Source: an optimization exercise on an open RTL-to-GDS flow (aim: small area). Production flows keep margins and buffers that such runs may drop.
RTL that was checked went through simulation tests only; none was proved equivalent to the original.
Not every run is shown, and edits may drop behaviour that the tests do not exercise.
Function not checked in runs 2, 5 and 8: the RTL went through the layout flow alone.
No activity file was given, so power comes from the tool's default toggle rates.

[flow/run.sh]
#!/bin/bash
# synth_recipe.tcl (not shown) runs the flow's synth.tcl, then flattens the netlist and writes it again
# the make line also repeats each setting of config.mk as NAME=value (left out here)
make -C /OpenROAD-flow-scripts/flow DESIGN_CONFIG=/design/flow/config.mk WORK_HOME=/design/flow/orfs CLKGATE_MAP_FILE= SYNTH_SCRIPT=/design/flow/synth_recipe.tcl finish
[flow/config.mk]
export PLATFORM = sky130hd
export DESIGN_NAME = riscv32b
export DESIGN_NICKNAME = riscv32b
export VERILOG_FILES = /design/flow/design.v
export SDC_FILE = /design/flow/constraint.sdc
export NUM_CORES = 8
export LEC_CHECK = 0
export CAP_MARGIN = 20
export CORE_MARGIN = 2
export CORE_UTILIZATION = 40
export SLEW_MARGIN = 20
[flow/constraint.sdc]
create_clock -name core_clock -period 10.0 [get_ports {clk}]
set_input_delay 2.0000 -clock core_clock [delete_from_list [all_inputs] [get_ports {clk}]]
set_output_delay 2.0000 -clock core_clock [all_outputs]
set_load 0.01 [all_outputs]
[flow/design.v]
module riscv32b(
input clk,
input rstn,
input  [31:0] instr_in,
input  [31:0] data_in,
output [31:0] data_addr,
output [3:0]  datamem_wr,
output [31:0] instr_addr,
output [7:0]  data_out0,
output [7:0]  data_out1,
output [7:0]  data_out2,
output [7:0]  data_out3
);
reg [31:0] pc;
reg [31:0] instr_reg;
reg [31:0] pc_if2id;
reg [31:0] pc_next1;
reg [31:0] pc_prev1, pc_prev2, pc_prev3;    
reg cpu_wait, branch_encountered, branch_predicted, branch_predicted_d1, branch_predicted_d2;
reg        jal, jalr;
reg [2:0]  branch_cntr;
reg [31:0] pc_id2exe;
reg        reg_write;
reg [1:0]  memtoreg_id2exe;
reg [1:0]  st_cntr_id2exe;
reg [2:0]  ld_cntr_id2exe;
reg [1:0]  alu_a, alu_b;
reg [3:0]  alu_cntr;
reg [31:0] imm;
reg [4:0]  wr_addr_id2exe;
reg        isload_id2exe;
reg [31:0] rs1_q;
reg [31:0] rs2_q;
reg        stall1, stall2;
reg [1:0]  memtoreg_exe2lsu;
reg [2:0]  ld_cntr_exe2lsu;
reg [1:0]  st_cntr_exe2lsu;
reg        ov_flag;
reg [31:0] alu_result;
reg [31:0] rs2_exe2lsu;
reg        reg_write_exe2lsu;
reg [4:0]  wr_addr_exe2lsu;
reg        isload_exe2lsu;
reg        pcbranch;
reg [1:0]  rs1_hazard, rs2_hazard;
reg [31:0] memtoreg_data_DH;
reg        sl_pre;
reg        store_load_hazard;
reg [31:0] store_value_reg;
reg        hit_d1, hit_d2, branch_cntr_d;
reg [1:0]  bhr;
reg [1:0]  pht0, pht1, pht2, pht3;
reg [31:0] btb_tag0, btb_tag1, btb_tag2, btb_tag3;
reg [11:0] btb_off0, btb_off1, btb_off2, btb_off3;
reg [1:0]  wr_pos;
reg [31:0] rf [1:31];
wire [4:0] rs1_addr = instr_reg[19:15];
wire [4:0] rs2_addr = instr_reg[24:20];
reg        hit;
reg [11:0] hit_off;
always @(*) begin
   hit = 1'b0;
   hit_off = 12'd0;
   if (pc == btb_tag0) begin hit = 1'b1; hit_off = btb_off0; end
   if (pc == btb_tag1) begin hit = 1'b1; hit_off = btb_off1; end
   if (pc == btb_tag2) begin hit = 1'b1; hit_off = btb_off2; end
   if (pc == btb_tag3) begin hit = 1'b1; hit_off = btb_off3; end
end
wire [31:0] bpu_addr = pc + {{19{hit_off[11]}}, hit_off, 1'b0};
wire [1:0]  count = (bhr == 2'd0) ? pht0 : (bhr == 2'd1) ? pht1 : (bhr == 2'd2) ? pht2 : pht3;
wire        bpu_branch = hit & count[1];
wire branchcnt = |branch_cntr;
wire pc_error  = jal | jalr | (pcbranch ^ branch_predicted_d2) | (branchcnt ^ branch_predicted_d1) | branch_encountered;
wire exe_wait  = ~pcbranch & branch_predicted_d2;
wire ide_wait  = pc_error | cpu_wait;
wire [31:0] t1 = jalr ? rs1_q : pc - 32'd8;
wire [31:0] t2 = t1 + imm;
wire [31:0] t3 = jalr ? {t2[31:1], 1'b0} : t2;
wire [31:0] t4 = pc + 32'd4;
wire [31:0] pc_nxt = (pcbranch & ~branch_predicted_d2) ? pc_next1 : jal ? t3 : t4;
assign instr_addr = pc;
always @(posedge clk or negedge rstn) begin
   if (~rstn) begin
      pc <= 0;
      pc_next1 <= 0;
      instr_reg <= 0;
      cpu_wait <= 0;
      branch_encountered <= 0;
      branch_predicted <= 0;
      branch_predicted_d1 <= 0;
      branch_predicted_d2 <= 0;
   end else begin
      if (branchcnt && !branch_predicted_d1) begin
         pc_next1 <= t2;
         branch_encountered <= 1'b1;
      end
      if (exe_wait) begin
         pc <= pc_prev3;
         branch_predicted <= 1'b0;
         branch_predicted_d1 <= 1'b0;
         branch_predicted_d2 <= 1'b0;
      end else begin
         if (bpu_branch) begin
            pc <= bpu_addr;
            branch_predicted <= 1'b1;
         end else if (!pcbranch && branch_encountered) begin
            pc <= t1;
            branch_encountered <= 1'b0;
         end else if (pcbranch && branch_encountered) begin
            branch_encountered <= 1'b0;
            pc <= pc_nxt;
         end else begin
            pc <= pc_nxt;
            branch_predicted <= 1'b0;
         end
         branch_predicted_d1 <= branch_predicted;
         branch_predicted_d2 <= branch_predicted_d1;
      end
      if (!pc_error) instr_reg <= instr_in;
      cpu_wait <= pc_error;
   end
end
always @(posedge clk) begin
   pc_prev1 <= t4;
   pc_prev2 <= pc_prev1;
   pc_prev3 <= pc_prev2;
   if (!pc_error) pc_if2id <= pc;
end
wire [31:0] Uimm  = {instr_reg[31:12], 12'b0};
wire [31:0] Iimm  = {{20{instr_reg[31]}}, instr_reg[31:20]};
wire [31:0] SBimm = {{20{instr_reg[31]}}, instr_reg[7], instr_reg[30:25], instr_reg[11:8], 1'b0};
wire [31:0] UJimm = {{12{instr_reg[31]}}, instr_reg[19:12], instr_reg[20], instr_reg[30:25], instr_reg[24:21], 1'b0};
wire [31:0] Simm  = {{20{instr_reg[31]}}, instr_reg[31:25], instr_reg[11:7]};
wire [31:0] Shiftimm = {27'b0, instr_reg[24:20]};
always @(posedge clk or negedge rstn) begin
   if (~rstn) begin
      jal <= 0;
      jalr <= 0;
      branch_cntr <= 0;
      pc_id2exe <= 0;
   end else if (ide_wait) begin
      jal <= 0;
      jalr <= 0;
      branch_cntr <= 0;
   end else begin
      pc_id2exe <= pc_if2id;
      case (instr_reg[6:0])
         7'b1100011: begin
            jal <= 0; jalr <= 0;
            case (instr_reg[14:12])
               3'b000: branch_cntr <= 3'b001;
               3'b001: branch_cntr <= 3'b010;
               3'b100: branch_cntr <= 3'b011;
               3'b101: branch_cntr <= 3'b100;
               3'b110: branch_cntr <= 3'b011;
               3'b111: branch_cntr <= 3'b100;
               default: ;
            endcase
         end
         7'b1101111: begin jal <= 1; jalr <= 0; branch_cntr <= 0; end
         7'b1100111: begin jal <= 1; jalr <= 1; branch_cntr <= 0; end
         default:    begin jal <= 0; jalr <= 0; branch_cntr <= 0; end
      endcase
   end
end
always @(posedge clk) begin
   if (!ide_wait) begin
      wr_addr_id2exe <= instr_reg[11:7];
      isload_id2exe  <= (instr_reg[6:0] == 7'b0000011);
      case (instr_reg[6:0])
      7'b0000011: begin
         {reg_write,memtoreg_id2exe,alu_a,alu_b,alu_cntr} <= 11'b11111101000;
         st_cntr_id2exe <= 2'b00;
         case (instr_reg[14:12])
            3'b010: ld_cntr_id2exe <= 3'b000;
            3'b001: ld_cntr_id2exe <= 3'b001;
            3'b000: ld_cntr_id2exe <= 3'b010;
            3'b101: ld_cntr_id2exe <= 3'b011;
            3'b100: ld_cntr_id2exe <= 3'b100;
            default: ;
         endcase
         imm <= Iimm;
      end
      7'b0100011: begin
         {reg_write,memtoreg_id2exe,alu_a,alu_b,alu_cntr} <= 11'b00011101000;
         ld_cntr_id2exe <= 3'b000;
         case (instr_reg[14:12])
            3'b010: st_cntr_id2exe <= 2'b01;
            3'b001: st_cntr_id2exe <= 2'b10;
            3'b000: st_cntr_id2exe <= 2'b11;
            default: st_cntr_id2exe <= 2'b00;
         endcase
         imm <= Simm;
      end
      7'b0110111: begin
         {reg_write,memtoreg_id2exe,alu_a,alu_b,alu_cntr} <= 11'b10101101000;
         st_cntr_id2exe <= 2'b00;
         ld_cntr_id2exe <= 3'b000;
         imm <= Uimm;
      end
      7'b0010111: begin
         {reg_write,memtoreg_id2exe,alu_a,alu_b,alu_cntr} <= 11'b10110101000;
         st_cntr_id2exe <= 2'b00;
         ld_cntr_id2exe <= 3'b000;
         imm <= Uimm;
      end
      7'b0110011: begin
         reg_write <= 1'b1;
         st_cntr_id2exe <= 2'b00;
         ld_cntr_id2exe <= 3'b000;
         case (instr_reg[14:12])
            3'b111: {memtoreg_id2exe,alu_a,alu_b,alu_cntr} <= 10'b0111001001;
            3'b110: {memtoreg_id2exe,alu_a,alu_b,alu_cntr} <= 10'b0111001011;
            3'b100: {memtoreg_id2exe,alu_a,alu_b,alu_cntr} <= 10'b0111001010;
            3'b000: {memtoreg_id2exe,alu_a,alu_b,alu_cntr} <= instr_reg[30] ? 10'b0111001100 : 10'b0111001000;
            3'b010: {memtoreg_id2exe,alu_a,alu_b,alu_cntr} <= 10'b1011001100;
            3'b011: {memtoreg_id2exe,alu_a,alu_b,alu_cntr} <= 10'b1011000100;
            3'b001: {memtoreg_id2exe,alu_a,alu_b,alu_cntr} <= 10'b0111011101;
            default: {memtoreg_id2exe,alu_a,alu_b,alu_cntr} <= instr_reg[30] ? 10'b0111011111 : 10'b0111011110;
         endcase
      end
      7'b0010011: begin
         reg_write <= 1'b1;
         st_cntr_id2exe <= 2'b00;
         ld_cntr_id2exe <= 3'b000;
         case (instr_reg[14:12])
            3'b111: begin {memtoreg_id2exe,alu_a,alu_b,alu_cntr} <= 10'b0111101001; imm <= Iimm; end
            3'b110: begin {memtoreg_id2exe,alu_a,alu_b,alu_cntr} <= 10'b0111101011; imm <= Iimm; end
            3'b100: begin {memtoreg_id2exe,alu_a,alu_b,alu_cntr} <= 10'b0111101010; imm <= Iimm; end
            3'b000: begin {memtoreg_id2exe,alu_a,alu_b,alu_cntr} <= 10'b0111101000; imm <= Iimm; end
            3'b010: begin {memtoreg_id2exe,alu_a,alu_b,alu_cntr} <= 10'b1011101100; imm <= Iimm; end
            3'b011: begin {memtoreg_id2exe,alu_a,alu_b,alu_cntr} <= 10'b1011100100; imm <= Iimm; end
            3'b001: begin {memtoreg_id2exe,alu_a,alu_b,alu_cntr} <= 10'b0111101101; imm <= Shiftimm; end
            default: begin
               {memtoreg_id2exe,alu_a,alu_b,alu_cntr} <= instr_reg[30] ? 10'b0111101111 : 10'b0111101110;
               imm <= Shiftimm;
            end
         endcase
      end
      7'b1100011: begin
         {reg_write,memtoreg_id2exe,alu_a,alu_b} <= 7'b0011100;
         st_cntr_id2exe <= 2'b00;
         ld_cntr_id2exe <= 3'b000;
         imm <= SBimm;
         case (instr_reg[14:12])
            3'b000, 3'b001, 3'b100, 3'b101: alu_cntr <= 4'b1100;
            3'b110, 3'b111: alu_cntr <= 4'b0100;
            default: ;
         endcase
      end
      7'b1101111: begin
         {reg_write,memtoreg_id2exe,alu_a,alu_b,alu_cntr} <= 11'b10110111000;
         st_cntr_id2exe <= 2'b00;
         ld_cntr_id2exe <= 3'b000;
         imm <= UJimm;
      end
      7'b1100111: begin
         {reg_write,memtoreg_id2exe,alu_a,alu_b,alu_cntr} <= 11'b10110111000;
         st_cntr_id2exe <= 2'b00;
         ld_cntr_id2exe <= 3'b000;
         imm <= Iimm;
      end
      default: begin
         {reg_write,memtoreg_id2exe,st_cntr_id2exe,ld_cntr_id2exe,alu_a,alu_b,alu_cntr} <= 16'd0;
         imm <= 32'd0;
      end
      endcase
   end
end
wire [31:0] rf_rd1 = (rs1_addr == 5'd0) ? 32'd0 : rf[rs1_addr];
wire [31:0] rf_rd2 = (rs2_addr == 5'd0) ? 32'd0 : rf[rs2_addr];
always @(posedge clk) begin
   rs1_q  <= rstn ? rf_rd1 : 32'd0;
   rs2_q  <= rstn ? rf_rd2 : 32'd0;
end
wire [31:0] rs1_fwd = rs1_hazard[0] ? alu_result : rs1_hazard[1] ? memtoreg_data_DH : rs1_q;
wire [31:0] rs2_fwd = rs2_hazard[0] ? alu_result : rs2_hazard[1] ? memtoreg_data_DH : rs2_q;
reg [31:0] opa, opb;
always @(*) begin
   case (alu_a)
      2'b01: opa = 32'd0;
      2'b10: opa = pc_id2exe;
      default: opa = rs1_fwd;
   endcase
   case (alu_b)
      2'b00: opb = rs2_fwd;
      2'b01: opb = {27'd0, rs2_fwd[4:0]};
      2'b10: opb = imm;
      default: opb = 32'd4;
   endcase
end
wire        is_sub = alu_cntr[2];
wire [32:0] sum    = {1'b0, opa} + {1'b0, opb ^ {32{is_sub}}} + {32'd0, is_sub};
wire        lt_u   = ~sum[32];
wire        lt_s   = (opa[31] == opb[31]) ? sum[31] : opa[31];
wire        slt    = alu_cntr[3] ? lt_s : lt_u;
wire        sh_left = ~alu_cntr[1];
wire        sh_fill = alu_cntr[0] & alu_cntr[1] & opa[31];
wire        sh_big  = |opb[31:5];
reg  [31:0] opa_rev;
integer k;
always @(*) for (k = 0; k < 32; k = k + 1) opa_rev[k] = opa[31-k];
wire [31:0] sh_in  = sh_left ? opa_rev : opa;
wire [63:0] sh_ext = {{32{sh_fill}}, sh_in} >> opb[4:0];
wire [31:0] sh_r   = sh_big ? {32{sh_fill}} : sh_ext[31:0];
reg  [31:0] sh_rev;
always @(*) for (k = 0; k < 32; k = k + 1) sh_rev[k] = sh_r[31-k];
wire [31:0] sh_out = sh_left ? sh_rev : sh_r;
reg [31:0] result;
always @(*) begin
   case (alu_cntr)
      4'b0100, 4'b1000, 4'b1100: result = sum[31:0];
      4'b1001: result = opa & opb;
      4'b1010: result = opa ^ opb;
      4'b1011: result = opa | opb;
      4'b1101, 4'b1110, 4'b1111: result = sh_out;
      default: result = 32'd0;
   endcase
end
wire overflow = (alu_cntr[2:0] == 3'b100) ? slt : 1'b0;
wire z_flag   = (result == 32'd0);
wire stall = exe_wait | stall1;
always @(posedge clk or negedge rstn) begin
   if (~rstn) begin
      stall1 <= 0;
      stall2 <= 0;
      memtoreg_exe2lsu <= 0;
      ld_cntr_exe2lsu <= 0;
      st_cntr_exe2lsu <= 0;
      ov_flag <= 0;
      alu_result <= 0;
      rs2_exe2lsu <= 0;
      reg_write_exe2lsu <= 0;
      wr_addr_exe2lsu <= 0;
      isload_exe2lsu <= 0;
      pcbranch <= 0;
   end else begin
      if (stall) begin
         reg_write_exe2lsu <= 0;
         st_cntr_exe2lsu <= 0;
         if (!stall1) stall1 <= 1;
         else if (!stall2) stall2 <= 1;
         else begin
            stall1 <= 0;
            stall2 <= 0;
         end
      end else begin
         stall1 <= 0;
         stall2 <= 0;
         memtoreg_exe2lsu <= memtoreg_id2exe;
         ld_cntr_exe2lsu <= ld_cntr_id2exe;
         st_cntr_exe2lsu <= st_cntr_id2exe;
         ov_flag <= overflow;
         alu_result <= result;
         rs2_exe2lsu <= rs2_fwd;
         reg_write_exe2lsu <= reg_write;
         wr_addr_exe2lsu <= wr_addr_id2exe;
         isload_exe2lsu <= isload_id2exe;
      end
      case (branch_cntr)
         3'b001: pcbranch <= ~overflow & z_flag;
         3'b010: pcbranch <= ~z_flag;
         3'b011: pcbranch <= overflow & ~z_flag;
         3'b100: pcbranch <= ~overflow;
         default: pcbranch <= 1'b0;
      endcase
   end
end
assign data_addr = alu_result;
wire [1:0] b_pos = alu_result[1:0];
reg [31:0] memtoreg_data;
always @(*) begin
   case (memtoreg_exe2lsu)
      2'b10: memtoreg_data = {31'd0, ov_flag};
      2'b11: case (ld_cntr_exe2lsu)
                3'b001: memtoreg_data = {{16{data_in[15]}}, data_in[15:0]};
                3'b010: memtoreg_data = {{24{data_in[7]}}, data_in[7:0]};
                3'b011: memtoreg_data = {16'd0, data_in[15:0]};
                3'b100: memtoreg_data = {24'd0, data_in[7:0]};
                default: memtoreg_data = data_in;
             endcase
      default: memtoreg_data = alu_result;
   endcase
end
reg [3:0] dmem_wr;
always @(*) begin
   case (st_cntr_exe2lsu)
      2'b01: dmem_wr = 4'b1111;
      2'b10: dmem_wr = (b_pos == 2'b10) ? 4'b1100 : 4'b0011;
      2'b11: dmem_wr = 4'b0001 << b_pos;
      default: dmem_wr = 4'b0000;
   endcase
end
assign datamem_wr = dmem_wr;
wire [31:0] data_out = rs2_exe2lsu << {b_pos, 3'b000};
assign data_out0 = data_out[7:0];
assign data_out1 = data_out[15:8];
assign data_out2 = data_out[23:16];
assign data_out3 = data_out[31:24];
wire [1:0] rs1_haz = ((rs1_addr != 0) && (rs1_addr == wr_addr_id2exe) && reg_write) ? 2'b01 :
                     ((rs1_addr != 0) && (rs1_addr == wr_addr_exe2lsu) && reg_write_exe2lsu) ? 2'b10 : 2'b00;
wire [1:0] rs2_haz = ((rs2_addr != 0) && (rs2_addr == wr_addr_id2exe) && reg_write) ? 2'b01 :
                     ((rs2_addr != 0) && (rs2_addr == wr_addr_exe2lsu) && reg_write_exe2lsu) ? 2'b10 : 2'b00;
wire sl_eq   = stall | (alu_result == result);
wire sl_load = stall ? isload_exe2lsu : isload_id2exe;
always @(posedge clk or negedge rstn) begin
   if (~rstn) begin
      rs1_hazard <= 0;
      rs2_hazard <= 0;
      store_load_hazard <= 0;
   end else begin
      rs1_hazard <= rs1_haz;
      rs2_hazard <= rs2_haz;
      store_load_hazard <= sl_pre;
   end
end
always @(posedge clk) begin
   sl_pre <= (|st_cntr_exe2lsu) & sl_eq & sl_load;
   memtoreg_data_DH <= memtoreg_data;
   store_value_reg <= rs2_exe2lsu;
end
wire [31:0] w_data = store_load_hazard ? store_value_reg : memtoreg_data;
wire        rf_we  = reg_write_exe2lsu & (wr_addr_exe2lsu != 5'd0);
genvar gi;
generate
   for (gi = 1; gi < 32; gi = gi + 1) begin : g_rf
      always @(posedge clk)
         if (~rstn | (rf_we & (wr_addr_exe2lsu == gi))) rf[gi] <= w_data;
   end
endgenerate
wire btb_wr = ~hit_d2 & branchcnt;
wire [11:0] btb_off_in = rstn ? imm[12:1] : 12'd0;
always @(posedge clk or negedge rstn) begin
   if (~rstn) begin
      hit_d1 <= 0;
      bhr <= 0;
      pht0 <= 2'b01; pht1 <= 2'b01; pht2 <= 2'b01; pht3 <= 2'b01;
      wr_pos <= 0;
   end else begin
      hit_d1 <= hit;
      if (btb_wr) wr_pos <= wr_pos + 2'd1;
      if (branch_cntr_d) begin
         bhr <= {pcbranch, bhr[1]};
         case (bhr)
            2'd0: if (pcbranch) begin if (pht0 != 2'b11) pht0 <= pht0 + 2'b01; end else begin if (pht0 != 2'b00) pht0 <= pht0 - 2'b01; end
            2'd1: if (pcbranch) begin if (pht1 != 2'b11) pht1 <= pht1 + 2'b01; end else begin if (pht1 != 2'b00) pht1 <= pht1 - 2'b01; end
            2'd2: if (pcbranch) begin if (pht2 != 2'b11) pht2 <= pht2 + 2'b01; end else begin if (pht2 != 2'b00) pht2 <= pht2 - 2'b01; end
            default: if (pcbranch) begin if (pht3 != 2'b11) pht3 <= pht3 + 2'b01; end else begin if (pht3 != 2'b00) pht3 <= pht3 - 2'b01; end
         endcase
      end
   end
end
always @(posedge clk) begin
   hit_d2 <= hit_d1;
   branch_cntr_d <= branchcnt;
   if (~rstn | (btb_wr & (wr_pos == 2'd0))) begin btb_tag0 <= pc_id2exe; btb_off0 <= btb_off_in; end
   if (~rstn | (btb_wr & (wr_pos == 2'd1))) begin btb_tag1 <= pc_id2exe; btb_off1 <= btb_off_in; end
   if (~rstn | (btb_wr & (wr_pos == 2'd2))) begin btb_tag2 <= pc_id2exe; btb_off2 <= btb_off_in; end
   if (~rstn | (btb_wr & (wr_pos == 2'd3))) begin btb_tag3 <= pc_id2exe; btb_off3 <= btb_off_in; end
end
endmodule
**Run 1: routed metal per tile**

The bar under the picture is 100 um long. 23 x 23 tiles, from dark purple (low) to yellow (high), scaled to the fullest tile. Values are wire area over tile area, all layers added.
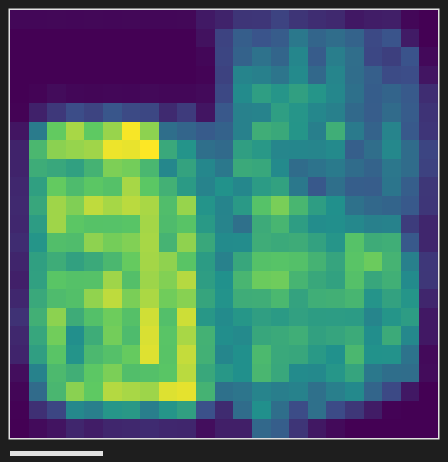
The emptiest ninth of the die: north-west. 44% of the tiles are over half the peak. The mean over all tiles is 0.35. 12% of the tiles are nearly empty.
routed vias: 70497
drt wl/cell: 41.0 um
Post-Route WL: 410000 um
Overall Global Routing Usage: 0.376

**Run 1: where the registers sit**

The bar under the picture is 100 um long. Other sequential cells in the stronger gray, the rest of the logic in the fainter gray.
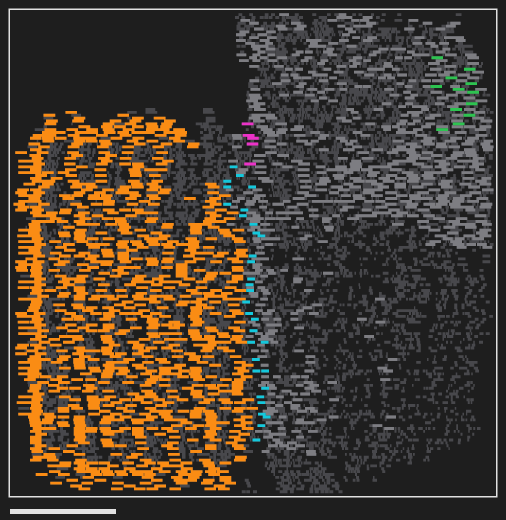
Key: green = btb_off2 [placed flops 12, where north-east]; magenta = wr_addr_id2exe [placed flops 5, where north]; orange = rf [placed flops 992]; cyan = rs1_q [placed flops 32]
fraction of area in registers: 0.505
Reg area: 0.0482 sq mm

==> flow_summary.ini, run 1 <==
[run_status]
status = complete, no violations

[floorplanning]
core_area_sq_mm = 0.207
die_width_um = 460
num_io_pins = 166
fp.dieH_um = 460
rows = 167

[clock_tree]
clockRootBuffer = clkbuf_16
hold_buffers = 0

[setup_path]
crit_path_start_kind = flip-flop
cp-endpoint = pcbranch
crit_chain = ha_1, buf_4, nand2b_1, buf_4, o21ai_0, ha_1, a21oi_1, o211ai_1, or3_1, a311oi_1, or2_1, o311a_1, nor4_1, nor4_1, xnor2_1, o21ai_1, mux2i_1, nand4_1, or4b_2, nand3_1
cpPeakStageDelay_ps = 790
cp_slowest_cell = a311oi_1
critPathBufInv = 2
cp-end-kind = flip-flop

[final_layout]
layout-drive-gt1-share = 0.123
syn2layout_area_growth_pct = 14.6
fillerInstances = 18651

[global_routing]
grt_pass1_wl_um = 551000
antenna_found_initial = 23
grt_pass1_vias = 66568

[worst_hold_path]
min_path_cells = 0
hp-start = pc_prev2[28]
hold_end = pc_prev3[28]

[yosys]
ys_warn_count = 34
synthFlopType = edfxtp_1
synth_xor_area_frac = 0.0355
ys_seq_elements = 1719
async_flop_share = 0.138

[power_and_ir_drop]
p_leak_nw = 35.1
p_seq_mw = 11.7
power_top_consumer = combinational cells

[placement]
routabilityCongestion = 1.04
dp_hpwl_um = 262000
placed_area_sq_mm = 0.0888

[route]
top_layer_used = met5
antenna_left = 0

[sta]
max_freq_ghz = 0.139
tns_ps = 0
setup_ws_ps = 2830
worst_pin_slew_ps = 1270
period_share = 0.717

[job]
maxCapViolations = 0
**Run 1: clock wiring as the flow saved it**

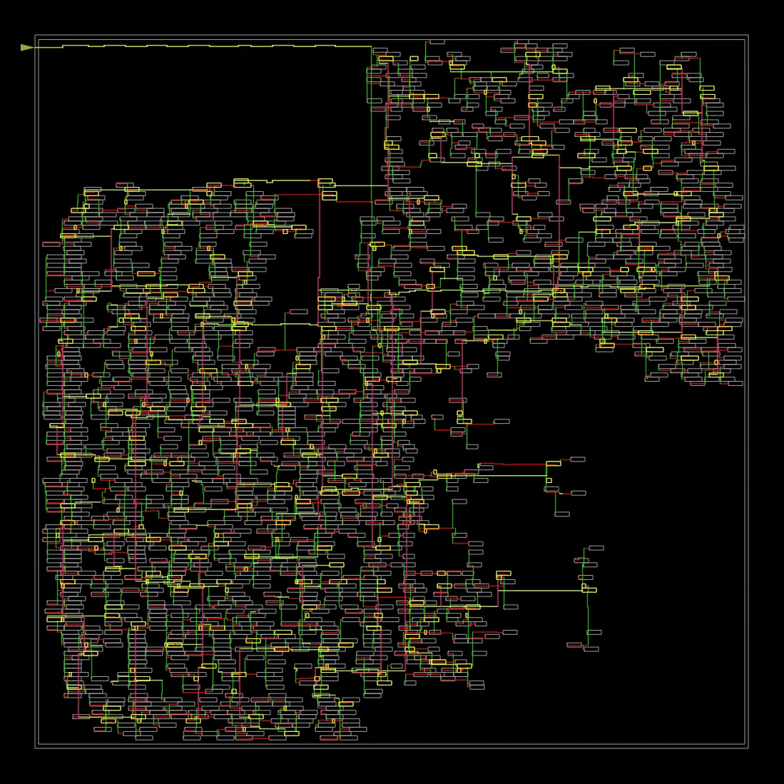
Worst-Skew Late Latency: 890 ps
clock buf count: 232
FF+latch count: 1719
Clock Skews: 61.6 ps
Clk power: 7.20 mW

run 1: final cells by class:
| cell class | count | share of cell area |
|---|---|---|
| Timing Repair Buffer | 394 | 0.0359 |
| Sequential cell | 1719 | 0.505 |
| Clock inverter | 110 | 0.0147 |
| Clock buffer | 232 | 0.0519 |
| Inverter | 166 | 0.00654 |
| Tap cell | 2704 | 0.0355 |
| Antenna cell | 16 | 0.000420 |
| Multi-Input combinational cell | 4657 | 0.350 |
run 1: cells by family (layout without fill, tap and decap cells):
family | count (synthesis) | count (layout)
AO/OA/AOI/OAI | 2173 | 2173
XOR/XNOR | 337 | 337
adder cells (fa/ha/maj) | 170 | 170
buffers and inverters | 660 | 902
flip-flops | 1719 | 1719
multiplexers | 291 | 291
other | 0 | 16
AND/OR/NAND/NOR | 1686 | 1686
run 1: cells in the mapped netlist (12+ instances only):
| library cell | n |
|---|---|
| o21bai_1 | 18 |
| mux2i_1 | 105 |
| nor3b_1 | 25 |
| o211ai_1 | 46 |
| nor2_1 | 428 |
| or3_1 | 23 |
| inv_1 | 155 |
| a21o_1 | 73 |
| xnor2_1 | 225 |
| buf_1 | 57 |
| a222oi_1 | 67 |
| mux2_2 | 167 |
| nand3b_1 | 16 |
| ha_1 | 167 |
| nand2_1 | 467 |
| and3_1 | 21 |
| o221ai_1 | 15 |
| a22oi_1 | 339 |
| a221oi_1 | 297 |
| o31ai_1 | 19 |
| nor3_1 | 148 |
| a32oi_1 | 25 |
| a21oi_1 | 307 |
| o21ai_1 | 23 |
| nand4_1 | 176 |
| o211a_1 | 18 |
| nor2b_1 | 49 |
| dfxtp_1 | 227 |
| o22ai_1 | 46 |
| dfrtp_1 | 234 |
| o2111ai_1 | 12 |
| nor4_1 | 36 |
| edfxtp_1 | 1254 |
| buf_2 | 43 |
| o21ai_0 | 350 |
| o21a_1 | 26 |
| nand3_1 | 155 |
| nand2b_1 | 39 |
| a211oi_1 | 69 |
| xor2_1 | 112 |
| a31oi_1 | 31 |
| a22o_1 | 264 |
| and2_1 | 40 |
| clkbuf_1 | 374 |
run 1: stage by stage:
step | cells | utilization
floorplan | 7036 | -
global placement | 9636 | 0.429
detailed placement | 9637 | 0.429
CTS | 9979 | 0.460
global route | 9985 | 0.460
finish | 9998 | 0.461
==> run 2, diff against run 1 <==
--- a/flow/design.v
+++ b/flow/design.v
@@ -16,5 +16,5 @@
 reg [31:0] pc_if2id;
 reg [31:0] pc_next1;
-reg [31:0] pc_prev1, pc_prev2, pc_prev3;    
+reg [31:0] pc_prev1, pc_prev2, pc_prev3;
 reg cpu_wait, branch_encountered, branch_predicted, branch_predicted_d1, branch_predicted_d2;
 reg        jal, jalr;
@@ -31,5 +31,5 @@
 reg        isload_id2exe;
 reg [31:0] rs1_q;
-reg [31:0] rs2_q;
+reg [4:0]  rs2a_q;
 reg        stall1, stall2;
 reg [1:0]  memtoreg_exe2lsu;
@@ -96,5 +96,5 @@
       end
       if (exe_wait) begin
-         pc <= pc_prev3;
+         pc <= pc_prev3 + 32'd4;
          branch_predicted <= 1'b0;
          branch_predicted_d1 <= 1'b0;
@@ -122,5 +122,5 @@
 end
 always @(posedge clk) begin
-   pc_prev1 <= t4;
+   pc_prev1 <= pc;
    pc_prev2 <= pc_prev1;
    pc_prev3 <= pc_prev2;
@@ -269,11 +269,11 @@
 end
 wire [31:0] rf_rd1 = (rs1_addr == 5'd0) ? 32'd0 : rf[rs1_addr];
-wire [31:0] rf_rd2 = (rs2_addr == 5'd0) ? 32'd0 : rf[rs2_addr];
+wire [31:0] rf_rd2 = (rs2a_q == 5'd0) ? 32'd0 : rf[rs2a_q];
 always @(posedge clk) begin
    rs1_q  <= rstn ? rf_rd1 : 32'd0;
-   rs2_q  <= rstn ? rf_rd2 : 32'd0;
+   rs2a_q <= rs2_addr;
 end
 wire [31:0] rs1_fwd = rs1_hazard[0] ? alu_result : rs1_hazard[1] ? memtoreg_data_DH : rs1_q;
-wire [31:0] rs2_fwd = rs2_hazard[0] ? alu_result : rs2_hazard[1] ? memtoreg_data_DH : rs2_q;
+wire [31:0] rs2_fwd = rs2_hazard[0] ? alu_result : rs2_hazard[1] ? memtoreg_data_DH : rf_rd2;
 reg [31:0] opa, opb;
 always @(*) begin
**Run 2: final layout**

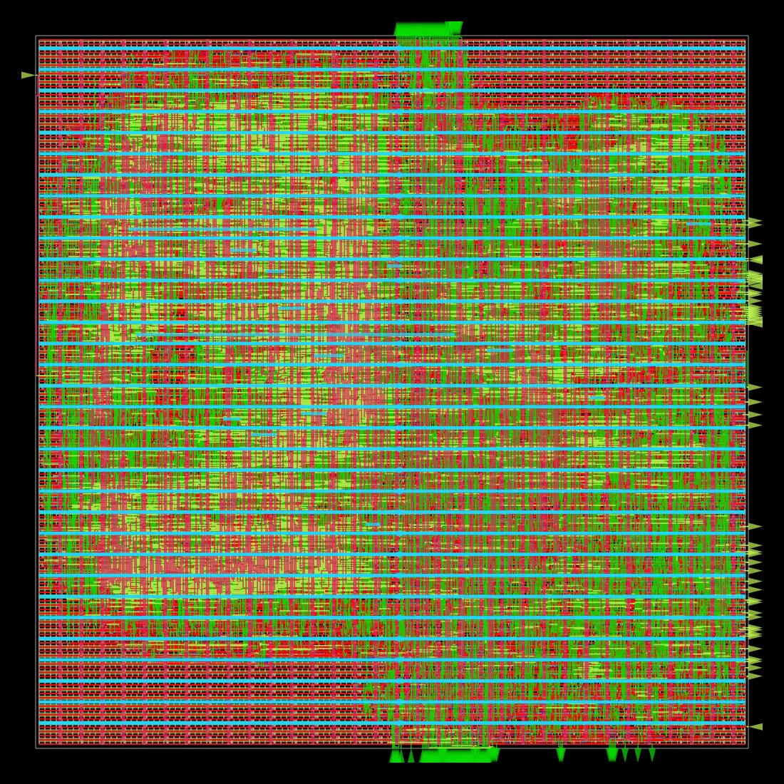
die area: 0.211 sq mm
Post-Route WL: 428000 um
Die Wd: 460 um

**Run 2: routed metal per tile**

The bar under the picture is 100 um long. 23 x 23 tiles, from dark purple (low) to yellow (high), scaled to the fullest tile. Values are wire area over tile area, all layers added.
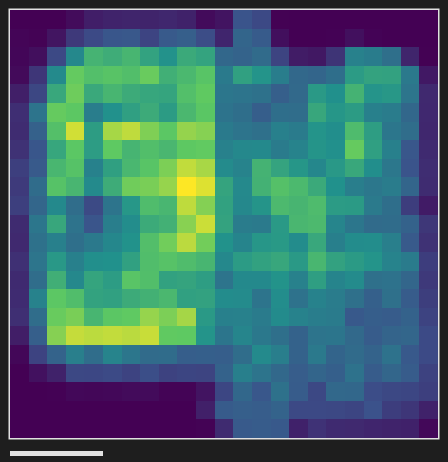
The densest ninth of the die: center. The mean over all tiles is 0.37. The fullest tile reaches 0.94. 34% of the tiles are over half the peak. 9.8% of the tiles are nearly empty.
routed vias: 72185
Overall Global Routing Usage: 0.393
drt wl/cell: 41.6 um

**Run 2: power grid**

Pins as bars on the die edge.
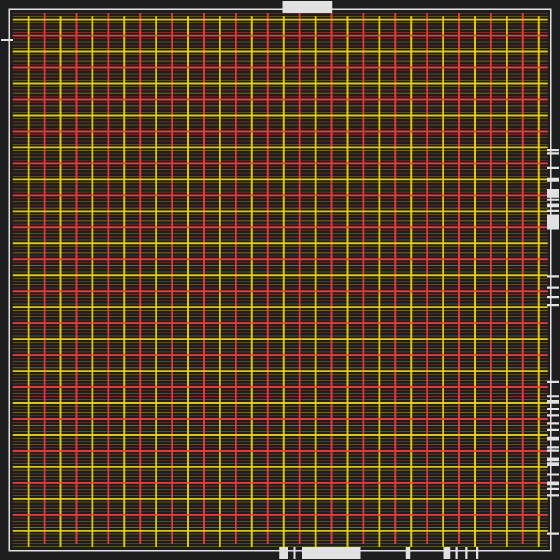
Key: red = VDD; yellow = VSS
33 straps on met4. 33 straps on met5.
die height: 460 um
VDD IR max: 0.000265 V

==> run 2 against run 1 <==
Net effect: still clean; via count increased by 2.4%; clock skew up 29 ps; non-clock buffer count rose by 48; final area is 0.40% higher; fmax fell by 26%; sequential share of layout area is 0.75 points lower; critical endpoint is now sl_pre; highest routed layer unchanged.
==> flow_summary.ini, run 2 <==
[route]
antenna_left = 0
initialDrtViolationCount = 13612

[setup_path]
cp-end-kind = flip-flop
cp-endpoint = sl_pre
cpPeakStageDelay_ps = 1040
crit_path_start_kind = flip-flop
reg2reg_from = rs2a_q[3]

[yosys]
ys_warn_count = 34
synth_common_cells = 1254 x edfxtp_1, 665 x nand2_1, 407 x a22oi_1, 400 x clkbuf_1, 368 x o21ai_0
ys_seq_elements = 1692
synthFlopType = edfxtp_1
async_flop_share = 0.141
yosysMostFrequentCell = edfxtp_1

[floorplanning]
core_area_sq_mm = 0.207
rows = 167
num_io_pins = 166

[power_and_ir_drop]
p_leak_nw = 35.9

[sta]
period_share = 0.974
max_freq_ghz = 0.103
worst_pin_slew_ps = 1270
skew_ps = 90.4
setup_ws_ps = 255

[clock_tree]
hold_buffers = 0
clk-insertion-delay-late_ps = 890
clockRootBuffer = clkbuf_16

[placement]
routabilityCongestion = 1.04
dp_hpwl_um = 286000

[final_layout]
layout-drive-gt1-share = 0.121
seq_area_sq_mm = 0.0476
syn2layout_area_growth_pct = 15.2

[global_routing]
grt_pass1_vias = 67202
grt_pass1_wl_um = 573000

[job]
maxCapViolations = 0

[run_status]
status = complete, no violations
-- run 2: power groups by stage --
stage                     Combinational, mW  Clock (mW)  Sequential [mW]
final                                  14.5        7.30             12.2
after CTS                              13.8        7.32             12.0
after global placement                 13.7           0             12.2
after floorplan                        8.14           0             10.8
after detailed placement               13.8           0             12.1
after global routing                   15.0        7.60             12.2
-- run 2: cell type report --
| cell class | count | area share |
|---|---|---|
| Sequential cell | 1692 | 0.498 |
| Multi-Input combinational cell | 4918 | 0.352 |
| Timing Repair Buffer | 442 | 0.0397 |
| Clock buffer | 218 | 0.0516 |
| Antenna cell | 11 | 0.000288 |
| Tap cell | 2704 | 0.0354 |
| Inverter | 175 | 0.00687 |
| Clock inverter | 119 | 0.0160 |
-- run 2: through the flow --
stage | cell area [sq um] | util | hold WS (ps) | std cells
finish | 95700 | 0.462 | 300 | 10279
global route | 95600 | 0.462 | 316 | 10271
CTS | 95600 | 0.462 | 302 | 10266
detailed placement | 89100 | 0.431 | 312 | 9929
global placement | 89000 | 0.430 | 310 | 9927
floorplan | 83100 | - | 310 | 7292
-- run 2: cells by family after synthesis --
group,Yosys count,share of synthesized area
fa+ha+maj,171,0.0260
simple gates,2162,0.130
buf+inv,682,0.0325
mux,211,0.0280
compound gates,2012,0.172
xor+xnor,362,0.0382
flops,1692,0.573
-- run 2: how the worst min path moves through the flow --
stage / cells past startpoint / slack (ps) / endpoint / start
finish: 0 / 300 / pc_prev2[21] / pc_prev1[21]
global route: 0 / 320 / store_load_hazard / sl_pre
CTS: 0 / 300 / pc_prev2[21] / pc_prev1[21]
detailed placement: 0 / 310 / pc_prev2[14] / pc_prev1[14]
global placement: 0 / 310 / pc_prev2[14] / pc_prev1[14]
floorplan: 0 / 310 / pc_prev2[0] / pc_prev1[0]
-- run 2: critical path: cells and delay by family (launching register included) --
family	cells	cell delay, ps
flip-flops	1	860
adder cells (fa/ha/maj)	1	450
AO/OA/AOI/OAI	16	5580
AND/OR/NAND/NOR	7	1990
buffers and inverters	2	410
XOR/XNOR	2	270
-- run 2: routing by layer --
layer  wire [um]  vias to the layer above  track usage
met2      181000                     6362        0.581
li1            -                    28429            -
met4       39900                       28        0.288
met3       54500                     1845        0.124
met5         466                        -      0.00850
met1      152000                    35521        0.483
==> run 3, diff against run 2 <==
--- a/flow/design.v
+++ b/flow/design.v
@@ -16,5 +16,5 @@
 reg [31:0] pc_if2id;
 reg [31:0] pc_next1;
-reg [31:0] pc_prev1, pc_prev2, pc_prev3;
+reg [31:0] pc_prev1, pc_prev2, pc_prev3;    
 reg cpu_wait, branch_encountered, branch_predicted, branch_predicted_d1, branch_predicted_d2;
 reg        jal, jalr;
@@ -31,5 +31,5 @@
 reg        isload_id2exe;
 reg [31:0] rs1_q;
-reg [4:0]  rs2a_q;
+reg [31:0] rs2_q;
 reg        stall1, stall2;
 reg [1:0]  memtoreg_exe2lsu;
@@ -96,5 +96,5 @@
       end
       if (exe_wait) begin
-         pc <= pc_prev3 + 32'd4;
+         pc <= pc_prev3;
          branch_predicted <= 1'b0;
          branch_predicted_d1 <= 1'b0;
@@ -122,5 +122,5 @@
 end
 always @(posedge clk) begin
-   pc_prev1 <= pc;
+   pc_prev1 <= t4;
    pc_prev2 <= pc_prev1;
    pc_prev3 <= pc_prev2;
@@ -269,11 +269,11 @@
 end
 wire [31:0] rf_rd1 = (rs1_addr == 5'd0) ? 32'd0 : rf[rs1_addr];
-wire [31:0] rf_rd2 = (rs2a_q == 5'd0) ? 32'd0 : rf[rs2a_q];
+wire [31:0] rf_rd2 = (rs2_addr == 5'd0) ? 32'd0 : rf[rs2_addr];
 always @(posedge clk) begin
    rs1_q  <= rstn ? rf_rd1 : 32'd0;
-   rs2a_q <= rs2_addr;
+   rs2_q  <= rstn ? rf_rd2 : 32'd0;
 end
 wire [31:0] rs1_fwd = rs1_hazard[0] ? alu_result : rs1_hazard[1] ? memtoreg_data_DH : rs1_q;
-wire [31:0] rs2_fwd = rs2_hazard[0] ? alu_result : rs2_hazard[1] ? memtoreg_data_DH : rf_rd2;
+wire [31:0] rs2_fwd = rs2_hazard[0] ? alu_result : rs2_hazard[1] ? memtoreg_data_DH : rs2_q;
 reg [31:0] opa, opb;
 always @(*) begin
==> flow/flow/run.sh (new file) <==
#!/bin/bash
# Own layout flow: the standard synthesis unchanged, then the standard ORFS
# layout with three changes that only affect cell area:
#  - port buffers are buf_1 cells (every port still gets its own buffer);
#  - the clock tree is built from clkbuf_8 cells without dummy load cells;
#  - after global routing, cells off the critical paths are downsized
#    (repair_timing -recover_power).
# Each tool's output goes to a log file in this folder.
set -euo pipefail
bash standard.sh synth > synth.log 2>&1
bash standard.sh \
  BUFFER_PORTS_ARGS="-buffer_cell sky130_fd_sc_hd__buf_1" \
  CTS_ARGS="-sink_clustering_enable -repair_clock_nets -dont_use_dummy_load -buf_list sky130_fd_sc_hd__clkbuf_8 -sink_clustering_size 18 -sink_clustering_max_diameter 50" \
  RECOVER_POWER=100 \
  finish > layout.log 2>&1
==> flow/standard.sh (new file) <==
#!/bin/bash
# synth_recipe.tcl (not shown) runs the flow's synth.tcl, then flattens the netlist and writes it again
# the make line also repeats each setting of config.mk as NAME=value (left out here)
make -C /OpenROAD-flow-scripts/flow DESIGN_CONFIG=/design/flow/config.mk WORK_HOME=/design/flow/orfs CLKGATE_MAP_FILE= SYNTH_SCRIPT=/design/flow/synth_recipe.tcl "${@:-finish}"
removed: flow/run.sh
**Run 3: clock wiring as the flow saved it**

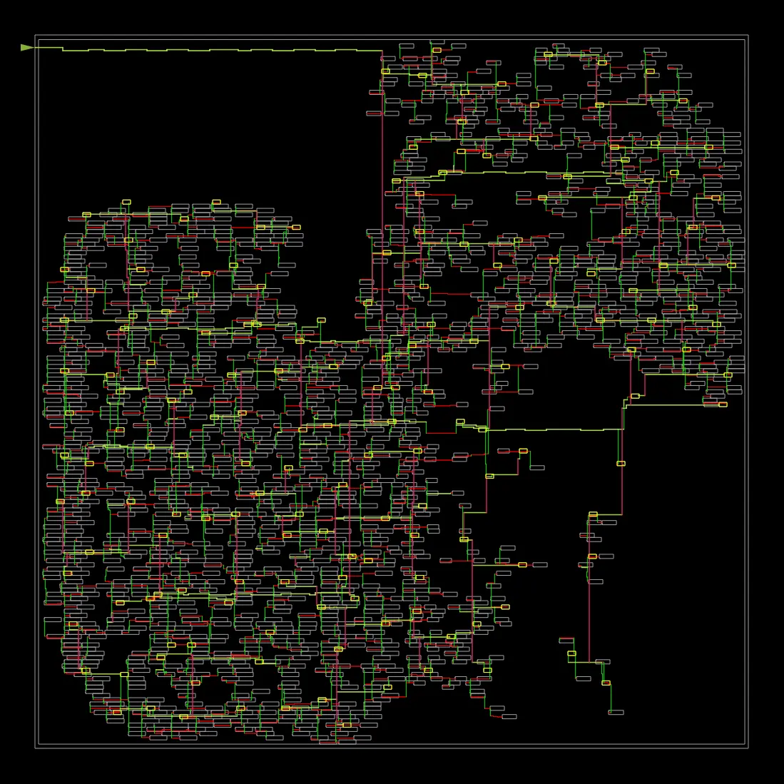
clock buf count: 175
Num CTS Buffers: 175
clk sinks: 1719

**Run 3: where the registers sit**

The bar under the picture is 100 um long. Other sequential cells in the stronger gray, the rest of the logic in the fainter gray.
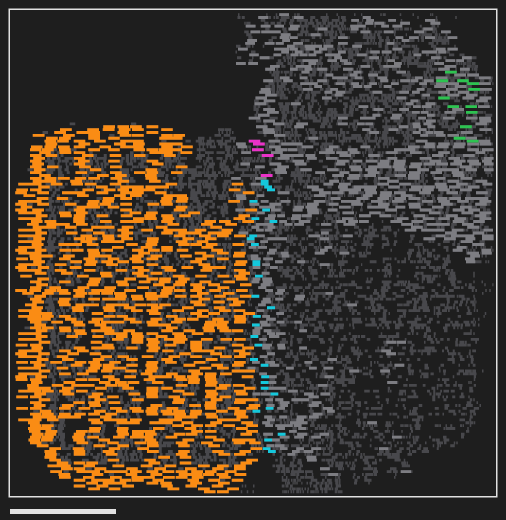
Key: cyan = rs1_q [placed flops 32]; green = btb_off2 [placed flops 12, where north-east]; orange = rf [placed flops 992]; magenta = wr_addr_id2exe [placed flops 5]
Another 678 sequential cells are not colored.
post-route core utilization: 0.435
power in sequential cells: 11.7 mW
Reg area: 0.0482 sq mm
fraction of area in registers: 0.535

**Run 3: power grid**

Pins as bars on the die edge.
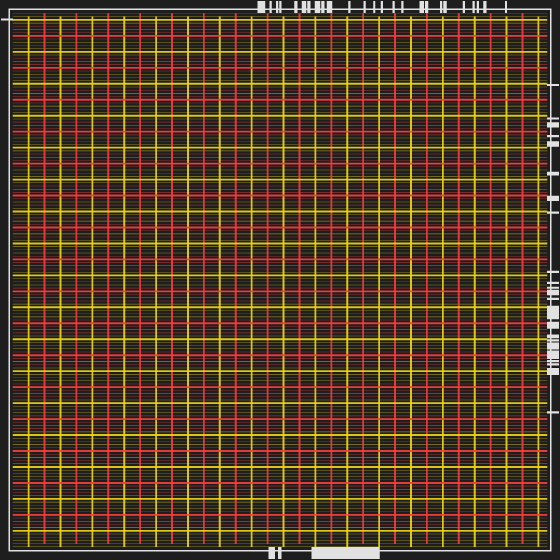
Key: yellow = VSS; red = VDD
168 met1 rails follow the rows. 33 straps on met4. 33 straps on met5. The core has 167 rows.
die height: 460 um
VDD IR max: 0.000177 V
Die Wd: 460 um
Core ar.: 0.207 sq mm

==> run 3 against run 2 <==
Net effect: now fails the layout checks on max-capacitance violations, max-slew violations; final area down 5.9%; sequential power down 4%; total power down 19%; flip-flop and latch count up 27; routed wire length down 4.9%; synthesized cell count down 3.5%; non-clock buffer count down 35; largest cell class unchanged; clock-buffer cell count down 43; sequential share of layout area up 3.7 points; fmax up 16%.
==> flow_summary.ini, run 3 <==
[setup_path]
cp.depth = 20
critPathBufInv = 3
crit_family = simple AND/OR/NAND/NOR gates
cp_slowest_cell = clkbuf_1
crit_start = alu_result[1]
cp-endpoint = pcbranch
crit_path_start_kind = flip-flop
reg2reg_from = alu_result[1]
crit_chain = clkbuf_1, nor3b_1, a221oi_4, buf_4, inv_1, xnor2_1, fa_1, a21oi_1, nor2_1, o311a_1, nand2b_1, xnor2_1, o221ai_1, a211oi_1, nand3_1, or4_1, or4_1, nor2_1, or4b_2, nand3_1
cp_max_fo = 42
cp-end-kind = flip-flop
cpPeakStageDelay_ps = 1950

[floorplanning]
rows = 167
num_io_pins = 166
dieArea_sq_mm = 0.212

[power_and_ir_drop]
p_leak_nw = 32.7

[sta]
tns_ps = 0
skew_ps = 158
period_share = 0.842
setup_ws_ps = 1580
worst_pin_slew_ps = 4670
slew_violations = 2080

[global_routing]
grt_use_total = 0.373
grt_start_max_net_pins = 128
grt_pass1_vias = 65373
use_met3 = 0.131
antenna_found_initial = 34
use_met1 = 0.450
top_usage_layer = met2
grt_pass1_wl_um = 546000

[placement]
routabilityCongestion = 1.02
dp_hpwl_um = 261000
numPlacedInstances = 9649
portBuffers = 165

[final_layout]
syn2layout_area_growth_pct = 8.25
fin_area_sq_mm = 0.0900
layout-drive-gt1-share = 0.0942
instances_no_fill = 9850

[yosys]
yosys-top-cells-area = edfxtp_1 45%, dfrtp_1 7.0%, dfxtp_1 5.5%
async_flop_share = 0.138
ys_seq_elements = 1719
synth_cell_types = 109
ys_warn_count = 34
synth_common_cells = 1254 x edfxtp_1, 467 x nand2_1, 428 x nor2_1, 374 x clkbuf_1, 350 x o21ai_0
yosysMostFrequentCell = edfxtp_1
synthesis.instances = 7036
synthFlopType = edfxtp_1

[clock_tree]
clk-insertion-delay-late_ps = 1030
clockRootBuffer = clkbuf_8
hold_buffers = 0

[route]
totalWireLength_um = 407000
wl_per_cell_um = 41.3
antenna_left = 0
vias = 70187

[run_status]
so.violations = max-capacitance violations, max-slew violations
status = failed layout checks

[job]
maxCapViolations = 54
[run 3: metal layers]
metal,vias to the layer above,wire (um),share of wire
met4,32,38300,0.094
li1,27515,-,-
met5,-,589,0.0014
met3,1959,55300,0.14
met1,34266,141000,0.35
met2,6415,172000,0.42
[run 3: per-stage QoR]
stage           util  total power [mW]  hold slack, ps
3_3_place_gp   0.425              23.0             310
2_1_floorplan      -              17.5             310
4_1_cts        0.436              26.8             255
3_5_place_dp   0.425              23.0             312
5_1_grt        0.435              28.2             252
6_report       0.435              27.5             254
[run 3: how the worst min path moves through the flow]
| stage | startpoint | end | slack, ps | depth (start not counted) |
|---|---|---|---|---|
| floorplan | pc_prev1[0] | pc_prev2[0] | 310 | 0 |
| global placement | pc_prev1[5] | pc_prev2[5] | 310 | 0 |
| detailed placement | pc_prev2[9] | pc_prev3[9] | 310 | 0 |
| CTS | pc_prev2[7] | pc_prev3[7] | 250 | 0 |
| global route | pc_prev2[7] | pc_prev3[7] | 250 | 0 |
| finish | pc_prev2[7] | pc_prev3[7] | 250 | 0 |
[run 3: cell type report]
class                   instances  area (sq um)
multi-input cells            4657         33300
repair buffers                407          2140
flip-flops and latches       1719         48200
well taps                    2704          3380
clock buffers                 175          2410
inverters                     166           623
diodes                         22          55.1
fillers                     19250        117000
[run 3: power groups by stage]
stage               Clock (mW)  Combinational [mW]  Sequential [mW]
floorplan                    0                6.78             10.7
global placement             0                11.3             11.7
detailed placement           0                11.3             11.7
CTS                       3.94                11.3             11.6
global route              4.19                12.2             11.8
finish                    3.93                11.8             11.7
[run 3: cells by family (layout without fill, tap and decap cells)]
| kind of cell | Yosys count | after routing | share of synthesized area |
|---|---|---|---|
| fa+ha+maj | 170 | 170 | 0.0258 |
| xor+xnor | 337 | 337 | 0.0355 |
| flops | 1719 | 1719 | 0.579 |
| compound gates | 2173 | 2173 | 0.191 |
| other cells | 0 | 22 | 0 |
| buf+inv | 660 | 748 | 0.0318 |
| simple gates | 1686 | 1686 | 0.0974 |
| mux | 291 | 291 | 0.0392 |
==> run 4, diff against run 3 <==
--- a/flow/design.v
+++ b/flow/design.v
@@ -55,4 +55,53 @@
 reg [1:0]  wr_pos;
 reg [31:0] rf [1:31];
+function [31:0] inc4;
+   input [31:0] x;
+   integer i; reg c;
+   begin
+      c = 1'b1;
+      inc4[1:0] = x[1:0];
+      for (i = 2; i < 32; i = i + 1) begin
+         inc4[i] = x[i] ^ c;
+         c = c & x[i];
+      end
+   end
+endfunction
+function [31:0] dec8;
+   input [31:0] x;
+   integer i; reg b;
+   begin
+      b = 1'b1;
+      dec8[2:0] = x[2:0];
+      for (i = 3; i < 32; i = i + 1) begin
+         dec8[i] = x[i] ^ b;
+         b = b & ~x[i];
+      end
+   end
+endfunction
+function [32:0] bkadd;
+   input [31:0] x, y;
+   input cin;
+   integer i, l;
+   reg [31:0] p, G, P;
+   begin
+      p = x ^ y;
+      G = x & y;
+      P = p;
+      G[0] = G[0] | (P[0] & cin);
+      for (l = 0; l < 5; l = l + 1)
+         for (i = 0; i < 32; i = i + 1)
+            if ((i % (2 << l)) == ((2 << l) - 1)) begin
+               G[i] = G[i] | (P[i] & G[i - (1 << l)]);
+               P[i] = P[i] & P[i - (1 << l)];
+            end
+      for (l = 3; l >= 0; l = l - 1)
+         for (i = 0; i < 32; i = i + 1)
+            if ((i >= (3 << l) - 1) && ((i % (2 << l)) == ((1 << l) - 1))) begin
+               G[i] = G[i] | (P[i] & G[i - (1 << l)]);
+               P[i] = P[i] & P[i - (1 << l)];
+            end
+      bkadd = {G[31], p ^ {G[30:0], cin}};
+   end
+endfunction
 wire [4:0] rs1_addr = instr_reg[19:15];
 wire [4:0] rs2_addr = instr_reg[24:20];
@@ -67,5 +116,11 @@
    if (pc == btb_tag3) begin hit = 1'b1; hit_off = btb_off3; end
 end
-wire [31:0] bpu_addr = pc + {{19{hit_off[11]}}, hit_off, 1'b0};
+wire [13:0] bpu_lo = {1'b0, pc[12:0]} + {1'b0, hit_off, 1'b0};
+wire [31:0] pc_hi_inc4 = inc4({11'd0, pc[31:13], 2'b00});
+wire [31:0] pc_hi_dec4 = dec8({10'd0, pc[31:13], 3'b000});
+wire [18:0] pc_hi_inc = pc_hi_inc4[20:2];
+wire [18:0] pc_hi_dec = pc_hi_dec4[21:3];
+wire [18:0] bpu_hi = (bpu_lo[13] & ~hit_off[11]) ? pc_hi_inc : (~bpu_lo[13] & hit_off[11]) ? pc_hi_dec : pc[31:13];
+wire [31:0] bpu_addr = {bpu_hi, bpu_lo[12:0]};
 wire [1:0]  count = (bhr == 2'd0) ? pht0 : (bhr == 2'd1) ? pht1 : (bhr == 2'd2) ? pht2 : pht3;
 wire        bpu_branch = hit & count[1];
@@ -291,5 +346,5 @@
 end
 wire        is_sub = alu_cntr[2];
-wire [32:0] sum    = {1'b0, opa} + {1'b0, opb ^ {32{is_sub}}} + {32'd0, is_sub};
+wire [32:0] sum    = bkadd(opa, opb ^ {32{is_sub}}, is_sub);
 wire        lt_u   = ~sum[32];
 wire        lt_s   = (opa[31] == opb[31]) ? sum[31] : opa[31];
==> flow/flow/run.sh (replaced) <==
#!/bin/bash
# Own layout flow: the standard synthesis unchanged, then the standard ORFS
# layout with two changes that only affect cell area:
#  - port buffers are buf_1 cells (every port still gets its own buffer);
#  - the clock tree is built from clkbuf_8 cells, in clusters of at most 18
#    sinks within 50 um, without dummy load cells.
# Each tool's output goes to a log file in this folder.
set -euo pipefail
bash standard.sh synth > synth.log 2>&1
bash standard.sh \
  BUFFER_PORTS_ARGS="-buffer_cell sky130_fd_sc_hd__buf_1" \
  CTS_ARGS="-sink_clustering_enable -repair_clock_nets -dont_use_dummy_load -buf_list sky130_fd_sc_hd__clkbuf_8 -sink_clustering_size 18 -sink_clustering_max_diameter 50" \
  finish > layout.log 2>&1
**Run 4: power grid**

Pins as bars on the die edge.
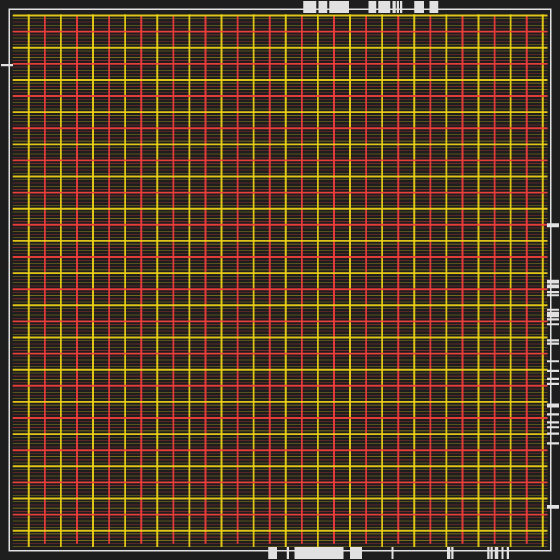
Key: red = VDD; yellow = VSS
166 signal pins sit on the boundary. 166 met1 rails follow the rows. The core has 165 rows. 33 straps on met5.
Core ar.: 0.203 sq mm
die height: 456 um
VDD IR max: 0.000178 V
Die Wd: 456 um

**Run 4: clock wiring as the flow saved it**

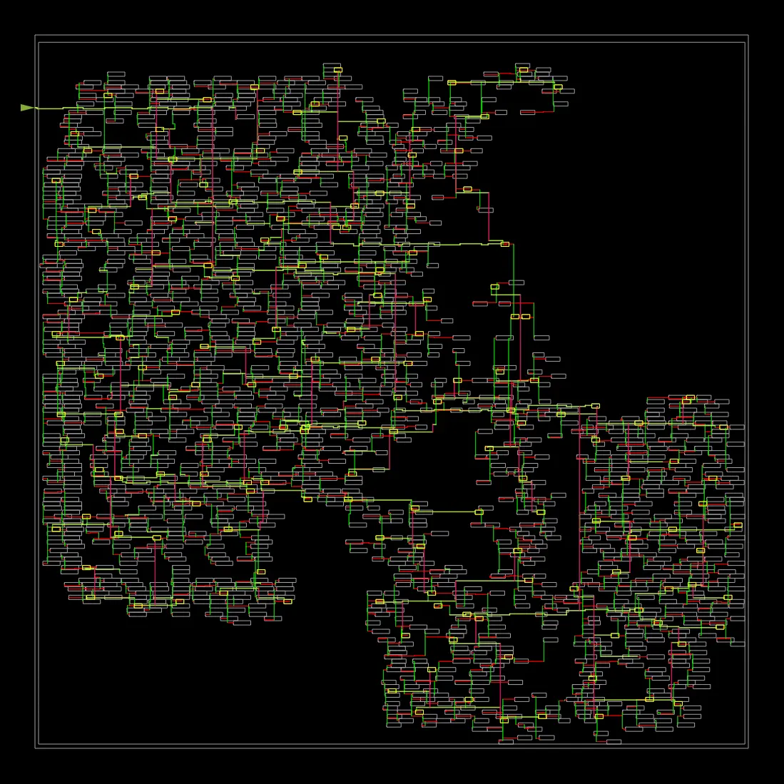
Clock Skews: 198 ps
Clk power: 3.84 mW

**Run 4: routed metal per tile**

The bar under the picture is 100 um long. 23 x 23 tiles, from dark purple (low) to yellow (high), scaled to the fullest tile. Values are wire area over tile area, all layers added.
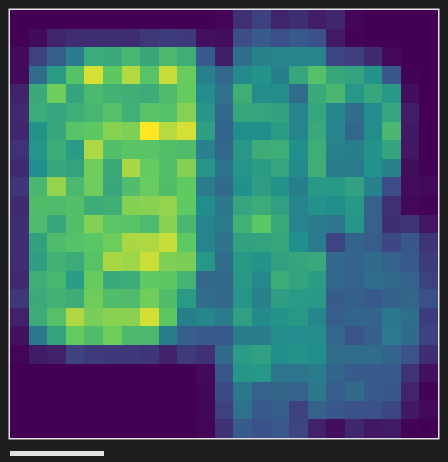
15% of the tiles are nearly empty. The fullest tile reaches 0.88. The emptiest ninth of the die: south-west. 39% of the tiles are over half the peak. The mean over all tiles is 0.34.
Post-Route WL: 387000 um
routed vias: 67414
drt wl/cell: 40.2 um

==> run 4 against run 3 <==
Net effect: via count down 4.0%; setup slack better by 150 ps; final area down 1.5%; die area down 1.6%; now clean on timing, DRC and antenna; fmax up 1.9%; clock-buffer cell count down 8; area after synthesis down 1.6%; critical path type unchanged; critical path depth up 6; highest routed layer unchanged; utilization up 0.23 points; non-clock buffer count down 31; sequential power about the same; register-to-register slack better by 150 ps; largest cell class unchanged; largest power group is now registers.
==> flow_summary.ini, run 4 <==
[placement]
dp_hpwl_um = 242000
routabilityCongestion = 1.02
portBuffers = 165

[yosys]
synthMuxAreaShare = 0.0409
yosys-top-cells-area = edfxtp_1 46%, dfrtp_1 7.2%, dfxtp_1 5.6%
yosysMostFrequentCell = edfxtp_1
ys_seq_elements = 1719
async_flop_share = 0.138
synthFlopType = edfxtp_1
synth_compound_area_frac = 0.175
synth_top_family_by_area = compound AO/OA/AOI/OAI gates
synth_xor_area_frac = 0.0361

[sta]
whs_ps = 314
max_freq_ghz = 0.121
setup_ws_ps = 1730
slew_violations = 0

[run_status]
status = complete, no violations

[worst_hold_path]
min_path_cells = 0

[setup_path]
cpPeakStageDelay_ps = 700
crit_start = alu_b[1]
critPathBufInv = 2

[final_layout]
instances_no_fill = 9638

[power_and_ir_drop]
p_leak_nw = 32.2

[job]
maxCapViolations = 0

[clock_tree]
clockRootBuffer = clkbuf_8
cts_made_buffers = 167

[global_routing]
antenna_found_initial = 20

[floorplanning]
dieArea_sq_mm = 0.208

[route]
initialDrtViolationCount = 13640
-- run 4: cell types whose count changed in the layout (fill, tap and decap cells not counted), sizes merged, moves of 26 or more --
cell	previous run	this run
clkbuf	275	169
nand2	467	568
buf	307	374
a221oi	308	262
o21ai	375	332
mux2	174	132
a21o	74	41
a22oi	340	372
nor3	148	118
o22ai	46	72
-- run 4: worst max path at each step --
stage | endpoint | slack, ps | cells after the start
floorplan | pcbranch | 3240 | 30
global placement | pcbranch | 2180 | 25
detailed placement | pcbranch | 2030 | 25
CTS | pcbranch | 1930 | 26
global route | pcbranch | 1250 | 26
finish | pcbranch | 1730 | 26
-- run 4: per-layer routing --
metal  up-vias  part of all wire  track usage
met3      1767              0.13        0.122
met1     32896              0.34        0.427
met2      6060              0.43        0.539
met4        12             0.093        0.260
met5         -           0.00097      0.00482
li1      26679                 -            -
-- run 4: metrics by stage --
| step | cell area, sq um | power, mW | utilization |
|---|---|---|---|
| floorplan | 81800 | 16.9 | - |
| global placement | 86300 | 21.9 | 0.426 |
| detailed placement | 86300 | 22.0 | 0.426 |
| CTS | 88600 | 25.7 | 0.437 |
| global route | 88700 | 27.1 | 0.437 |
| finish | 88700 | 26.3 | 0.438 |
-- run 4: layout make-up --
| class | instances | area (sq um) |
|---|---|---|
| timing repair buffer | 376 | 2220 |
| sequential | 1719 | 48200 |
| fill | 18671 | 114000 |
| tap | 2672 | 3340 |
| clock buffer | 167 | 2300 |
| antenna | 14 | 35.0 |
| inverter | 171 | 654 |
| multi-input combinational | 4519 | 32000 |
-- run 4: worst register-to-register path: stages, from the launching register on --
cell and delay [ps]:
edfxtp_1 420, inv_1 240, or2_0 650, nand2_8 280, clkinv_8 230, o21ai_0 160
fa_1 510, a211oi_1 310, o21bai_1 220, o41ai_1 700, a31oi_1 230, o31ai_1 520
o21a_1 320, nor2_1 80, nor3_1 350, o21a_1 230, fa_1 170, nor2_1 50
a221oi_1 230, o21ai_0 180, a31oi_1 180, o211ai_1 260, nor4_1 340, nand4b_1 130
or4_1 620, or3_1 380, nand4_1 90
-- run 4: kinds of logic after synthesis --
logic type | count (synthesis)
muxes | 284
xor gates and xnor gates | 337
and+or+nand+nor | 1745
DFF | 1719
adders and majority gates | 167
buffers and inverters | 653
AOI/OAI and AO/OA | 1986
==> run 5, diff against run 4 <==
--- a/flow/design.v
+++ b/flow/design.v
@@ -369,5 +369,6 @@
       4'b1010: result = opa ^ opb;
       4'b1011: result = opa | opb;
-      4'b1101, 4'b1110, 4'b1111: result = sh_out;
+      4'b1101: result = sh_rev;
+      4'b1110, 4'b1111: result = sh_r;
       default: result = 32'd0;
    endcase
==> flow/flow/run.sh (replaced) <==
#!/bin/bash
# Own flow.
# Synthesis: the standard flow's synthesis script and ORFS's synthesis, unchanged except
# for the ABC script that maps the combinational logic: it maps for area with
# the delay constraint relaxed and without ABC's buffering and resizing
# (flow/abc_area.script). Registers are mapped before ABC, as in the standard
# synthesis, so they keep their names and cell types.
# Layout: the standard ORFS layout, except that port buffers are buf_1 cells
# (every port still gets its own buffer) and the clock tree is built from
# clkbuf_8 cells, in clusters of at most 18 sinks within 50 um, without dummy
# load cells. Timing repair then fixes whatever the relaxed mapping left.
# Each tool's output goes to a log file in this folder.
set -euo pipefail
W=$PWD
rm -rf "$W/scripts_abc"
cp -r "$FLOW_HOME/scripts" "$W/scripts_abc"
cp "$W/flow/abc_area.script" "$W/scripts_abc/abc_speed.script"
bash standard.sh SCRIPTS_DIR="$W/scripts_abc" synth > synth.log 2>&1
bash standard.sh \
  BUFFER_PORTS_ARGS="-buffer_cell sky130_fd_sc_hd__buf_1" \
  CTS_ARGS="-sink_clustering_enable -repair_clock_nets -dont_use_dummy_load -buf_list sky130_fd_sc_hd__clkbuf_8 -sink_clustering_size 18 -sink_clustering_max_diameter 50" \
  finish > layout.log 2>&1
==> flow/flow/abc_area.script (new file) <==
&get -n
&st
&dch
&nf -p -R 1000 -C 32 -F 8 -A 4
&put
topo
stime -c
**Run 5: power grid**

Pins as bars on the die edge.
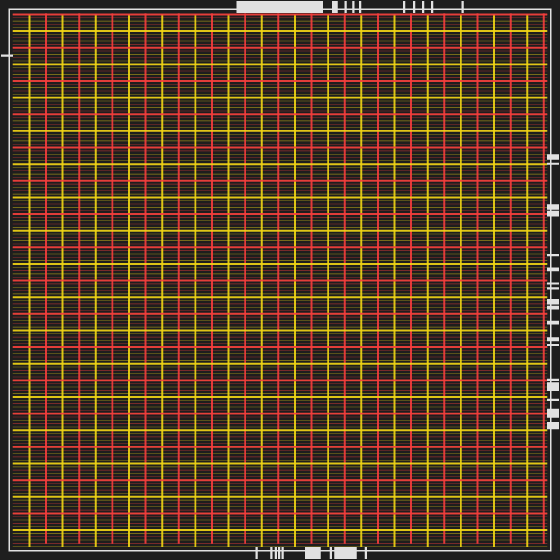
Key: red = VDD; yellow = VSS
32 straps on met5. The core has 160 rows. 161 met1 rails follow the rows.
Core ar.: 0.190 sq mm
die height: 442 um

**Run 5: clock wiring as the flow saved it**

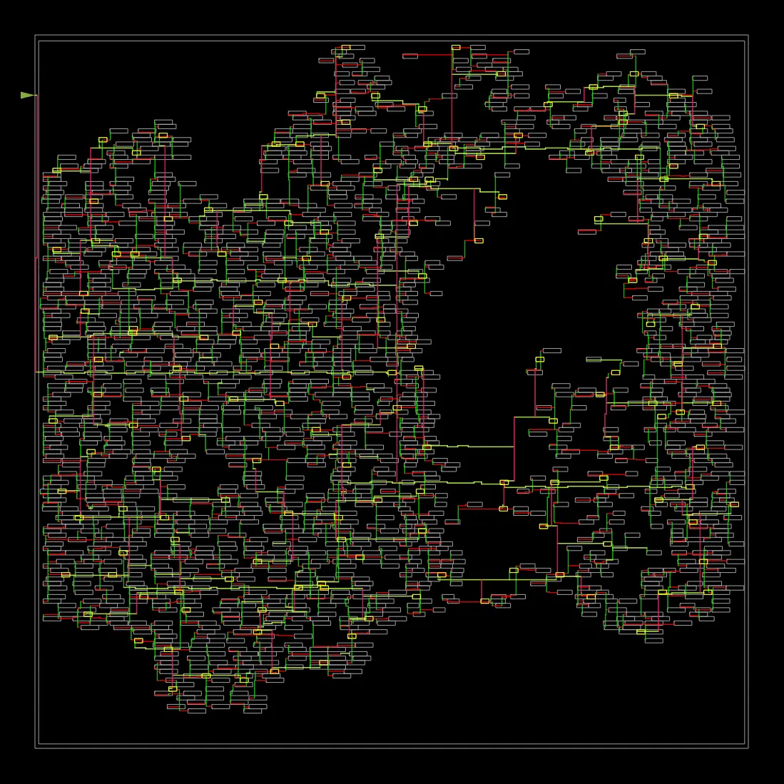
Clock Skews: 158 ps
Clk power: 3.71 mW
clock buf count: 160
Worst-Skew Late Latency: 1010 ps

**Run 5: nets reached from selected ports**

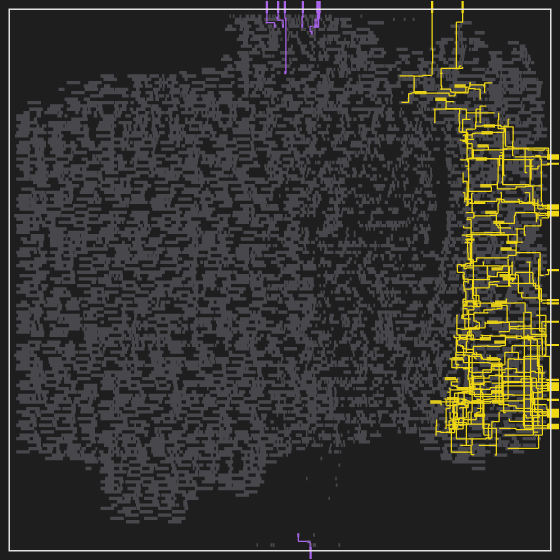
Key: purple = data_out2 [direction output, edge 7 north, 1 south, end cells 8, buffers 8, wire 174 um]; yellow = instr_addr [direction output, edge 30 east, 2 north, end cells 32, buffers 40, wire 6590 um]
boundary pin count: 166
port buffer count: 165

==> run 5 against run 4 <==
Net effect: still clean; routed wire length decreased by 22%; utilization increased by 0.99 points; register-to-register slack got worse by 580 ps; synthesized cell count fell by 15%; flip-flop and latch count stayed put; final cell count is 7.4% lower; largest power group unchanged; critical path depth is 5 higher; fmax is 6.6% lower; critical path type unchanged; via count down 12%; sequential power fell by 3%.
==> flow_summary.ini, run 5 <==
[run_status]
status = complete, no violations

[power_and_ir_drop]
p_leak_nw = 30.1
vdd_drop_max_v = 0.000149

[route]
wl_per_cell_um = 33.7
antenna_left = 0
totalWireLength_um = 301000

[clock_tree]
cts.sinks = 1719
clockRootBuffer = clkbuf_8

[setup_path]
cp_slowest_cell = dfrtp_2
cp-end-kind = flip-flop

[final_layout]
fin_area_sq_mm = 0.0851

[placement]
routabilityCongestion = 1.09
numPlacedInstances = 8758

[yosys]
async_flop_share = 0.138
ys_warn_count = 34
synthesis.instances = 5870
yosysMostFrequentCell = edfxtp_1
synthFlopType = edfxtp_1

[global_routing]
use_met3 = 0.0793
top_usage_layer = met2
use_met1 = 0.384
antenna_found_initial = 15
grt_start_max_net_pins = 96
grt_pass1_wl_um = 420000

[sta]
tns_ps = 0
-- run 5: final timing paths --
check / start / to
max reg2reg: rs2_hazard[0] / pcbranch
max in group asynchronous: rstn / jalr
min reg2reg: pc_prev1[24] / pc_prev2[24]
min in group asynchronous: rstn / pc[23]
max: rs2_hazard[0] / pcbranch
min: pc_prev1[24] / pc_prev2[24]
-- run 5: area by class of cell --
cell class | count | area [sq um] | area share
sequential | 1719 | 48200 | 0.566
clock buffer | 160 | 2200 | 0.0259
timing repair buffer | 381 | 2250 | 0.0265
antenna | 4 | 10.0 | 0.000118
inverter | 136 | 510 | 0.00600
tap | 2511 | 3140 | 0.0369
multi-input combinational | 4013 | 28800 | 0.338
-- run 5: kinds of logic after synthesis --
kind of cell / after synthesis / synth area share
xor+xnor: 338 / 0.0387
simple gates: 1544 / 0.0974
flops: 1719 / 0.629
compound gates: 1727 / 0.166
fa+ha+maj: 167 / 0.0290
mux: 237 / 0.0332
buf+inv: 138 / 0.00686
-- run 5: metrics by stage --
stage / hold WS (ps) / worst slack (ps) / power, mW
after floorplan: 310 / 749 / 15.9
after global placement: 310 / 1530 / 20.0
after CTS: 289 / 1440 / 23.7
final: 293 / 1150 / 24.0
after global routing: 294 / 875 / 25.0
after detailed placement: 312 / 1540 / 20.1
-- run 5: worst max-delay path, delay by kind of cell, from the launching register on --
family | cells | cell delay [ps]
compound gates | 13 | 3100
simple gates | 12 | 2530
fa+ha+maj | 2 | 1060
flops | 1 | 990
buf+inv | 3 | 830
xor+xnor | 1 | 140
-- run 5: report_power, final --
| group | switching, mW | internal (mW) | total, mW |
|---|---|---|---|
| Sequential | 1.67 | 9.75 | 11.4 |
| Combinational | 6.11 | 2.78 | 8.89 |
| Clock | 2.29 | 1.42 | 3.71 |
| Total | 10.1 | 13.9 | 24.0 |
-- run 5: per-layer routing --
metal  part of all wire  wire length, um
met1               0.37           112000
met4              0.061            18300
met2               0.45           135000
met5            0.00016               47
met3               0.12            35000
==> run 6, diff against run 5 <==
--- a/flow/design.v
+++ b/flow/design.v
@@ -346,5 +346,8 @@
 end
 wire        is_sub = alu_cntr[2];
-wire [32:0] sum    = bkadd(opa, opb ^ {32{is_sub}}, is_sub);
+wire [31:0] alu_y  = opb ^ {32{is_sub}};
+wire [31:0] alu_p  = opa ^ alu_y;     
+wire [31:0] alu_g  = opa & alu_y;     
+wire [32:0] sum    = bkadd(opa, alu_y, is_sub);
 wire        lt_u   = ~sum[32];
 wire        lt_s   = (opa[31] == opb[31]) ? sum[31] : opa[31];
@@ -366,7 +369,7 @@
    case (alu_cntr)
       4'b0100, 4'b1000, 4'b1100: result = sum[31:0];
-      4'b1001: result = opa & opb;
-      4'b1010: result = opa ^ opb;
-      4'b1011: result = opa | opb;
+      4'b1001: result = alu_g;
+      4'b1010: result = alu_p;
+      4'b1011: result = alu_p | alu_g;
       4'b1101: result = sh_rev;
       4'b1110, 4'b1111: result = sh_r;
==> flow/flow/run.sh (replaced) <==
#!/bin/bash
# Own flow.
# Synthesis: the standard flow's synthesis script and ORFS's synthesis with three changes
# that only concern the combinational logic:
#  - ABC maps for area with the delay constraint relaxed and without ABC's
#    buffering and resizing (flow/abc_area.script);
#  - adders are not pre-mapped to half/full adder cells (ADDER_MAP_FILE empty),
#    ABC maps them with the rest of the logic;
#  - Yosys's default carry-lookahead mapping is used instead of the
#    Kogge-Stone one (SYNTH_OPERATIONS_ARGS set).
# Registers are mapped before ABC exactly as in the standard synthesis, so they
# keep their names and cell types.
# Layout: the standard ORFS layout, except that port buffers are buf_1 cells
# (every port still gets its own buffer) and the clock tree is built from
# clkbuf_8 cells, in clusters of at most 18 sinks within 50 um, without dummy
# load cells. Timing repair then fixes whatever the relaxed mapping left.
# Each tool's output goes to a log file in this folder.
set -euo pipefail
W=$PWD
rm -rf "$W/scripts_abc"
cp -r "$FLOW_HOME/scripts" "$W/scripts_abc"
cp "$W/flow/abc_area.script" "$W/scripts_abc/abc_speed.script"
bash standard.sh SCRIPTS_DIR="$W/scripts_abc" ADDER_MAP_FILE= SYNTH_OPERATIONS_ARGS=-nofsm synth > synth.log 2>&1
bash standard.sh \
  BUFFER_PORTS_ARGS="-buffer_cell sky130_fd_sc_hd__buf_1" \
  CTS_ARGS="-sink_clustering_enable -repair_clock_nets -dont_use_dummy_load -buf_list sky130_fd_sc_hd__clkbuf_8 -sink_clustering_size 18 -sink_clustering_max_diameter 50" \
  finish > layout.log 2>&1
**Run 6: clock wiring as the flow saved it**

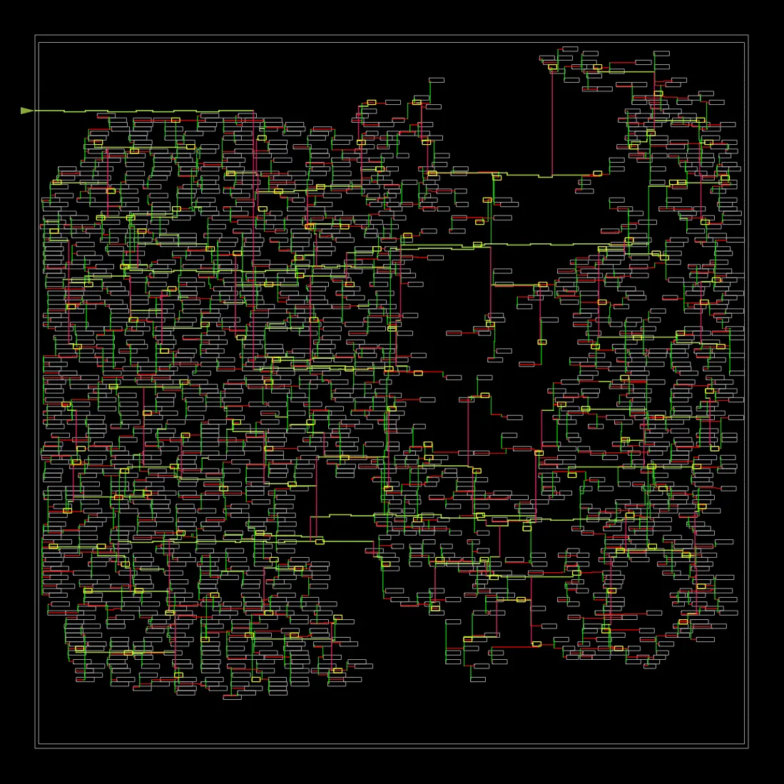
Clk power: 3.70 mW
Clock Skews: 124 ps
clock buf count: 158
Num CTS Buffers: 158
Worst-Skew Late Latency: 1000 ps

**Run 6: nets reached from selected ports**

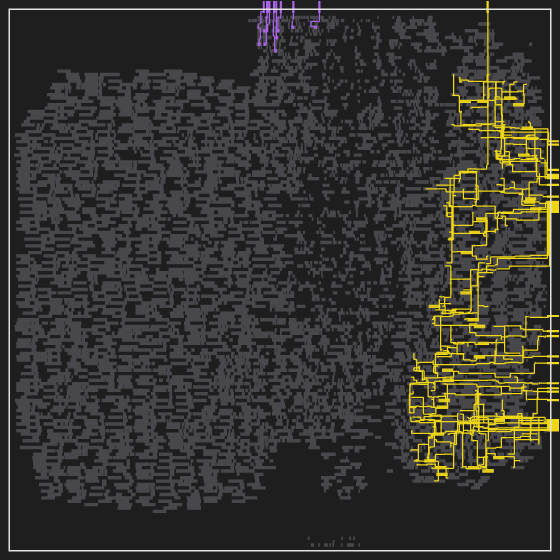
Key: purple = data_out2 [direction output, edge north, end cells 8, buffers 8, wire 198 um]; yellow = instr_addr [direction output, edge 31 east, 1 north, end cells 32, buffers 33, wire 6200 um]

**Run 6: final layout**

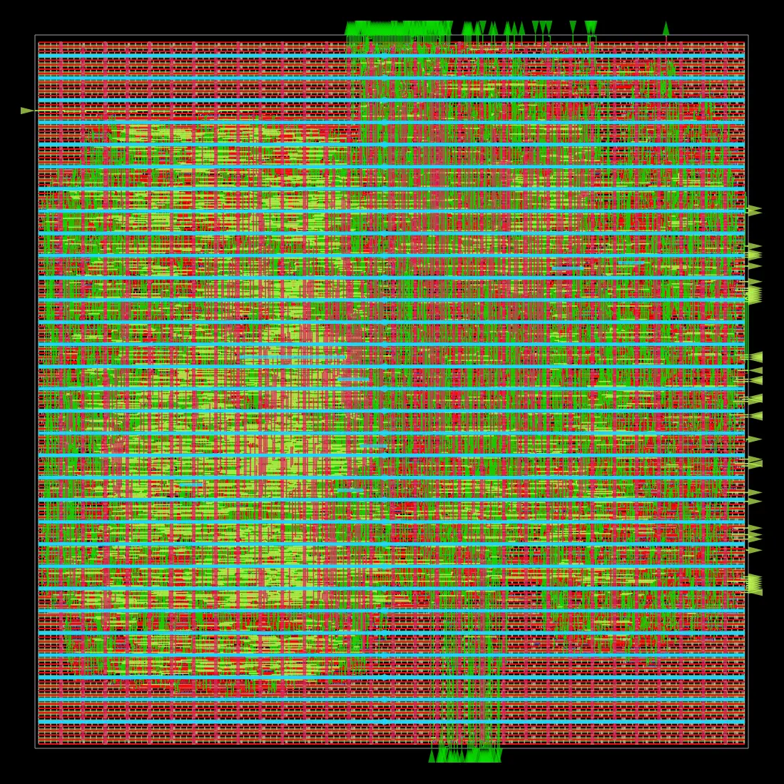
post-route core utilization: 0.450
Post-Route WL: 318000 um
row count: 158
final instance area: 0.0837 sq mm

==> run 6 against run 5 <==
Net effect: critical path type unchanged; via count grew 1.7%; final area shrank 1.6%; register-to-register slack gained 1000 ps; die area shrank 2.0%; combinational power shrank 5.5%; critical endpoint is now sl_pre; still clean; clock skew shrank 34 ps; utilization grew 0.31 points.
==> flow_summary.ini, run 6 <==
[global_routing]
grt_use_total = 0.323
grt_start_max_net_pins = 80
grt_pass1_vias = 56751

[sta]
slew_violations = 0
setup_ws_ps = 2160
worst_pin_slew_ps = 1190

[placement]
portBuffers = 165
numPlacedInstances = 8738
routabilityCongestion = 0.997

[yosys]
async_flop_share = 0.138
ys_seq_elements = 1719
synth_common_cells = 1254 x edfxtp_1, 552 x nand2_1, 439 x nor2_1, 416 x a222oi_1, 355 x o21ai_0

[floorplanning]
num_io_pins = 166
die_width_um = 437
fp.dieH_um = 437

[final_layout]
syn2layout_area_growth_pct = 11.6
layout-drive-gt1-share = 0.0868

[route]
vias = 60192
antenna_left = 0

[setup_path]
cp_slowest_cell = o311ai_0
cpPeakStageDelay_ps = 720
cp_max_fo = 14
critPathBufInv = 2
cp-end-kind = flip-flop

[run_status]
status = complete, no violations

[power_and_ir_drop]
p_leak_nw = 29.1

[clock_tree]
cts.sinks = 1719
## run 6: cell types whose count changed in the layout (fill, tap and decap cells not counted), moves of 19 or more
cell       delta
a21oi_1      -22
a221oi_1     -45
a222oi_1     -20
buf_4        +24
clkinv_1     -77
ha_1        -147
mux2i_1      +22
nand2_1     +123
nor2b_1      +29
o21ai_0      +77
o22ai_1      +70
o2bb2ai_1    -19
## run 6: cells by family after synthesis
| group | after synthesis | synth area share |
|---|---|---|
| AO/OA/AOI/OAI | 1805 | 0.173 |
| XOR/XNOR | 353 | 0.0412 |
| adder cells (fa/ha/maj) | 11 | 0.00147 |
| buffers and inverters | 62 | 0.00320 |
| flip-flops | 1719 | 0.642 |
| multiplexers | 240 | 0.0340 |
| AND/OR/NAND/NOR | 1667 | 0.105 |
## run 6: through the flow
stage | power (mW) | hold slack [ps] | cell area [sq um]
6_report | 23.8 | 303 | 83700
5_1_grt | 24.7 | 306 | 83700
4_1_cts | 23.5 | 295 | 83600
3_5_place_dp | 19.9 | 312 | 81400
3_3_place_gp | 19.8 | 310 | 81400
2_1_floorplan | 15.9 | 310 | 75000
## run 6: area by class of cell
cell class	count	area, sq um	area share
Clock buffer	158	2170	0.0260
Sequential cell	1719	48200	0.575
Timing Repair Buffer	407	2480	0.0296
Antenna cell	15	37.5	0.000448
Inverter	60	225	0.00269
Tap cell	2480	3100	0.0371
Multi-Input combinational cell	4076	27500	0.329
## run 6: report_power, final
part	switching (mW)	leakage, nW	internal (mW)	total, mW
combinational	5.76	10.2	2.64	8.40
clock	2.30	1.14	1.40	3.70
sequential	1.79	17.8	9.91	11.7
total	9.85	29.1	14.0	23.8
## run 6: routing by layer
metal,global-route usage,wire (um)
met3,0.0866,38900
met4,0.204,23500
met5,0.00227,151
met2,0.498,142000
met1,0.402,113000
## run 6: worst paths after layout
kind | slack [ps] | startpoint | end
worst max-delay path | 2160 | rs2_hazard[1] | sl_pre
worst min-delay path | 300 | pc_prev1[26] | pc_prev2[26]
worst max register to register | 2160 | rs2_hazard[1] | sl_pre
worst min register to register | 300 | pc_prev1[26] | pc_prev2[26]
max in group asynchronous | 6060 | rstn | rs2_exe2lsu[3]
min in group asynchronous | 1100 | rstn | pc[31]
==> run 7, diff against run 6 <==
--- a/flow/design.v
+++ b/flow/design.v
@@ -12,8 +12,9 @@
 output [7:0]  data_out3
 );
-reg [31:0] pc;
+reg [31:1] pc_r;
+wire [31:0] pc = {pc_r, 1'b0};
 reg [31:0] instr_reg;
 reg [31:0] pc_if2id;
-reg [31:0] pc_next1;
+reg [31:1] pc_next1;
 reg [31:0] pc_prev1, pc_prev2, pc_prev3;    
 reg cpu_wait, branch_encountered, branch_predicted, branch_predicted_d1, branch_predicted_d2;
@@ -133,10 +134,9 @@
 wire [31:0] t3 = jalr ? {t2[31:1], 1'b0} : t2;
 wire [31:0] t4 = pc + 32'd4;
-wire [31:0] pc_nxt = (pcbranch & ~branch_predicted_d2) ? pc_next1 : jal ? t3 : t4;
+wire [31:0] pc_nxt = (pcbranch & ~branch_predicted_d2) ? {pc_next1, 1'b0} : jal ? t3 : t4;
 assign instr_addr = pc;
 always @(posedge clk or negedge rstn) begin
    if (~rstn) begin
-      pc <= 0;
-      pc_next1 <= 0;
+      pc_r <= 0;
       instr_reg <= 0;
       cpu_wait <= 0;
@@ -146,10 +146,8 @@
       branch_predicted_d2 <= 0;
    end else begin
-      if (branchcnt && !branch_predicted_d1) begin
-         pc_next1 <= t2;
+      if (branchcnt && !branch_predicted_d1)
          branch_encountered <= 1'b1;
-      end
       if (exe_wait) begin
-         pc <= pc_prev3;
+         pc_r <= pc_prev3[31:1];
          branch_predicted <= 1'b0;
          branch_predicted_d1 <= 1'b0;
@@ -157,14 +155,14 @@
       end else begin
          if (bpu_branch) begin
-            pc <= bpu_addr;
+            pc_r <= bpu_addr[31:1];
             branch_predicted <= 1'b1;
          end else if (!pcbranch && branch_encountered) begin
-            pc <= t1;
+            pc_r <= t1[31:1];
             branch_encountered <= 1'b0;
          end else if (pcbranch && branch_encountered) begin
             branch_encountered <= 1'b0;
-            pc <= pc_nxt;
+            pc_r <= pc_nxt[31:1];
          end else begin
-            pc <= pc_nxt;
+            pc_r <= pc_nxt[31:1];
             branch_predicted <= 1'b0;
          end
@@ -177,4 +175,5 @@
 end
 always @(posedge clk) begin
+   if (branchcnt && !branch_predicted_d1) pc_next1 <= t2[31:1];
    pc_prev1 <= t4;
    pc_prev2 <= pc_prev1;
--- a/flow/config.mk
+++ b/flow/config.mk
@@ -8,4 +8,4 @@
 export CAP_MARGIN = 20
 export CORE_MARGIN = 2
-export CORE_UTILIZATION = 40
+export CORE_UTILIZATION = 55
 export SLEW_MARGIN = 20
**Run 7: power grid**

Pins as bars on the die edge.
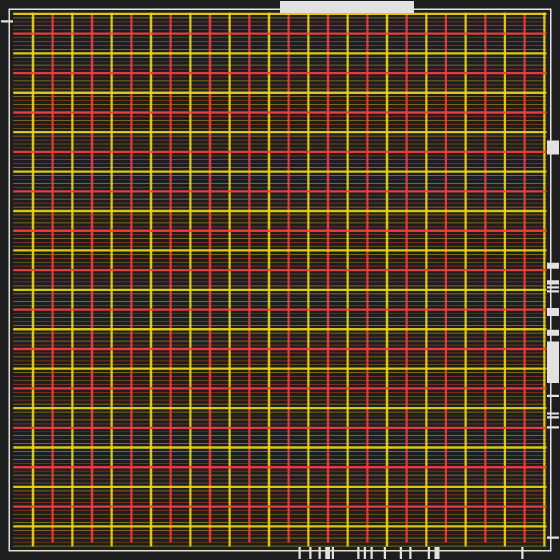
Key: red = VDD; yellow = VSS
166 signal pins sit on the boundary. 136 met1 rails follow the rows.
Core ar.: 0.135 sq mm
Die Wd: 373 um
die height: 373 um
VDD IR max: 0.000152 V

**Run 7: where the registers sit**

The bar under the picture is 100 um long. Other sequential cells in the stronger gray, the rest of the logic in the fainter gray.
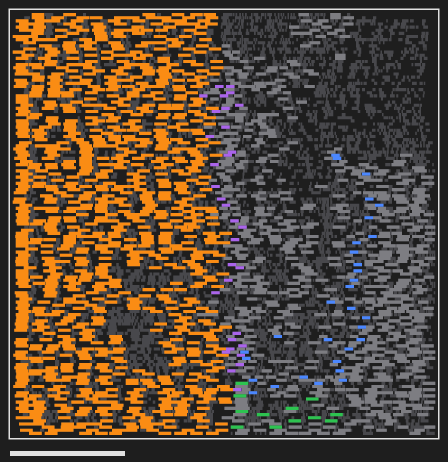
Key: green = btb_off2 [placed flops 12]; blue = pc_prev2 [placed flops 31]; orange = rf [placed flops 992]; purple = rs1_q [placed flops 32, where a vertical strip down the middle]
Another 641 sequential cells are not colored.
Reg area: 0.0480 sq mm
post-route core utilization: 0.608
fraction of area in registers: 0.585

**Run 7: final layout**

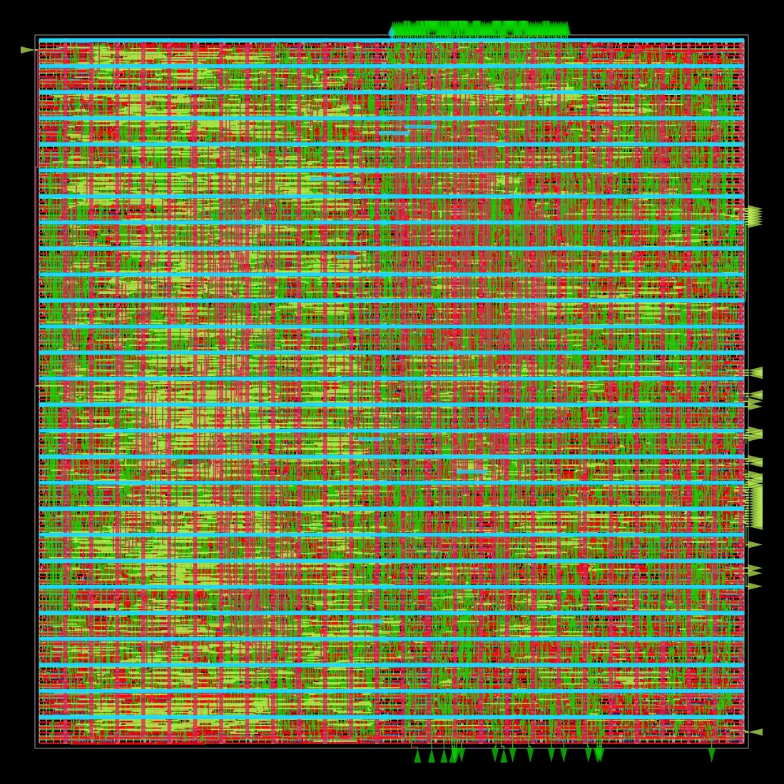
Post-Route WL: 289000 um
final instance area: 0.0821 sq mm
die area: 0.139 sq mm
final non-filler cell total: 8158

==> run 7 against run 6 <==
Net effect: highest routed layer unchanged; combinational power hardly changed; still clean; routed wire length down 9.0%; critical endpoint is now pcbranch; final cell count down 8.5%.
==> flow_summary.ini, run 7 <==
[yosys]
yosys-top-cells-area = edfxtp_1 51%, dfrtp_1 6.7%, dfxtp_1 6.0%
synth_common_cells = 1280 x edfxtp_1, 612 x nand2_1, 461 x nor2_1, 414 x a222oi_1, 318 x a21oi_1
yosysMostFrequentCell = edfxtp_1
async_flop_share = 0.119
ys_seq_elements = 1708

[global_routing]
grt_pass1_wl_um = 406000
grt_start_max_net_pins = 124
grt_pass1_vias = 55349

[setup_path]
reg2reg_from = rs2_hazard[1]
cp_slowest_cell = o21a_1
timing.rr.end = pcbranch
cp_max_fo = 28
cp-end-kind = flip-flop
cp-endpoint = pcbranch

[clock_tree]
clockRootBuffer = clkbuf_8
hold_buffers = 0
clk-insertion-delay-late_ps = 980
cts.sinks = 1708

[placement]
numPlacedInstances = 8000
placed_area_sq_mm = 0.0799
dp_slack_ps = 2230

[sta]
whs_ps = 274
setup_ws_ps = 2250
period_share = 0.775
worst_pin_slew_ps = 1320

[power_and_ir_drop]
finalPower_mw = 23.8
p_leak_nw = 28.6

[run_status]
status = complete, no violations

[route]
wl_per_cell_um = 35.5
initialDrtViolationCount = 11734

[floorplanning]
rows = 135

[final_layout]
syn2layout_area_growth_pct = 9.91
[run 7: worst min path at each step]
stage,startpoint,cells after the start,slack (ps),to
floorplan,pc_prev1[10],0,310,pc_prev2[10]
global placement,pc_prev2[23],0,310,pc_prev3[23]
detailed placement,pc_prev2[26],0,310,pc_prev3[26]
CTS,pc_prev2[12],0,280,pc_prev3[12]
global route,pc_prev2[12],0,290,pc_prev3[12]
finish,pc_prev1[1],0,270,pc_prev2[1]
[run 7: area by class of cell]
class / instances / area (sq um) / share of cell area
antenna: 3 / 7.51 / 0.0000914
clock buffer: 151 / 2080 / 0.0253
inverter: 81 / 304 / 0.00370
multi-input combinational: 4075 / 27300 / 0.333
sequential: 1708 / 48000 / 0.585
tap: 1781 / 2230 / 0.0271
timing repair buffer: 359 / 2160 / 0.0263
[run 7: metal layers]
metal | share of wire | GRT usage
met1 | 0.36 | 0.536
met2 | 0.45 | 0.621
met3 | 0.12 | 0.0970
met4 | 0.068 | 0.238
met5 | 0.00037 | 0
[run 7: kinds of logic (layout without fill, tap and decap cells)]
logic type	after synthesis	count (layout)	synth area share
xor gates and xnor gates	347	347	0.0407
other	1	4	0.0000502
adders and majority gates	17	17	0.00228
DFF	1708	1708	0.643
buffers and inverters	83	591	0.00427
AOI/OAI and AO/OA	1731	1731	0.168
and+or+nand+nor	1748	1748	0.109
muxes	231	231	0.0327
[run 7: critical path: cells and delay by family (launching register included)]
family | cells | cell delay (ps)
compound gates | 11 | 4360
simple gates | 11 | 1720
buf+inv | 1 | 480
flops | 1 | 450
xor+xnor | 2 | 370
mux | 1 | 260
[run 7: where the power goes]
part / switching [mW] / internal [mW]
clock network: 2.21 / 1.35
logic: 5.76 / 2.67
registers: 1.85 / 9.94
==> run 8: too many edits to list; what changed since run 7 <==
flow/design.v: 519 -> 1148 lines; modules unchanged: 0
  alu: new, 45 lines
  exe: new, 131 lines
  idecode: new, 253 lines
  ifetch: new, 108 lines
  lsu: new, 80 lines
  registers: new, 35 lines
  datahazard: new, 44 lines
  forwarding: new, 55 lines
  BranchHistoryRegister: new, 20 lines
  PatternHistoryTable: new, 37 lines
  BranchTargetBuffer: new, 53 lines
  BranchPrediction: new, 73 lines
  riscv32b: edited, 519 -> 214 lines
==> module forwarding as of run 8 <==
module forwarding(
input clk,
input rstn,
input wire [31:0] memtoreg_data,
input wire [31:0] memtoreg_data_d,
input wire [1:0]  rs1_hazard,
input wire [1:0]  rs2_hazard,
input wire [31:0] alu_result,
input wire [31:0] rs1,
input wire [31:0] rs2,
input wire        store_load_hazard,
input wire [31:0] store_value,
output reg [31:0] rs1_fwd2exe,
output reg [31:0] rs2_fwd2exe,
output reg [31:0] w_data
);
wire [1:0] rs1_haz, rs2_haz;
reg  [31:0] store_value_reg;
always @(*)
begin 
if (~rstn) begin 
   rs1_fwd2exe <= 0;
   rs2_fwd2exe <= 0;
   w_data <= 0;
end
else begin
case (rs1_hazard)
   2'b00: rs1_fwd2exe <= rs1;
   2'b01: rs1_fwd2exe <= alu_result;
   2'b10: rs1_fwd2exe <= memtoreg_data_d;
   default: rs1_fwd2exe <= 32'h00000000;
endcase  
case (rs2_hazard)
   2'b00: rs2_fwd2exe <= rs2;
   2'b01: rs2_fwd2exe <= alu_result;
   2'b10: rs2_fwd2exe <= memtoreg_data_d;
   default: rs2_fwd2exe <= 32'h00000000;
endcase  
case(store_load_hazard)
   1'b0: w_data <= memtoreg_data; 
   1'b1: w_data <= store_value_reg; 
   default: w_data <= 32'h00000000;
endcase
end
end
always @(posedge clk or negedge rstn)
begin
if(~rstn) begin
store_value_reg <= 32'h00000000;
end
else begin
store_value_reg <= store_value;
end
end
endmodule
==> module BranchTargetBuffer as of run 8 <==
module BranchTargetBuffer #(parameter BLOCKSIZE = 4)(
input       clk,
input       rstn,
input [31:0]pc,
input [31:0]pc_id2exe,
input [31:0]imm,
input        en,
output       hit,
output reg[31:0]addr_out
);
reg [31:0] pc_arr[0:BLOCKSIZE-1];
reg [31:0] addr_arr[0:BLOCKSIZE-1];
reg hit_reg;
integer i;
integer j;
reg [1:0] wr_pos; 
assign hit = hit_reg & rstn;
always@(*)
begin
   hit_reg = 0;
   addr_out = 32'b0;  
   for(j = 0;j<BLOCKSIZE;j = j+1)
   begin
      if(pc == pc_arr[j])
           begin
         addr_out = addr_arr[j];
              hit_reg = 1;
           end            
   end
end
always@(posedge clk or negedge rstn) 
begin
   if(~rstn)
   begin
          wr_pos <= 0;    
          for(i = 0;i<BLOCKSIZE;i = i+1)
          begin
             pc_arr[i] <= 32'b00000000;
             addr_arr[i] <= 32'b00000000;
          end
        end
   else
   begin
	   i=0;  
      if(en)
      begin
        pc_arr[wr_pos] <= pc_id2exe;
        addr_arr[wr_pos] <= pc_id2exe+imm;
        wr_pos <= wr_pos + 1'b1;
      end 
   end
end
endmodule
==> module datahazard as of run 8 <==
module datahazard(
input wire clk,
input wire rstn,
input wire [4:0]  rs1_addr,
input wire [4:0]  rs2_addr,
input wire [4:0]  wr_addr_id2exe, 
input wire [4:0]  wr_addr_lsu2reg,
input wire        reg_wr1,
input wire        reg_wr2,
input wire [1:0]  St_cntr,
input wire [31:0] ALU_result,
input wire [31:0] memtoreg_data,
input wire [6:0]  opcode,
output reg [1:0]  rs1_hazard,
output reg [1:0]  rs2_hazard,
output reg [31:0] memtoreg_data_DH,
output reg store_load_hazard  
);
wire [1:0]  rs1_haz,rs2_haz;
reg  [1:0]  St_cntr_reg;
reg  [31:0] ALU_result_reg;
wire store_load_haz;
assign store_load_haz = ((|St_cntr_reg) & (ALU_result_reg == ALU_result) & (opcode == 7'b0000011));
assign rs1_haz = ((rs1_addr != 0) && (rs1_addr == wr_addr_id2exe) && reg_wr1) ? 2'b01 : (((rs1_addr != 0) && (rs1_addr == wr_addr_lsu2reg) && reg_wr2) == 1  ? 2'b10 : 2'b00) ;
assign rs2_haz = ((rs2_addr != 0) && (rs2_addr == wr_addr_id2exe) && reg_wr1) ? 2'b01 : (((rs2_addr != 0) && (rs2_addr == wr_addr_lsu2reg) && reg_wr2) == 1  ? 2'b10 : 2'b00) ;
always @(posedge clk or negedge rstn) begin
if (~rstn) begin
rs1_hazard <= 0;
rs2_hazard <= 0;
memtoreg_data_DH <= 0;
store_load_hazard <= 0;
St_cntr_reg <= 0;
ALU_result_reg <= 0;
end
else begin
rs1_hazard <= rs1_haz;
rs2_hazard <= rs2_haz;
memtoreg_data_DH <= memtoreg_data;
store_load_hazard <= store_load_haz;
St_cntr_reg <= St_cntr;
ALU_result_reg <= ALU_result;
end
end
endmodule
==> module BranchHistoryRegister as of run 8 <==
module BranchHistoryRegister #(parameter REGSIZE=2)(
input  clk,
input  rstn,
input  bhr_en,
input  bhr_in,
output reg [REGSIZE-1:0] bhr_out 
);
always@(posedge clk or negedge rstn)
begin
if(~rstn)
  bhr_out <= 0;
else 
  begin
    if(bhr_en)
       bhr_out <= {bhr_in, bhr_out[REGSIZE-1:1]};
    else
       bhr_out <= bhr_out;
  end
end
endmodule
==> module ifetch as of run 8 <==
module ifetch(
input wire clk,
input wire rstn,
input wire [31:0] rs1,
input wire [31:0] imm,
input wire [31:0] instr_in,
input wire [31:0] bpu_addr,
input wire [2:0]  branch_cntr,
input wire bpu_branch,
input wire jal,jalr,pcbranch, 
output ide_wait,
output exe_wait,
output [31:0] pc_if2bpu,
output [31:0] instr_addr_o,
output reg [31:0] instr_reg,
output reg [31:0] pc_if2id
);
reg branch_encountered;
reg cpu_wait;
reg branch_predicted;
reg branch_predicted_d1;
reg branch_predicted_d2;
reg [31:0] pc_prev1,pc_prev2,pc_prev3;
wire branchcnt = branch_cntr[0]| branch_cntr[1]|branch_cntr[2];
wire pc_error = jal|jalr|(pcbranch^branch_predicted_d2)|(branchcnt^branch_predicted_d1)|branch_encountered; 
assign exe_wait = (pcbranch==0 & branch_predicted_d2==1)? 1'b1:1'b0; 
wire [31:0] t1;
wire [31:0] t2;
wire [31:0] t3;
wire [31:0] t4;
wire [31:0] pc_nxt;
reg  [31:0] pc;
reg [31:0] pc_next1;
assign instr_addr_o = pc;
assign ide_wait = pc_error|cpu_wait;
assign pc_if2bpu = pc;
assign t1 = (jalr===1)? rs1 : pc-8;
assign t2 = t1 + imm;
assign t3 = (jalr===1)? t2 &(32'hFFFFFFFE) : t2;
assign t4 = pc+4;
assign pc_nxt = (pcbranch==1 && branch_predicted_d2==0 )? pc_next1 : (jal===1)? t3:t4 ;
always@(posedge clk or negedge rstn)
begin
if (~rstn)  
begin
 pc <= 0;
 pc_if2id <= 0;
 pc_next1 <= 0;
 instr_reg <= 0;
 cpu_wait <= 0;
 branch_encountered <= 0;
 branch_predicted <= 0;
 branch_predicted_d1 <= 0;
 branch_predicted_d2 <= 0;
end
else
begin
   if(branchcnt !=0 && branch_predicted_d1==0)
   begin
   pc_next1 <= t2;
   branch_encountered<=1;
        end
   if(exe_wait==1)
   begin
      pc <= pc_prev3 + 4;
      branch_predicted <= 0;
      branch_predicted_d1 <= 0;
      branch_predicted_d2 <= 0;
   end
   else
   begin
      if (bpu_branch)
      begin
         pc <= bpu_addr;
         branch_predicted <= 1;
      end
      else if(pcbranch==0 && branch_encountered==1)
      begin
         pc<= t1;
            branch_encountered<=0;
      end
      else if (pcbranch ==1 && branch_encountered==1)
      begin
         branch_encountered<=0;
               pc<=pc_nxt;
         end
         else
      begin
            pc<= pc_nxt;
         branch_predicted <= 0;
      end
      branch_predicted_d1 <= branch_predicted;
      branch_predicted_d2 <= branch_predicted_d1;
   end
pc_prev1 <= pc;
pc_prev2 <= pc_prev1;
pc_prev3 <= pc_prev2;
if (pc_error !==1)
  begin
   instr_reg <= instr_in;
        pc_if2id <= pc;
   cpu_wait<= 0;
  end
else
   cpu_wait<=1;
end
end
endmodule
==> module PatternHistoryTable as of run 8 <==
module PatternHistoryTable #(parameter REGSIZE=2)(
input wire clk,
input wire rstn,
input wire en,
input wire pcbranch,
input wire [REGSIZE-1:0] pattern_addr,
output [1:0]count
);
reg [1:0] hist_table [2**REGSIZE-1:0];
integer i;
assign count = hist_table[pattern_addr];
always@(posedge clk or negedge rstn) 
begin
  if(~rstn)
  begin
    for(i = 0;i<2**REGSIZE;i = i+1) 
   hist_table[i]<=2'b01;
  end
  else
  begin
  i=0;  
    if(en)
    begin
      if (pcbranch==1)
      begin
        if(hist_table[pattern_addr] ==2'b00 || hist_table[pattern_addr] ==2'b01|| hist_table[pattern_addr]==2'b10)
      hist_table[pattern_addr] <= hist_table[pattern_addr] + 2'b01;
      end
      else if (pcbranch==0)
      begin
        if(hist_table[pattern_addr] ==2'b01 || hist_table[pattern_addr] ==2'b10 || hist_table[pattern_addr]==2'b11)
      hist_table[pattern_addr] <= hist_table[pattern_addr] - 2'b01;
      end
     end
  end
end
endmodule
==> module registers as of run 8 <==
module registers(
input clk,
input rstn,
input write,
input [4:0] rs1_addr,
input [4:0] rs2_addr,
input [4:0] w_addr,
input [31:0]  w_data,
output reg [31:0] rs1_out_id2exe,
output reg [31:0] rs2_out_id2exe
);
reg[31:0] reg_arr[0:31];
wire [31:0] rs1_out = reg_arr[rs1_addr]; 
wire [31:0] rs2_out = reg_arr[rs2_addr];
integer i;
always @(posedge clk)
begin
 rs1_out_id2exe <= rs1_out;
 rs2_out_id2exe <= rs2_out;
end
always @(posedge clk or negedge rstn)
begin
 if(~rstn)
   begin
     for(i = 0;i<32;i = i+1)
         reg_arr[i] <= 0;
   end
 else if(write)
    begin
	 i = 0;  
    if (w_addr != 0)
           reg_arr[w_addr] <= w_data;
         end
end
endmodule
==> flow/run.sh (new file) <==
#!/bin/bash
# synth_recipe.tcl (not shown) runs the flow's synth.tcl, then flattens the netlist and writes it again
# the make line also repeats each setting of config.mk as NAME=value (left out here)
make -C /OpenROAD-flow-scripts/flow DESIGN_CONFIG=/design/flow/config.mk WORK_HOME=/design/flow/orfs CLKGATE_MAP_FILE= SYNTH_SCRIPT=/design/flow/synth_recipe.tcl finish
--- a/flow/config.mk
+++ b/flow/config.mk
@@ -8,4 +8,4 @@
 export CAP_MARGIN = 20
 export CORE_MARGIN = 2
-export CORE_UTILIZATION = 55
+export CORE_UTILIZATION = 40
 export SLEW_MARGIN = 20
removed: flow/flow/run.sh
removed: flow/flow/abc_area.script
removed: flow/standard.sh
**Run 8: nets reached from selected ports**

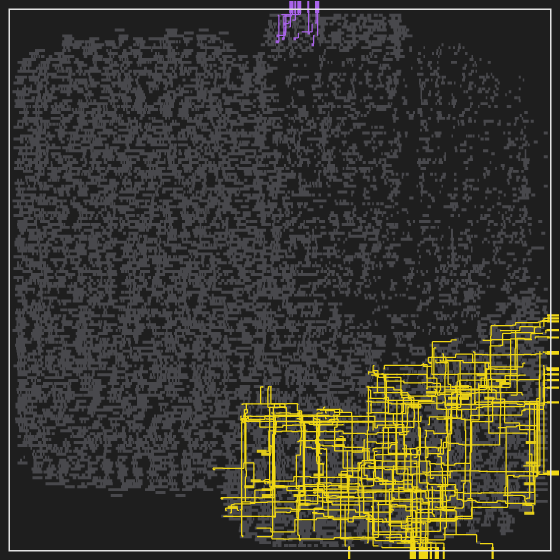
Key: purple = data_out2 [direction output, edge north, end cells 8, buffers 8, wire 240 um]; yellow = instr_addr [direction output, edge 16 south, 16 east, end cells 32, buffers 55, wire 14000 um]

**Run 8: clock wiring as the flow saved it**

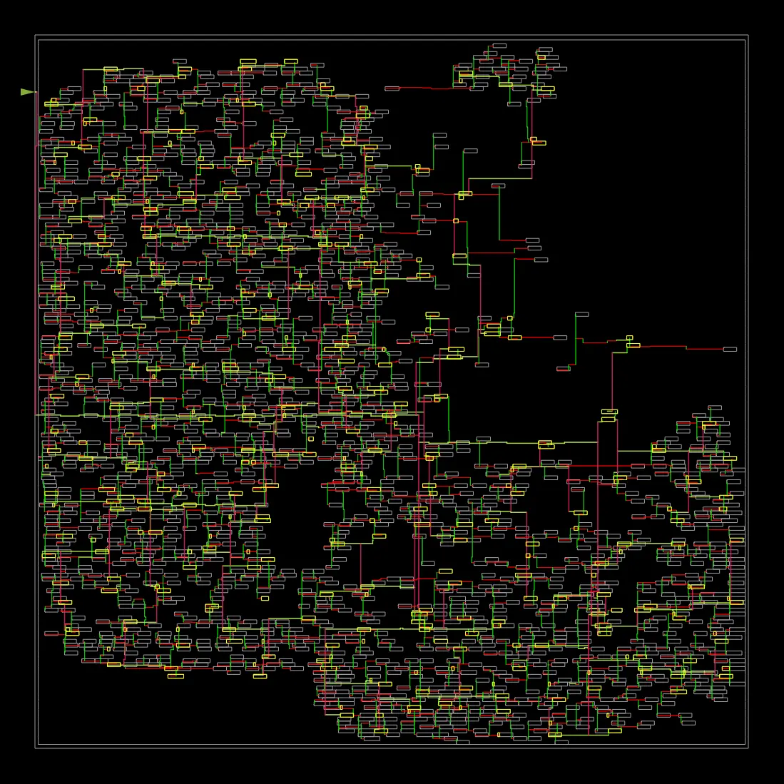
Num CTS Buffers: 199
clk sinks: 1844
FF+latch count: 1844

**Run 8: final layout**

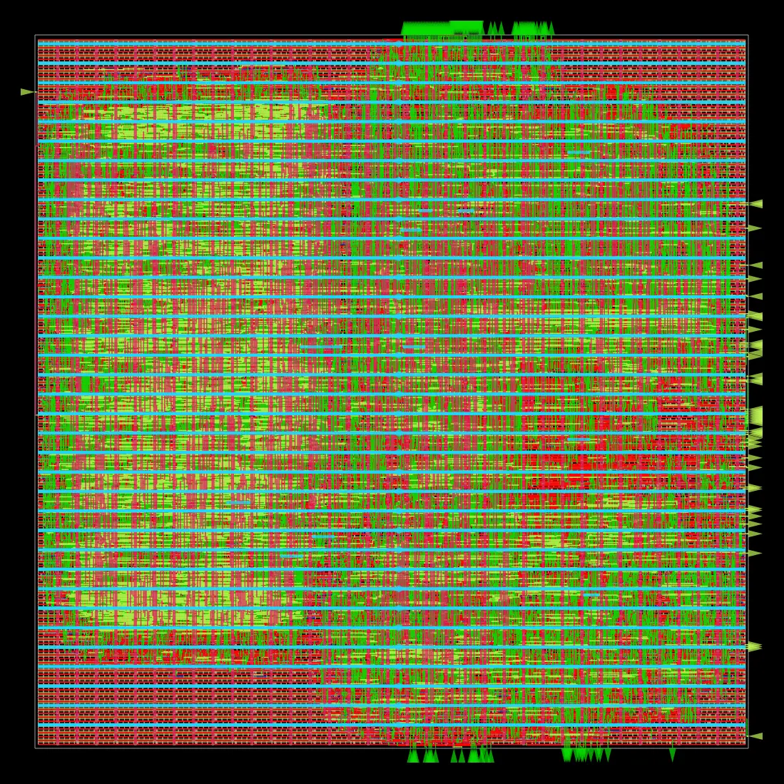
Die Wd: 499 um
die area: 0.249 sq mm
final instance area: 0.110 sq mm
final non-filler cell total: 14094

==> run 8 against run 7 <==
Net effect: clock-buffer cell count rose by 112; global-route usage fell by 0.11 points; first-iteration DRC count rose by 37%; critical endpoint is now exeunit.pcbranch; largest cell class is now multi-input combinational cells; largest power group unchanged.
==> flow_summary.ini, run 8 <==
[route]
wl_per_cell_um = 36.9
vias = 95394
wl_met2_um = 217000
totalWireLength_um = 521000
routedLengthMet1_um = 195000
wl_met3_um = 63500

[yosys]
yosys-top-cells-area = dfrtp_1 43%, nand2_1 8.9%, o21ai_0 7.2%
synth_common_cells = 2313 x nand2_1, 1680 x dfrtp_1, 1409 x o21ai_0, 797 x clkbuf_1, 542 x a22oi_1
yosysMostFrequentCell = nand2_1
ys_seq_elements = 1844
synthFlopType = dfrtp_1
ys_warn_count = 16

[setup_path]
cp_max_fo = 35
crit_path_start_kind = flip-flop
cp-end-kind = flip-flop

[power_and_ir_drop]
p_leak_nw = 47.5
vdd_drop_max_v = 0.000171

[global_routing]
antenna_found_initial = 42
grt_use_total = 0.407
grt_pass1_wl_um = 718000
use_met3 = 0.132
use_met1 = 0.514
grt_start_max_net_pins = 178

[sta]
period_share = 0.795
setup_ws_ps = 2050
slew_violations = 0
tns_ps = 0

[final_layout]
syn2layout_area_growth_pct = 12.8
layout-drive-gt1-share = 0.0903
fillerInstances = 23381

[job]
maxCapViolations = 0

[placement]
dp_hpwl_um = 330000
portBuffers = 165
routabilityCongestion = 1.01
dp_slack_ps = 1610

[floorplanning]
rows = 181
core_area_sq_mm = 0.243

[worst_hold_path]
min_path_cells = 0

[clock_tree]
clockRootBuffer = clkbuf_16

[run_status]
status = complete, no violations
[run 8: cell count changes in the layout (fill, tap and decap cells not counted), moves of 274 or more]
cell	change
nand2_1	+1664
dfrtp_1	+1474
edfxtp_1	-1184
o21ai_0	+1112
a222oi_1	-318
a22oi_1	+274
[run 8: cell families after synthesis]
family          share of synthesized area
flops                               0.473
xor+xnor                           0.0308
mux                                0.0336
buf+inv                            0.0431
fa+ha+maj                          0.0227
compound gates                      0.231
simple gates                        0.166
[run 8: where the power goes]
group	internal (mW)	switching, mW	total, mW
Sequential	8.47	1.43	9.90
Combinational	2.64	6.57	9.21
Clock	4.57	3.46	8.03
Total	15.7	11.5	27.1
[run 8: through the flow]
step	cells	hold WS [ps]	power, mW	area [sq um]	utilization
final	14094	359	27.1	110000	0.454
after global routing	14072	368	27.8	110000	0.453
after CTS	14065	357	26.7	110000	0.453
after global placement	13687	338	18.7	103000	0.424
after floorplan	10921	331	14.1	97800	-
after detailed placement	13688	343	18.8	103000	0.424
[run 8: critical path: stages (launching register included)]
cell and delay (ps):
dfrtp_1 380, ha_1 710, buf_4 440, nor2b_1 150
a22o_1 200, o21ai_1 610, inv_1 150, ha_1 520
nor2_1 90, a221oi_1 600, a21oi_1 230, o31ai_1 670
o211ai_1 340, a311oi_1 450, or2_2 240, o21ai_0 160
o41ai_1 670, o221a_2 300, o21ai_0 120, nor4_1 470
a21oi_1 120, nand3b_1 190
[run 8: cell type report]
| class | instances | area [sq um] | area share |
|---|---|---|---|
| Clock buffer | 263 | 5610 | 0.0508 |
| Clock inverter | 114 | 1490 | 0.0135 |
| Multi-Input combinational cell | 7983 | 48000 | 0.435 |
| Timing Repair Buffer | 482 | 4160 | 0.0377 |
| Tap cell | 3202 | 4010 | 0.0363 |
| Antenna cell | 26 | 65.1 | 0.000590 |
| Sequential cell | 1844 | 46300 | 0.420 |
| Inverter | 180 | 676 | 0.00612 |
[run 8: path summary, 6_finish.rpt]
kind                                      from                    endpoint
max                        decodeunit.alu_a[1]            exeunit.pcbranch
min                                 bpu.hit_d1                  bpu.hit_d2
max reg2reg                decodeunit.alu_a[1]            exeunit.pcbranch
min reg2reg                         bpu.hit_d1                  bpu.hit_d2
max in group asynchronous                 rstn       regset.reg_arr[5][23]
min in group asynchronous                 rstn  exeunit.wr_addr_exe2lsu[3]

==> separate check: timing with driven ports <==
No port has a modelled driver above. Below, the same layouts with a new extraction and two added sets of constraints. Step 1, drivers: a clkbuf_16 drives clk and a buf_2 each remaining input, both assumed. Step 2 adds t to the input delays and takes it off the output delays; t is the mean of the earliest and latest rising clock arrival at the registers after step 1. Input paths then give back, and output paths get back, about the clock's delay inside the block. Three values: ideal, step 1, step 2; two values: the first two.
| run | shift t [ns] | setup WS [ns] | hold WS [ns] | clock arrival spread, ns | worst slew at a driven data input, ns |
|---|---|---|---|---|---|
| run 1 | 0.931 | 2.828 / 2.828 / 2.828 | 0.292 / 0.292 / 0.292 | 0.079 / 0.078 | 0.05 |
| run 2 | 0.932 | 0.255 / 0.255 / 0.255 | 0.300 / 0.300 / 0.300 | 0.100 / 0.099 | 0.06 |
| run 3 | 1.040 | 1.578 / 1.578 / 0.583 | 0.254 / 0.254 / 0.254 | 0.162 / 0.161 | 0.05 |
| run 4 | 1.020 | 1.732 / 1.732 / 1.732 | 0.314 / 0.314 / 0.314 | 0.198 / 0.198 | 0.05 |
| run 5 | 1.006 | 1.149 / 1.149 / 1.149 | 0.293 / 0.293 / 0.293 | 0.159 / 0.159 | 0.10 |
| run 6 | 1.018 | 2.160 / 2.160 / 2.160 | 0.303 / 0.303 / 0.303 | 0.131 / 0.131 | 0.06 |
| run 7 | 0.986 | 2.248 / 2.248 / 2.248 | 0.274 / 0.274 / 0.274 | 0.137 / 0.137 | 0.04 |
| run 8 | 0.966 | 2.053 / 2.053 / 1.227 | 0.359 / 0.359 / 0.359 | 0.120 / 0.120 | 0.31 |
For run 3, which loses most, drivers alone change the setup slack by 0.000 ns; drivers and shift together by -0.995 ns.
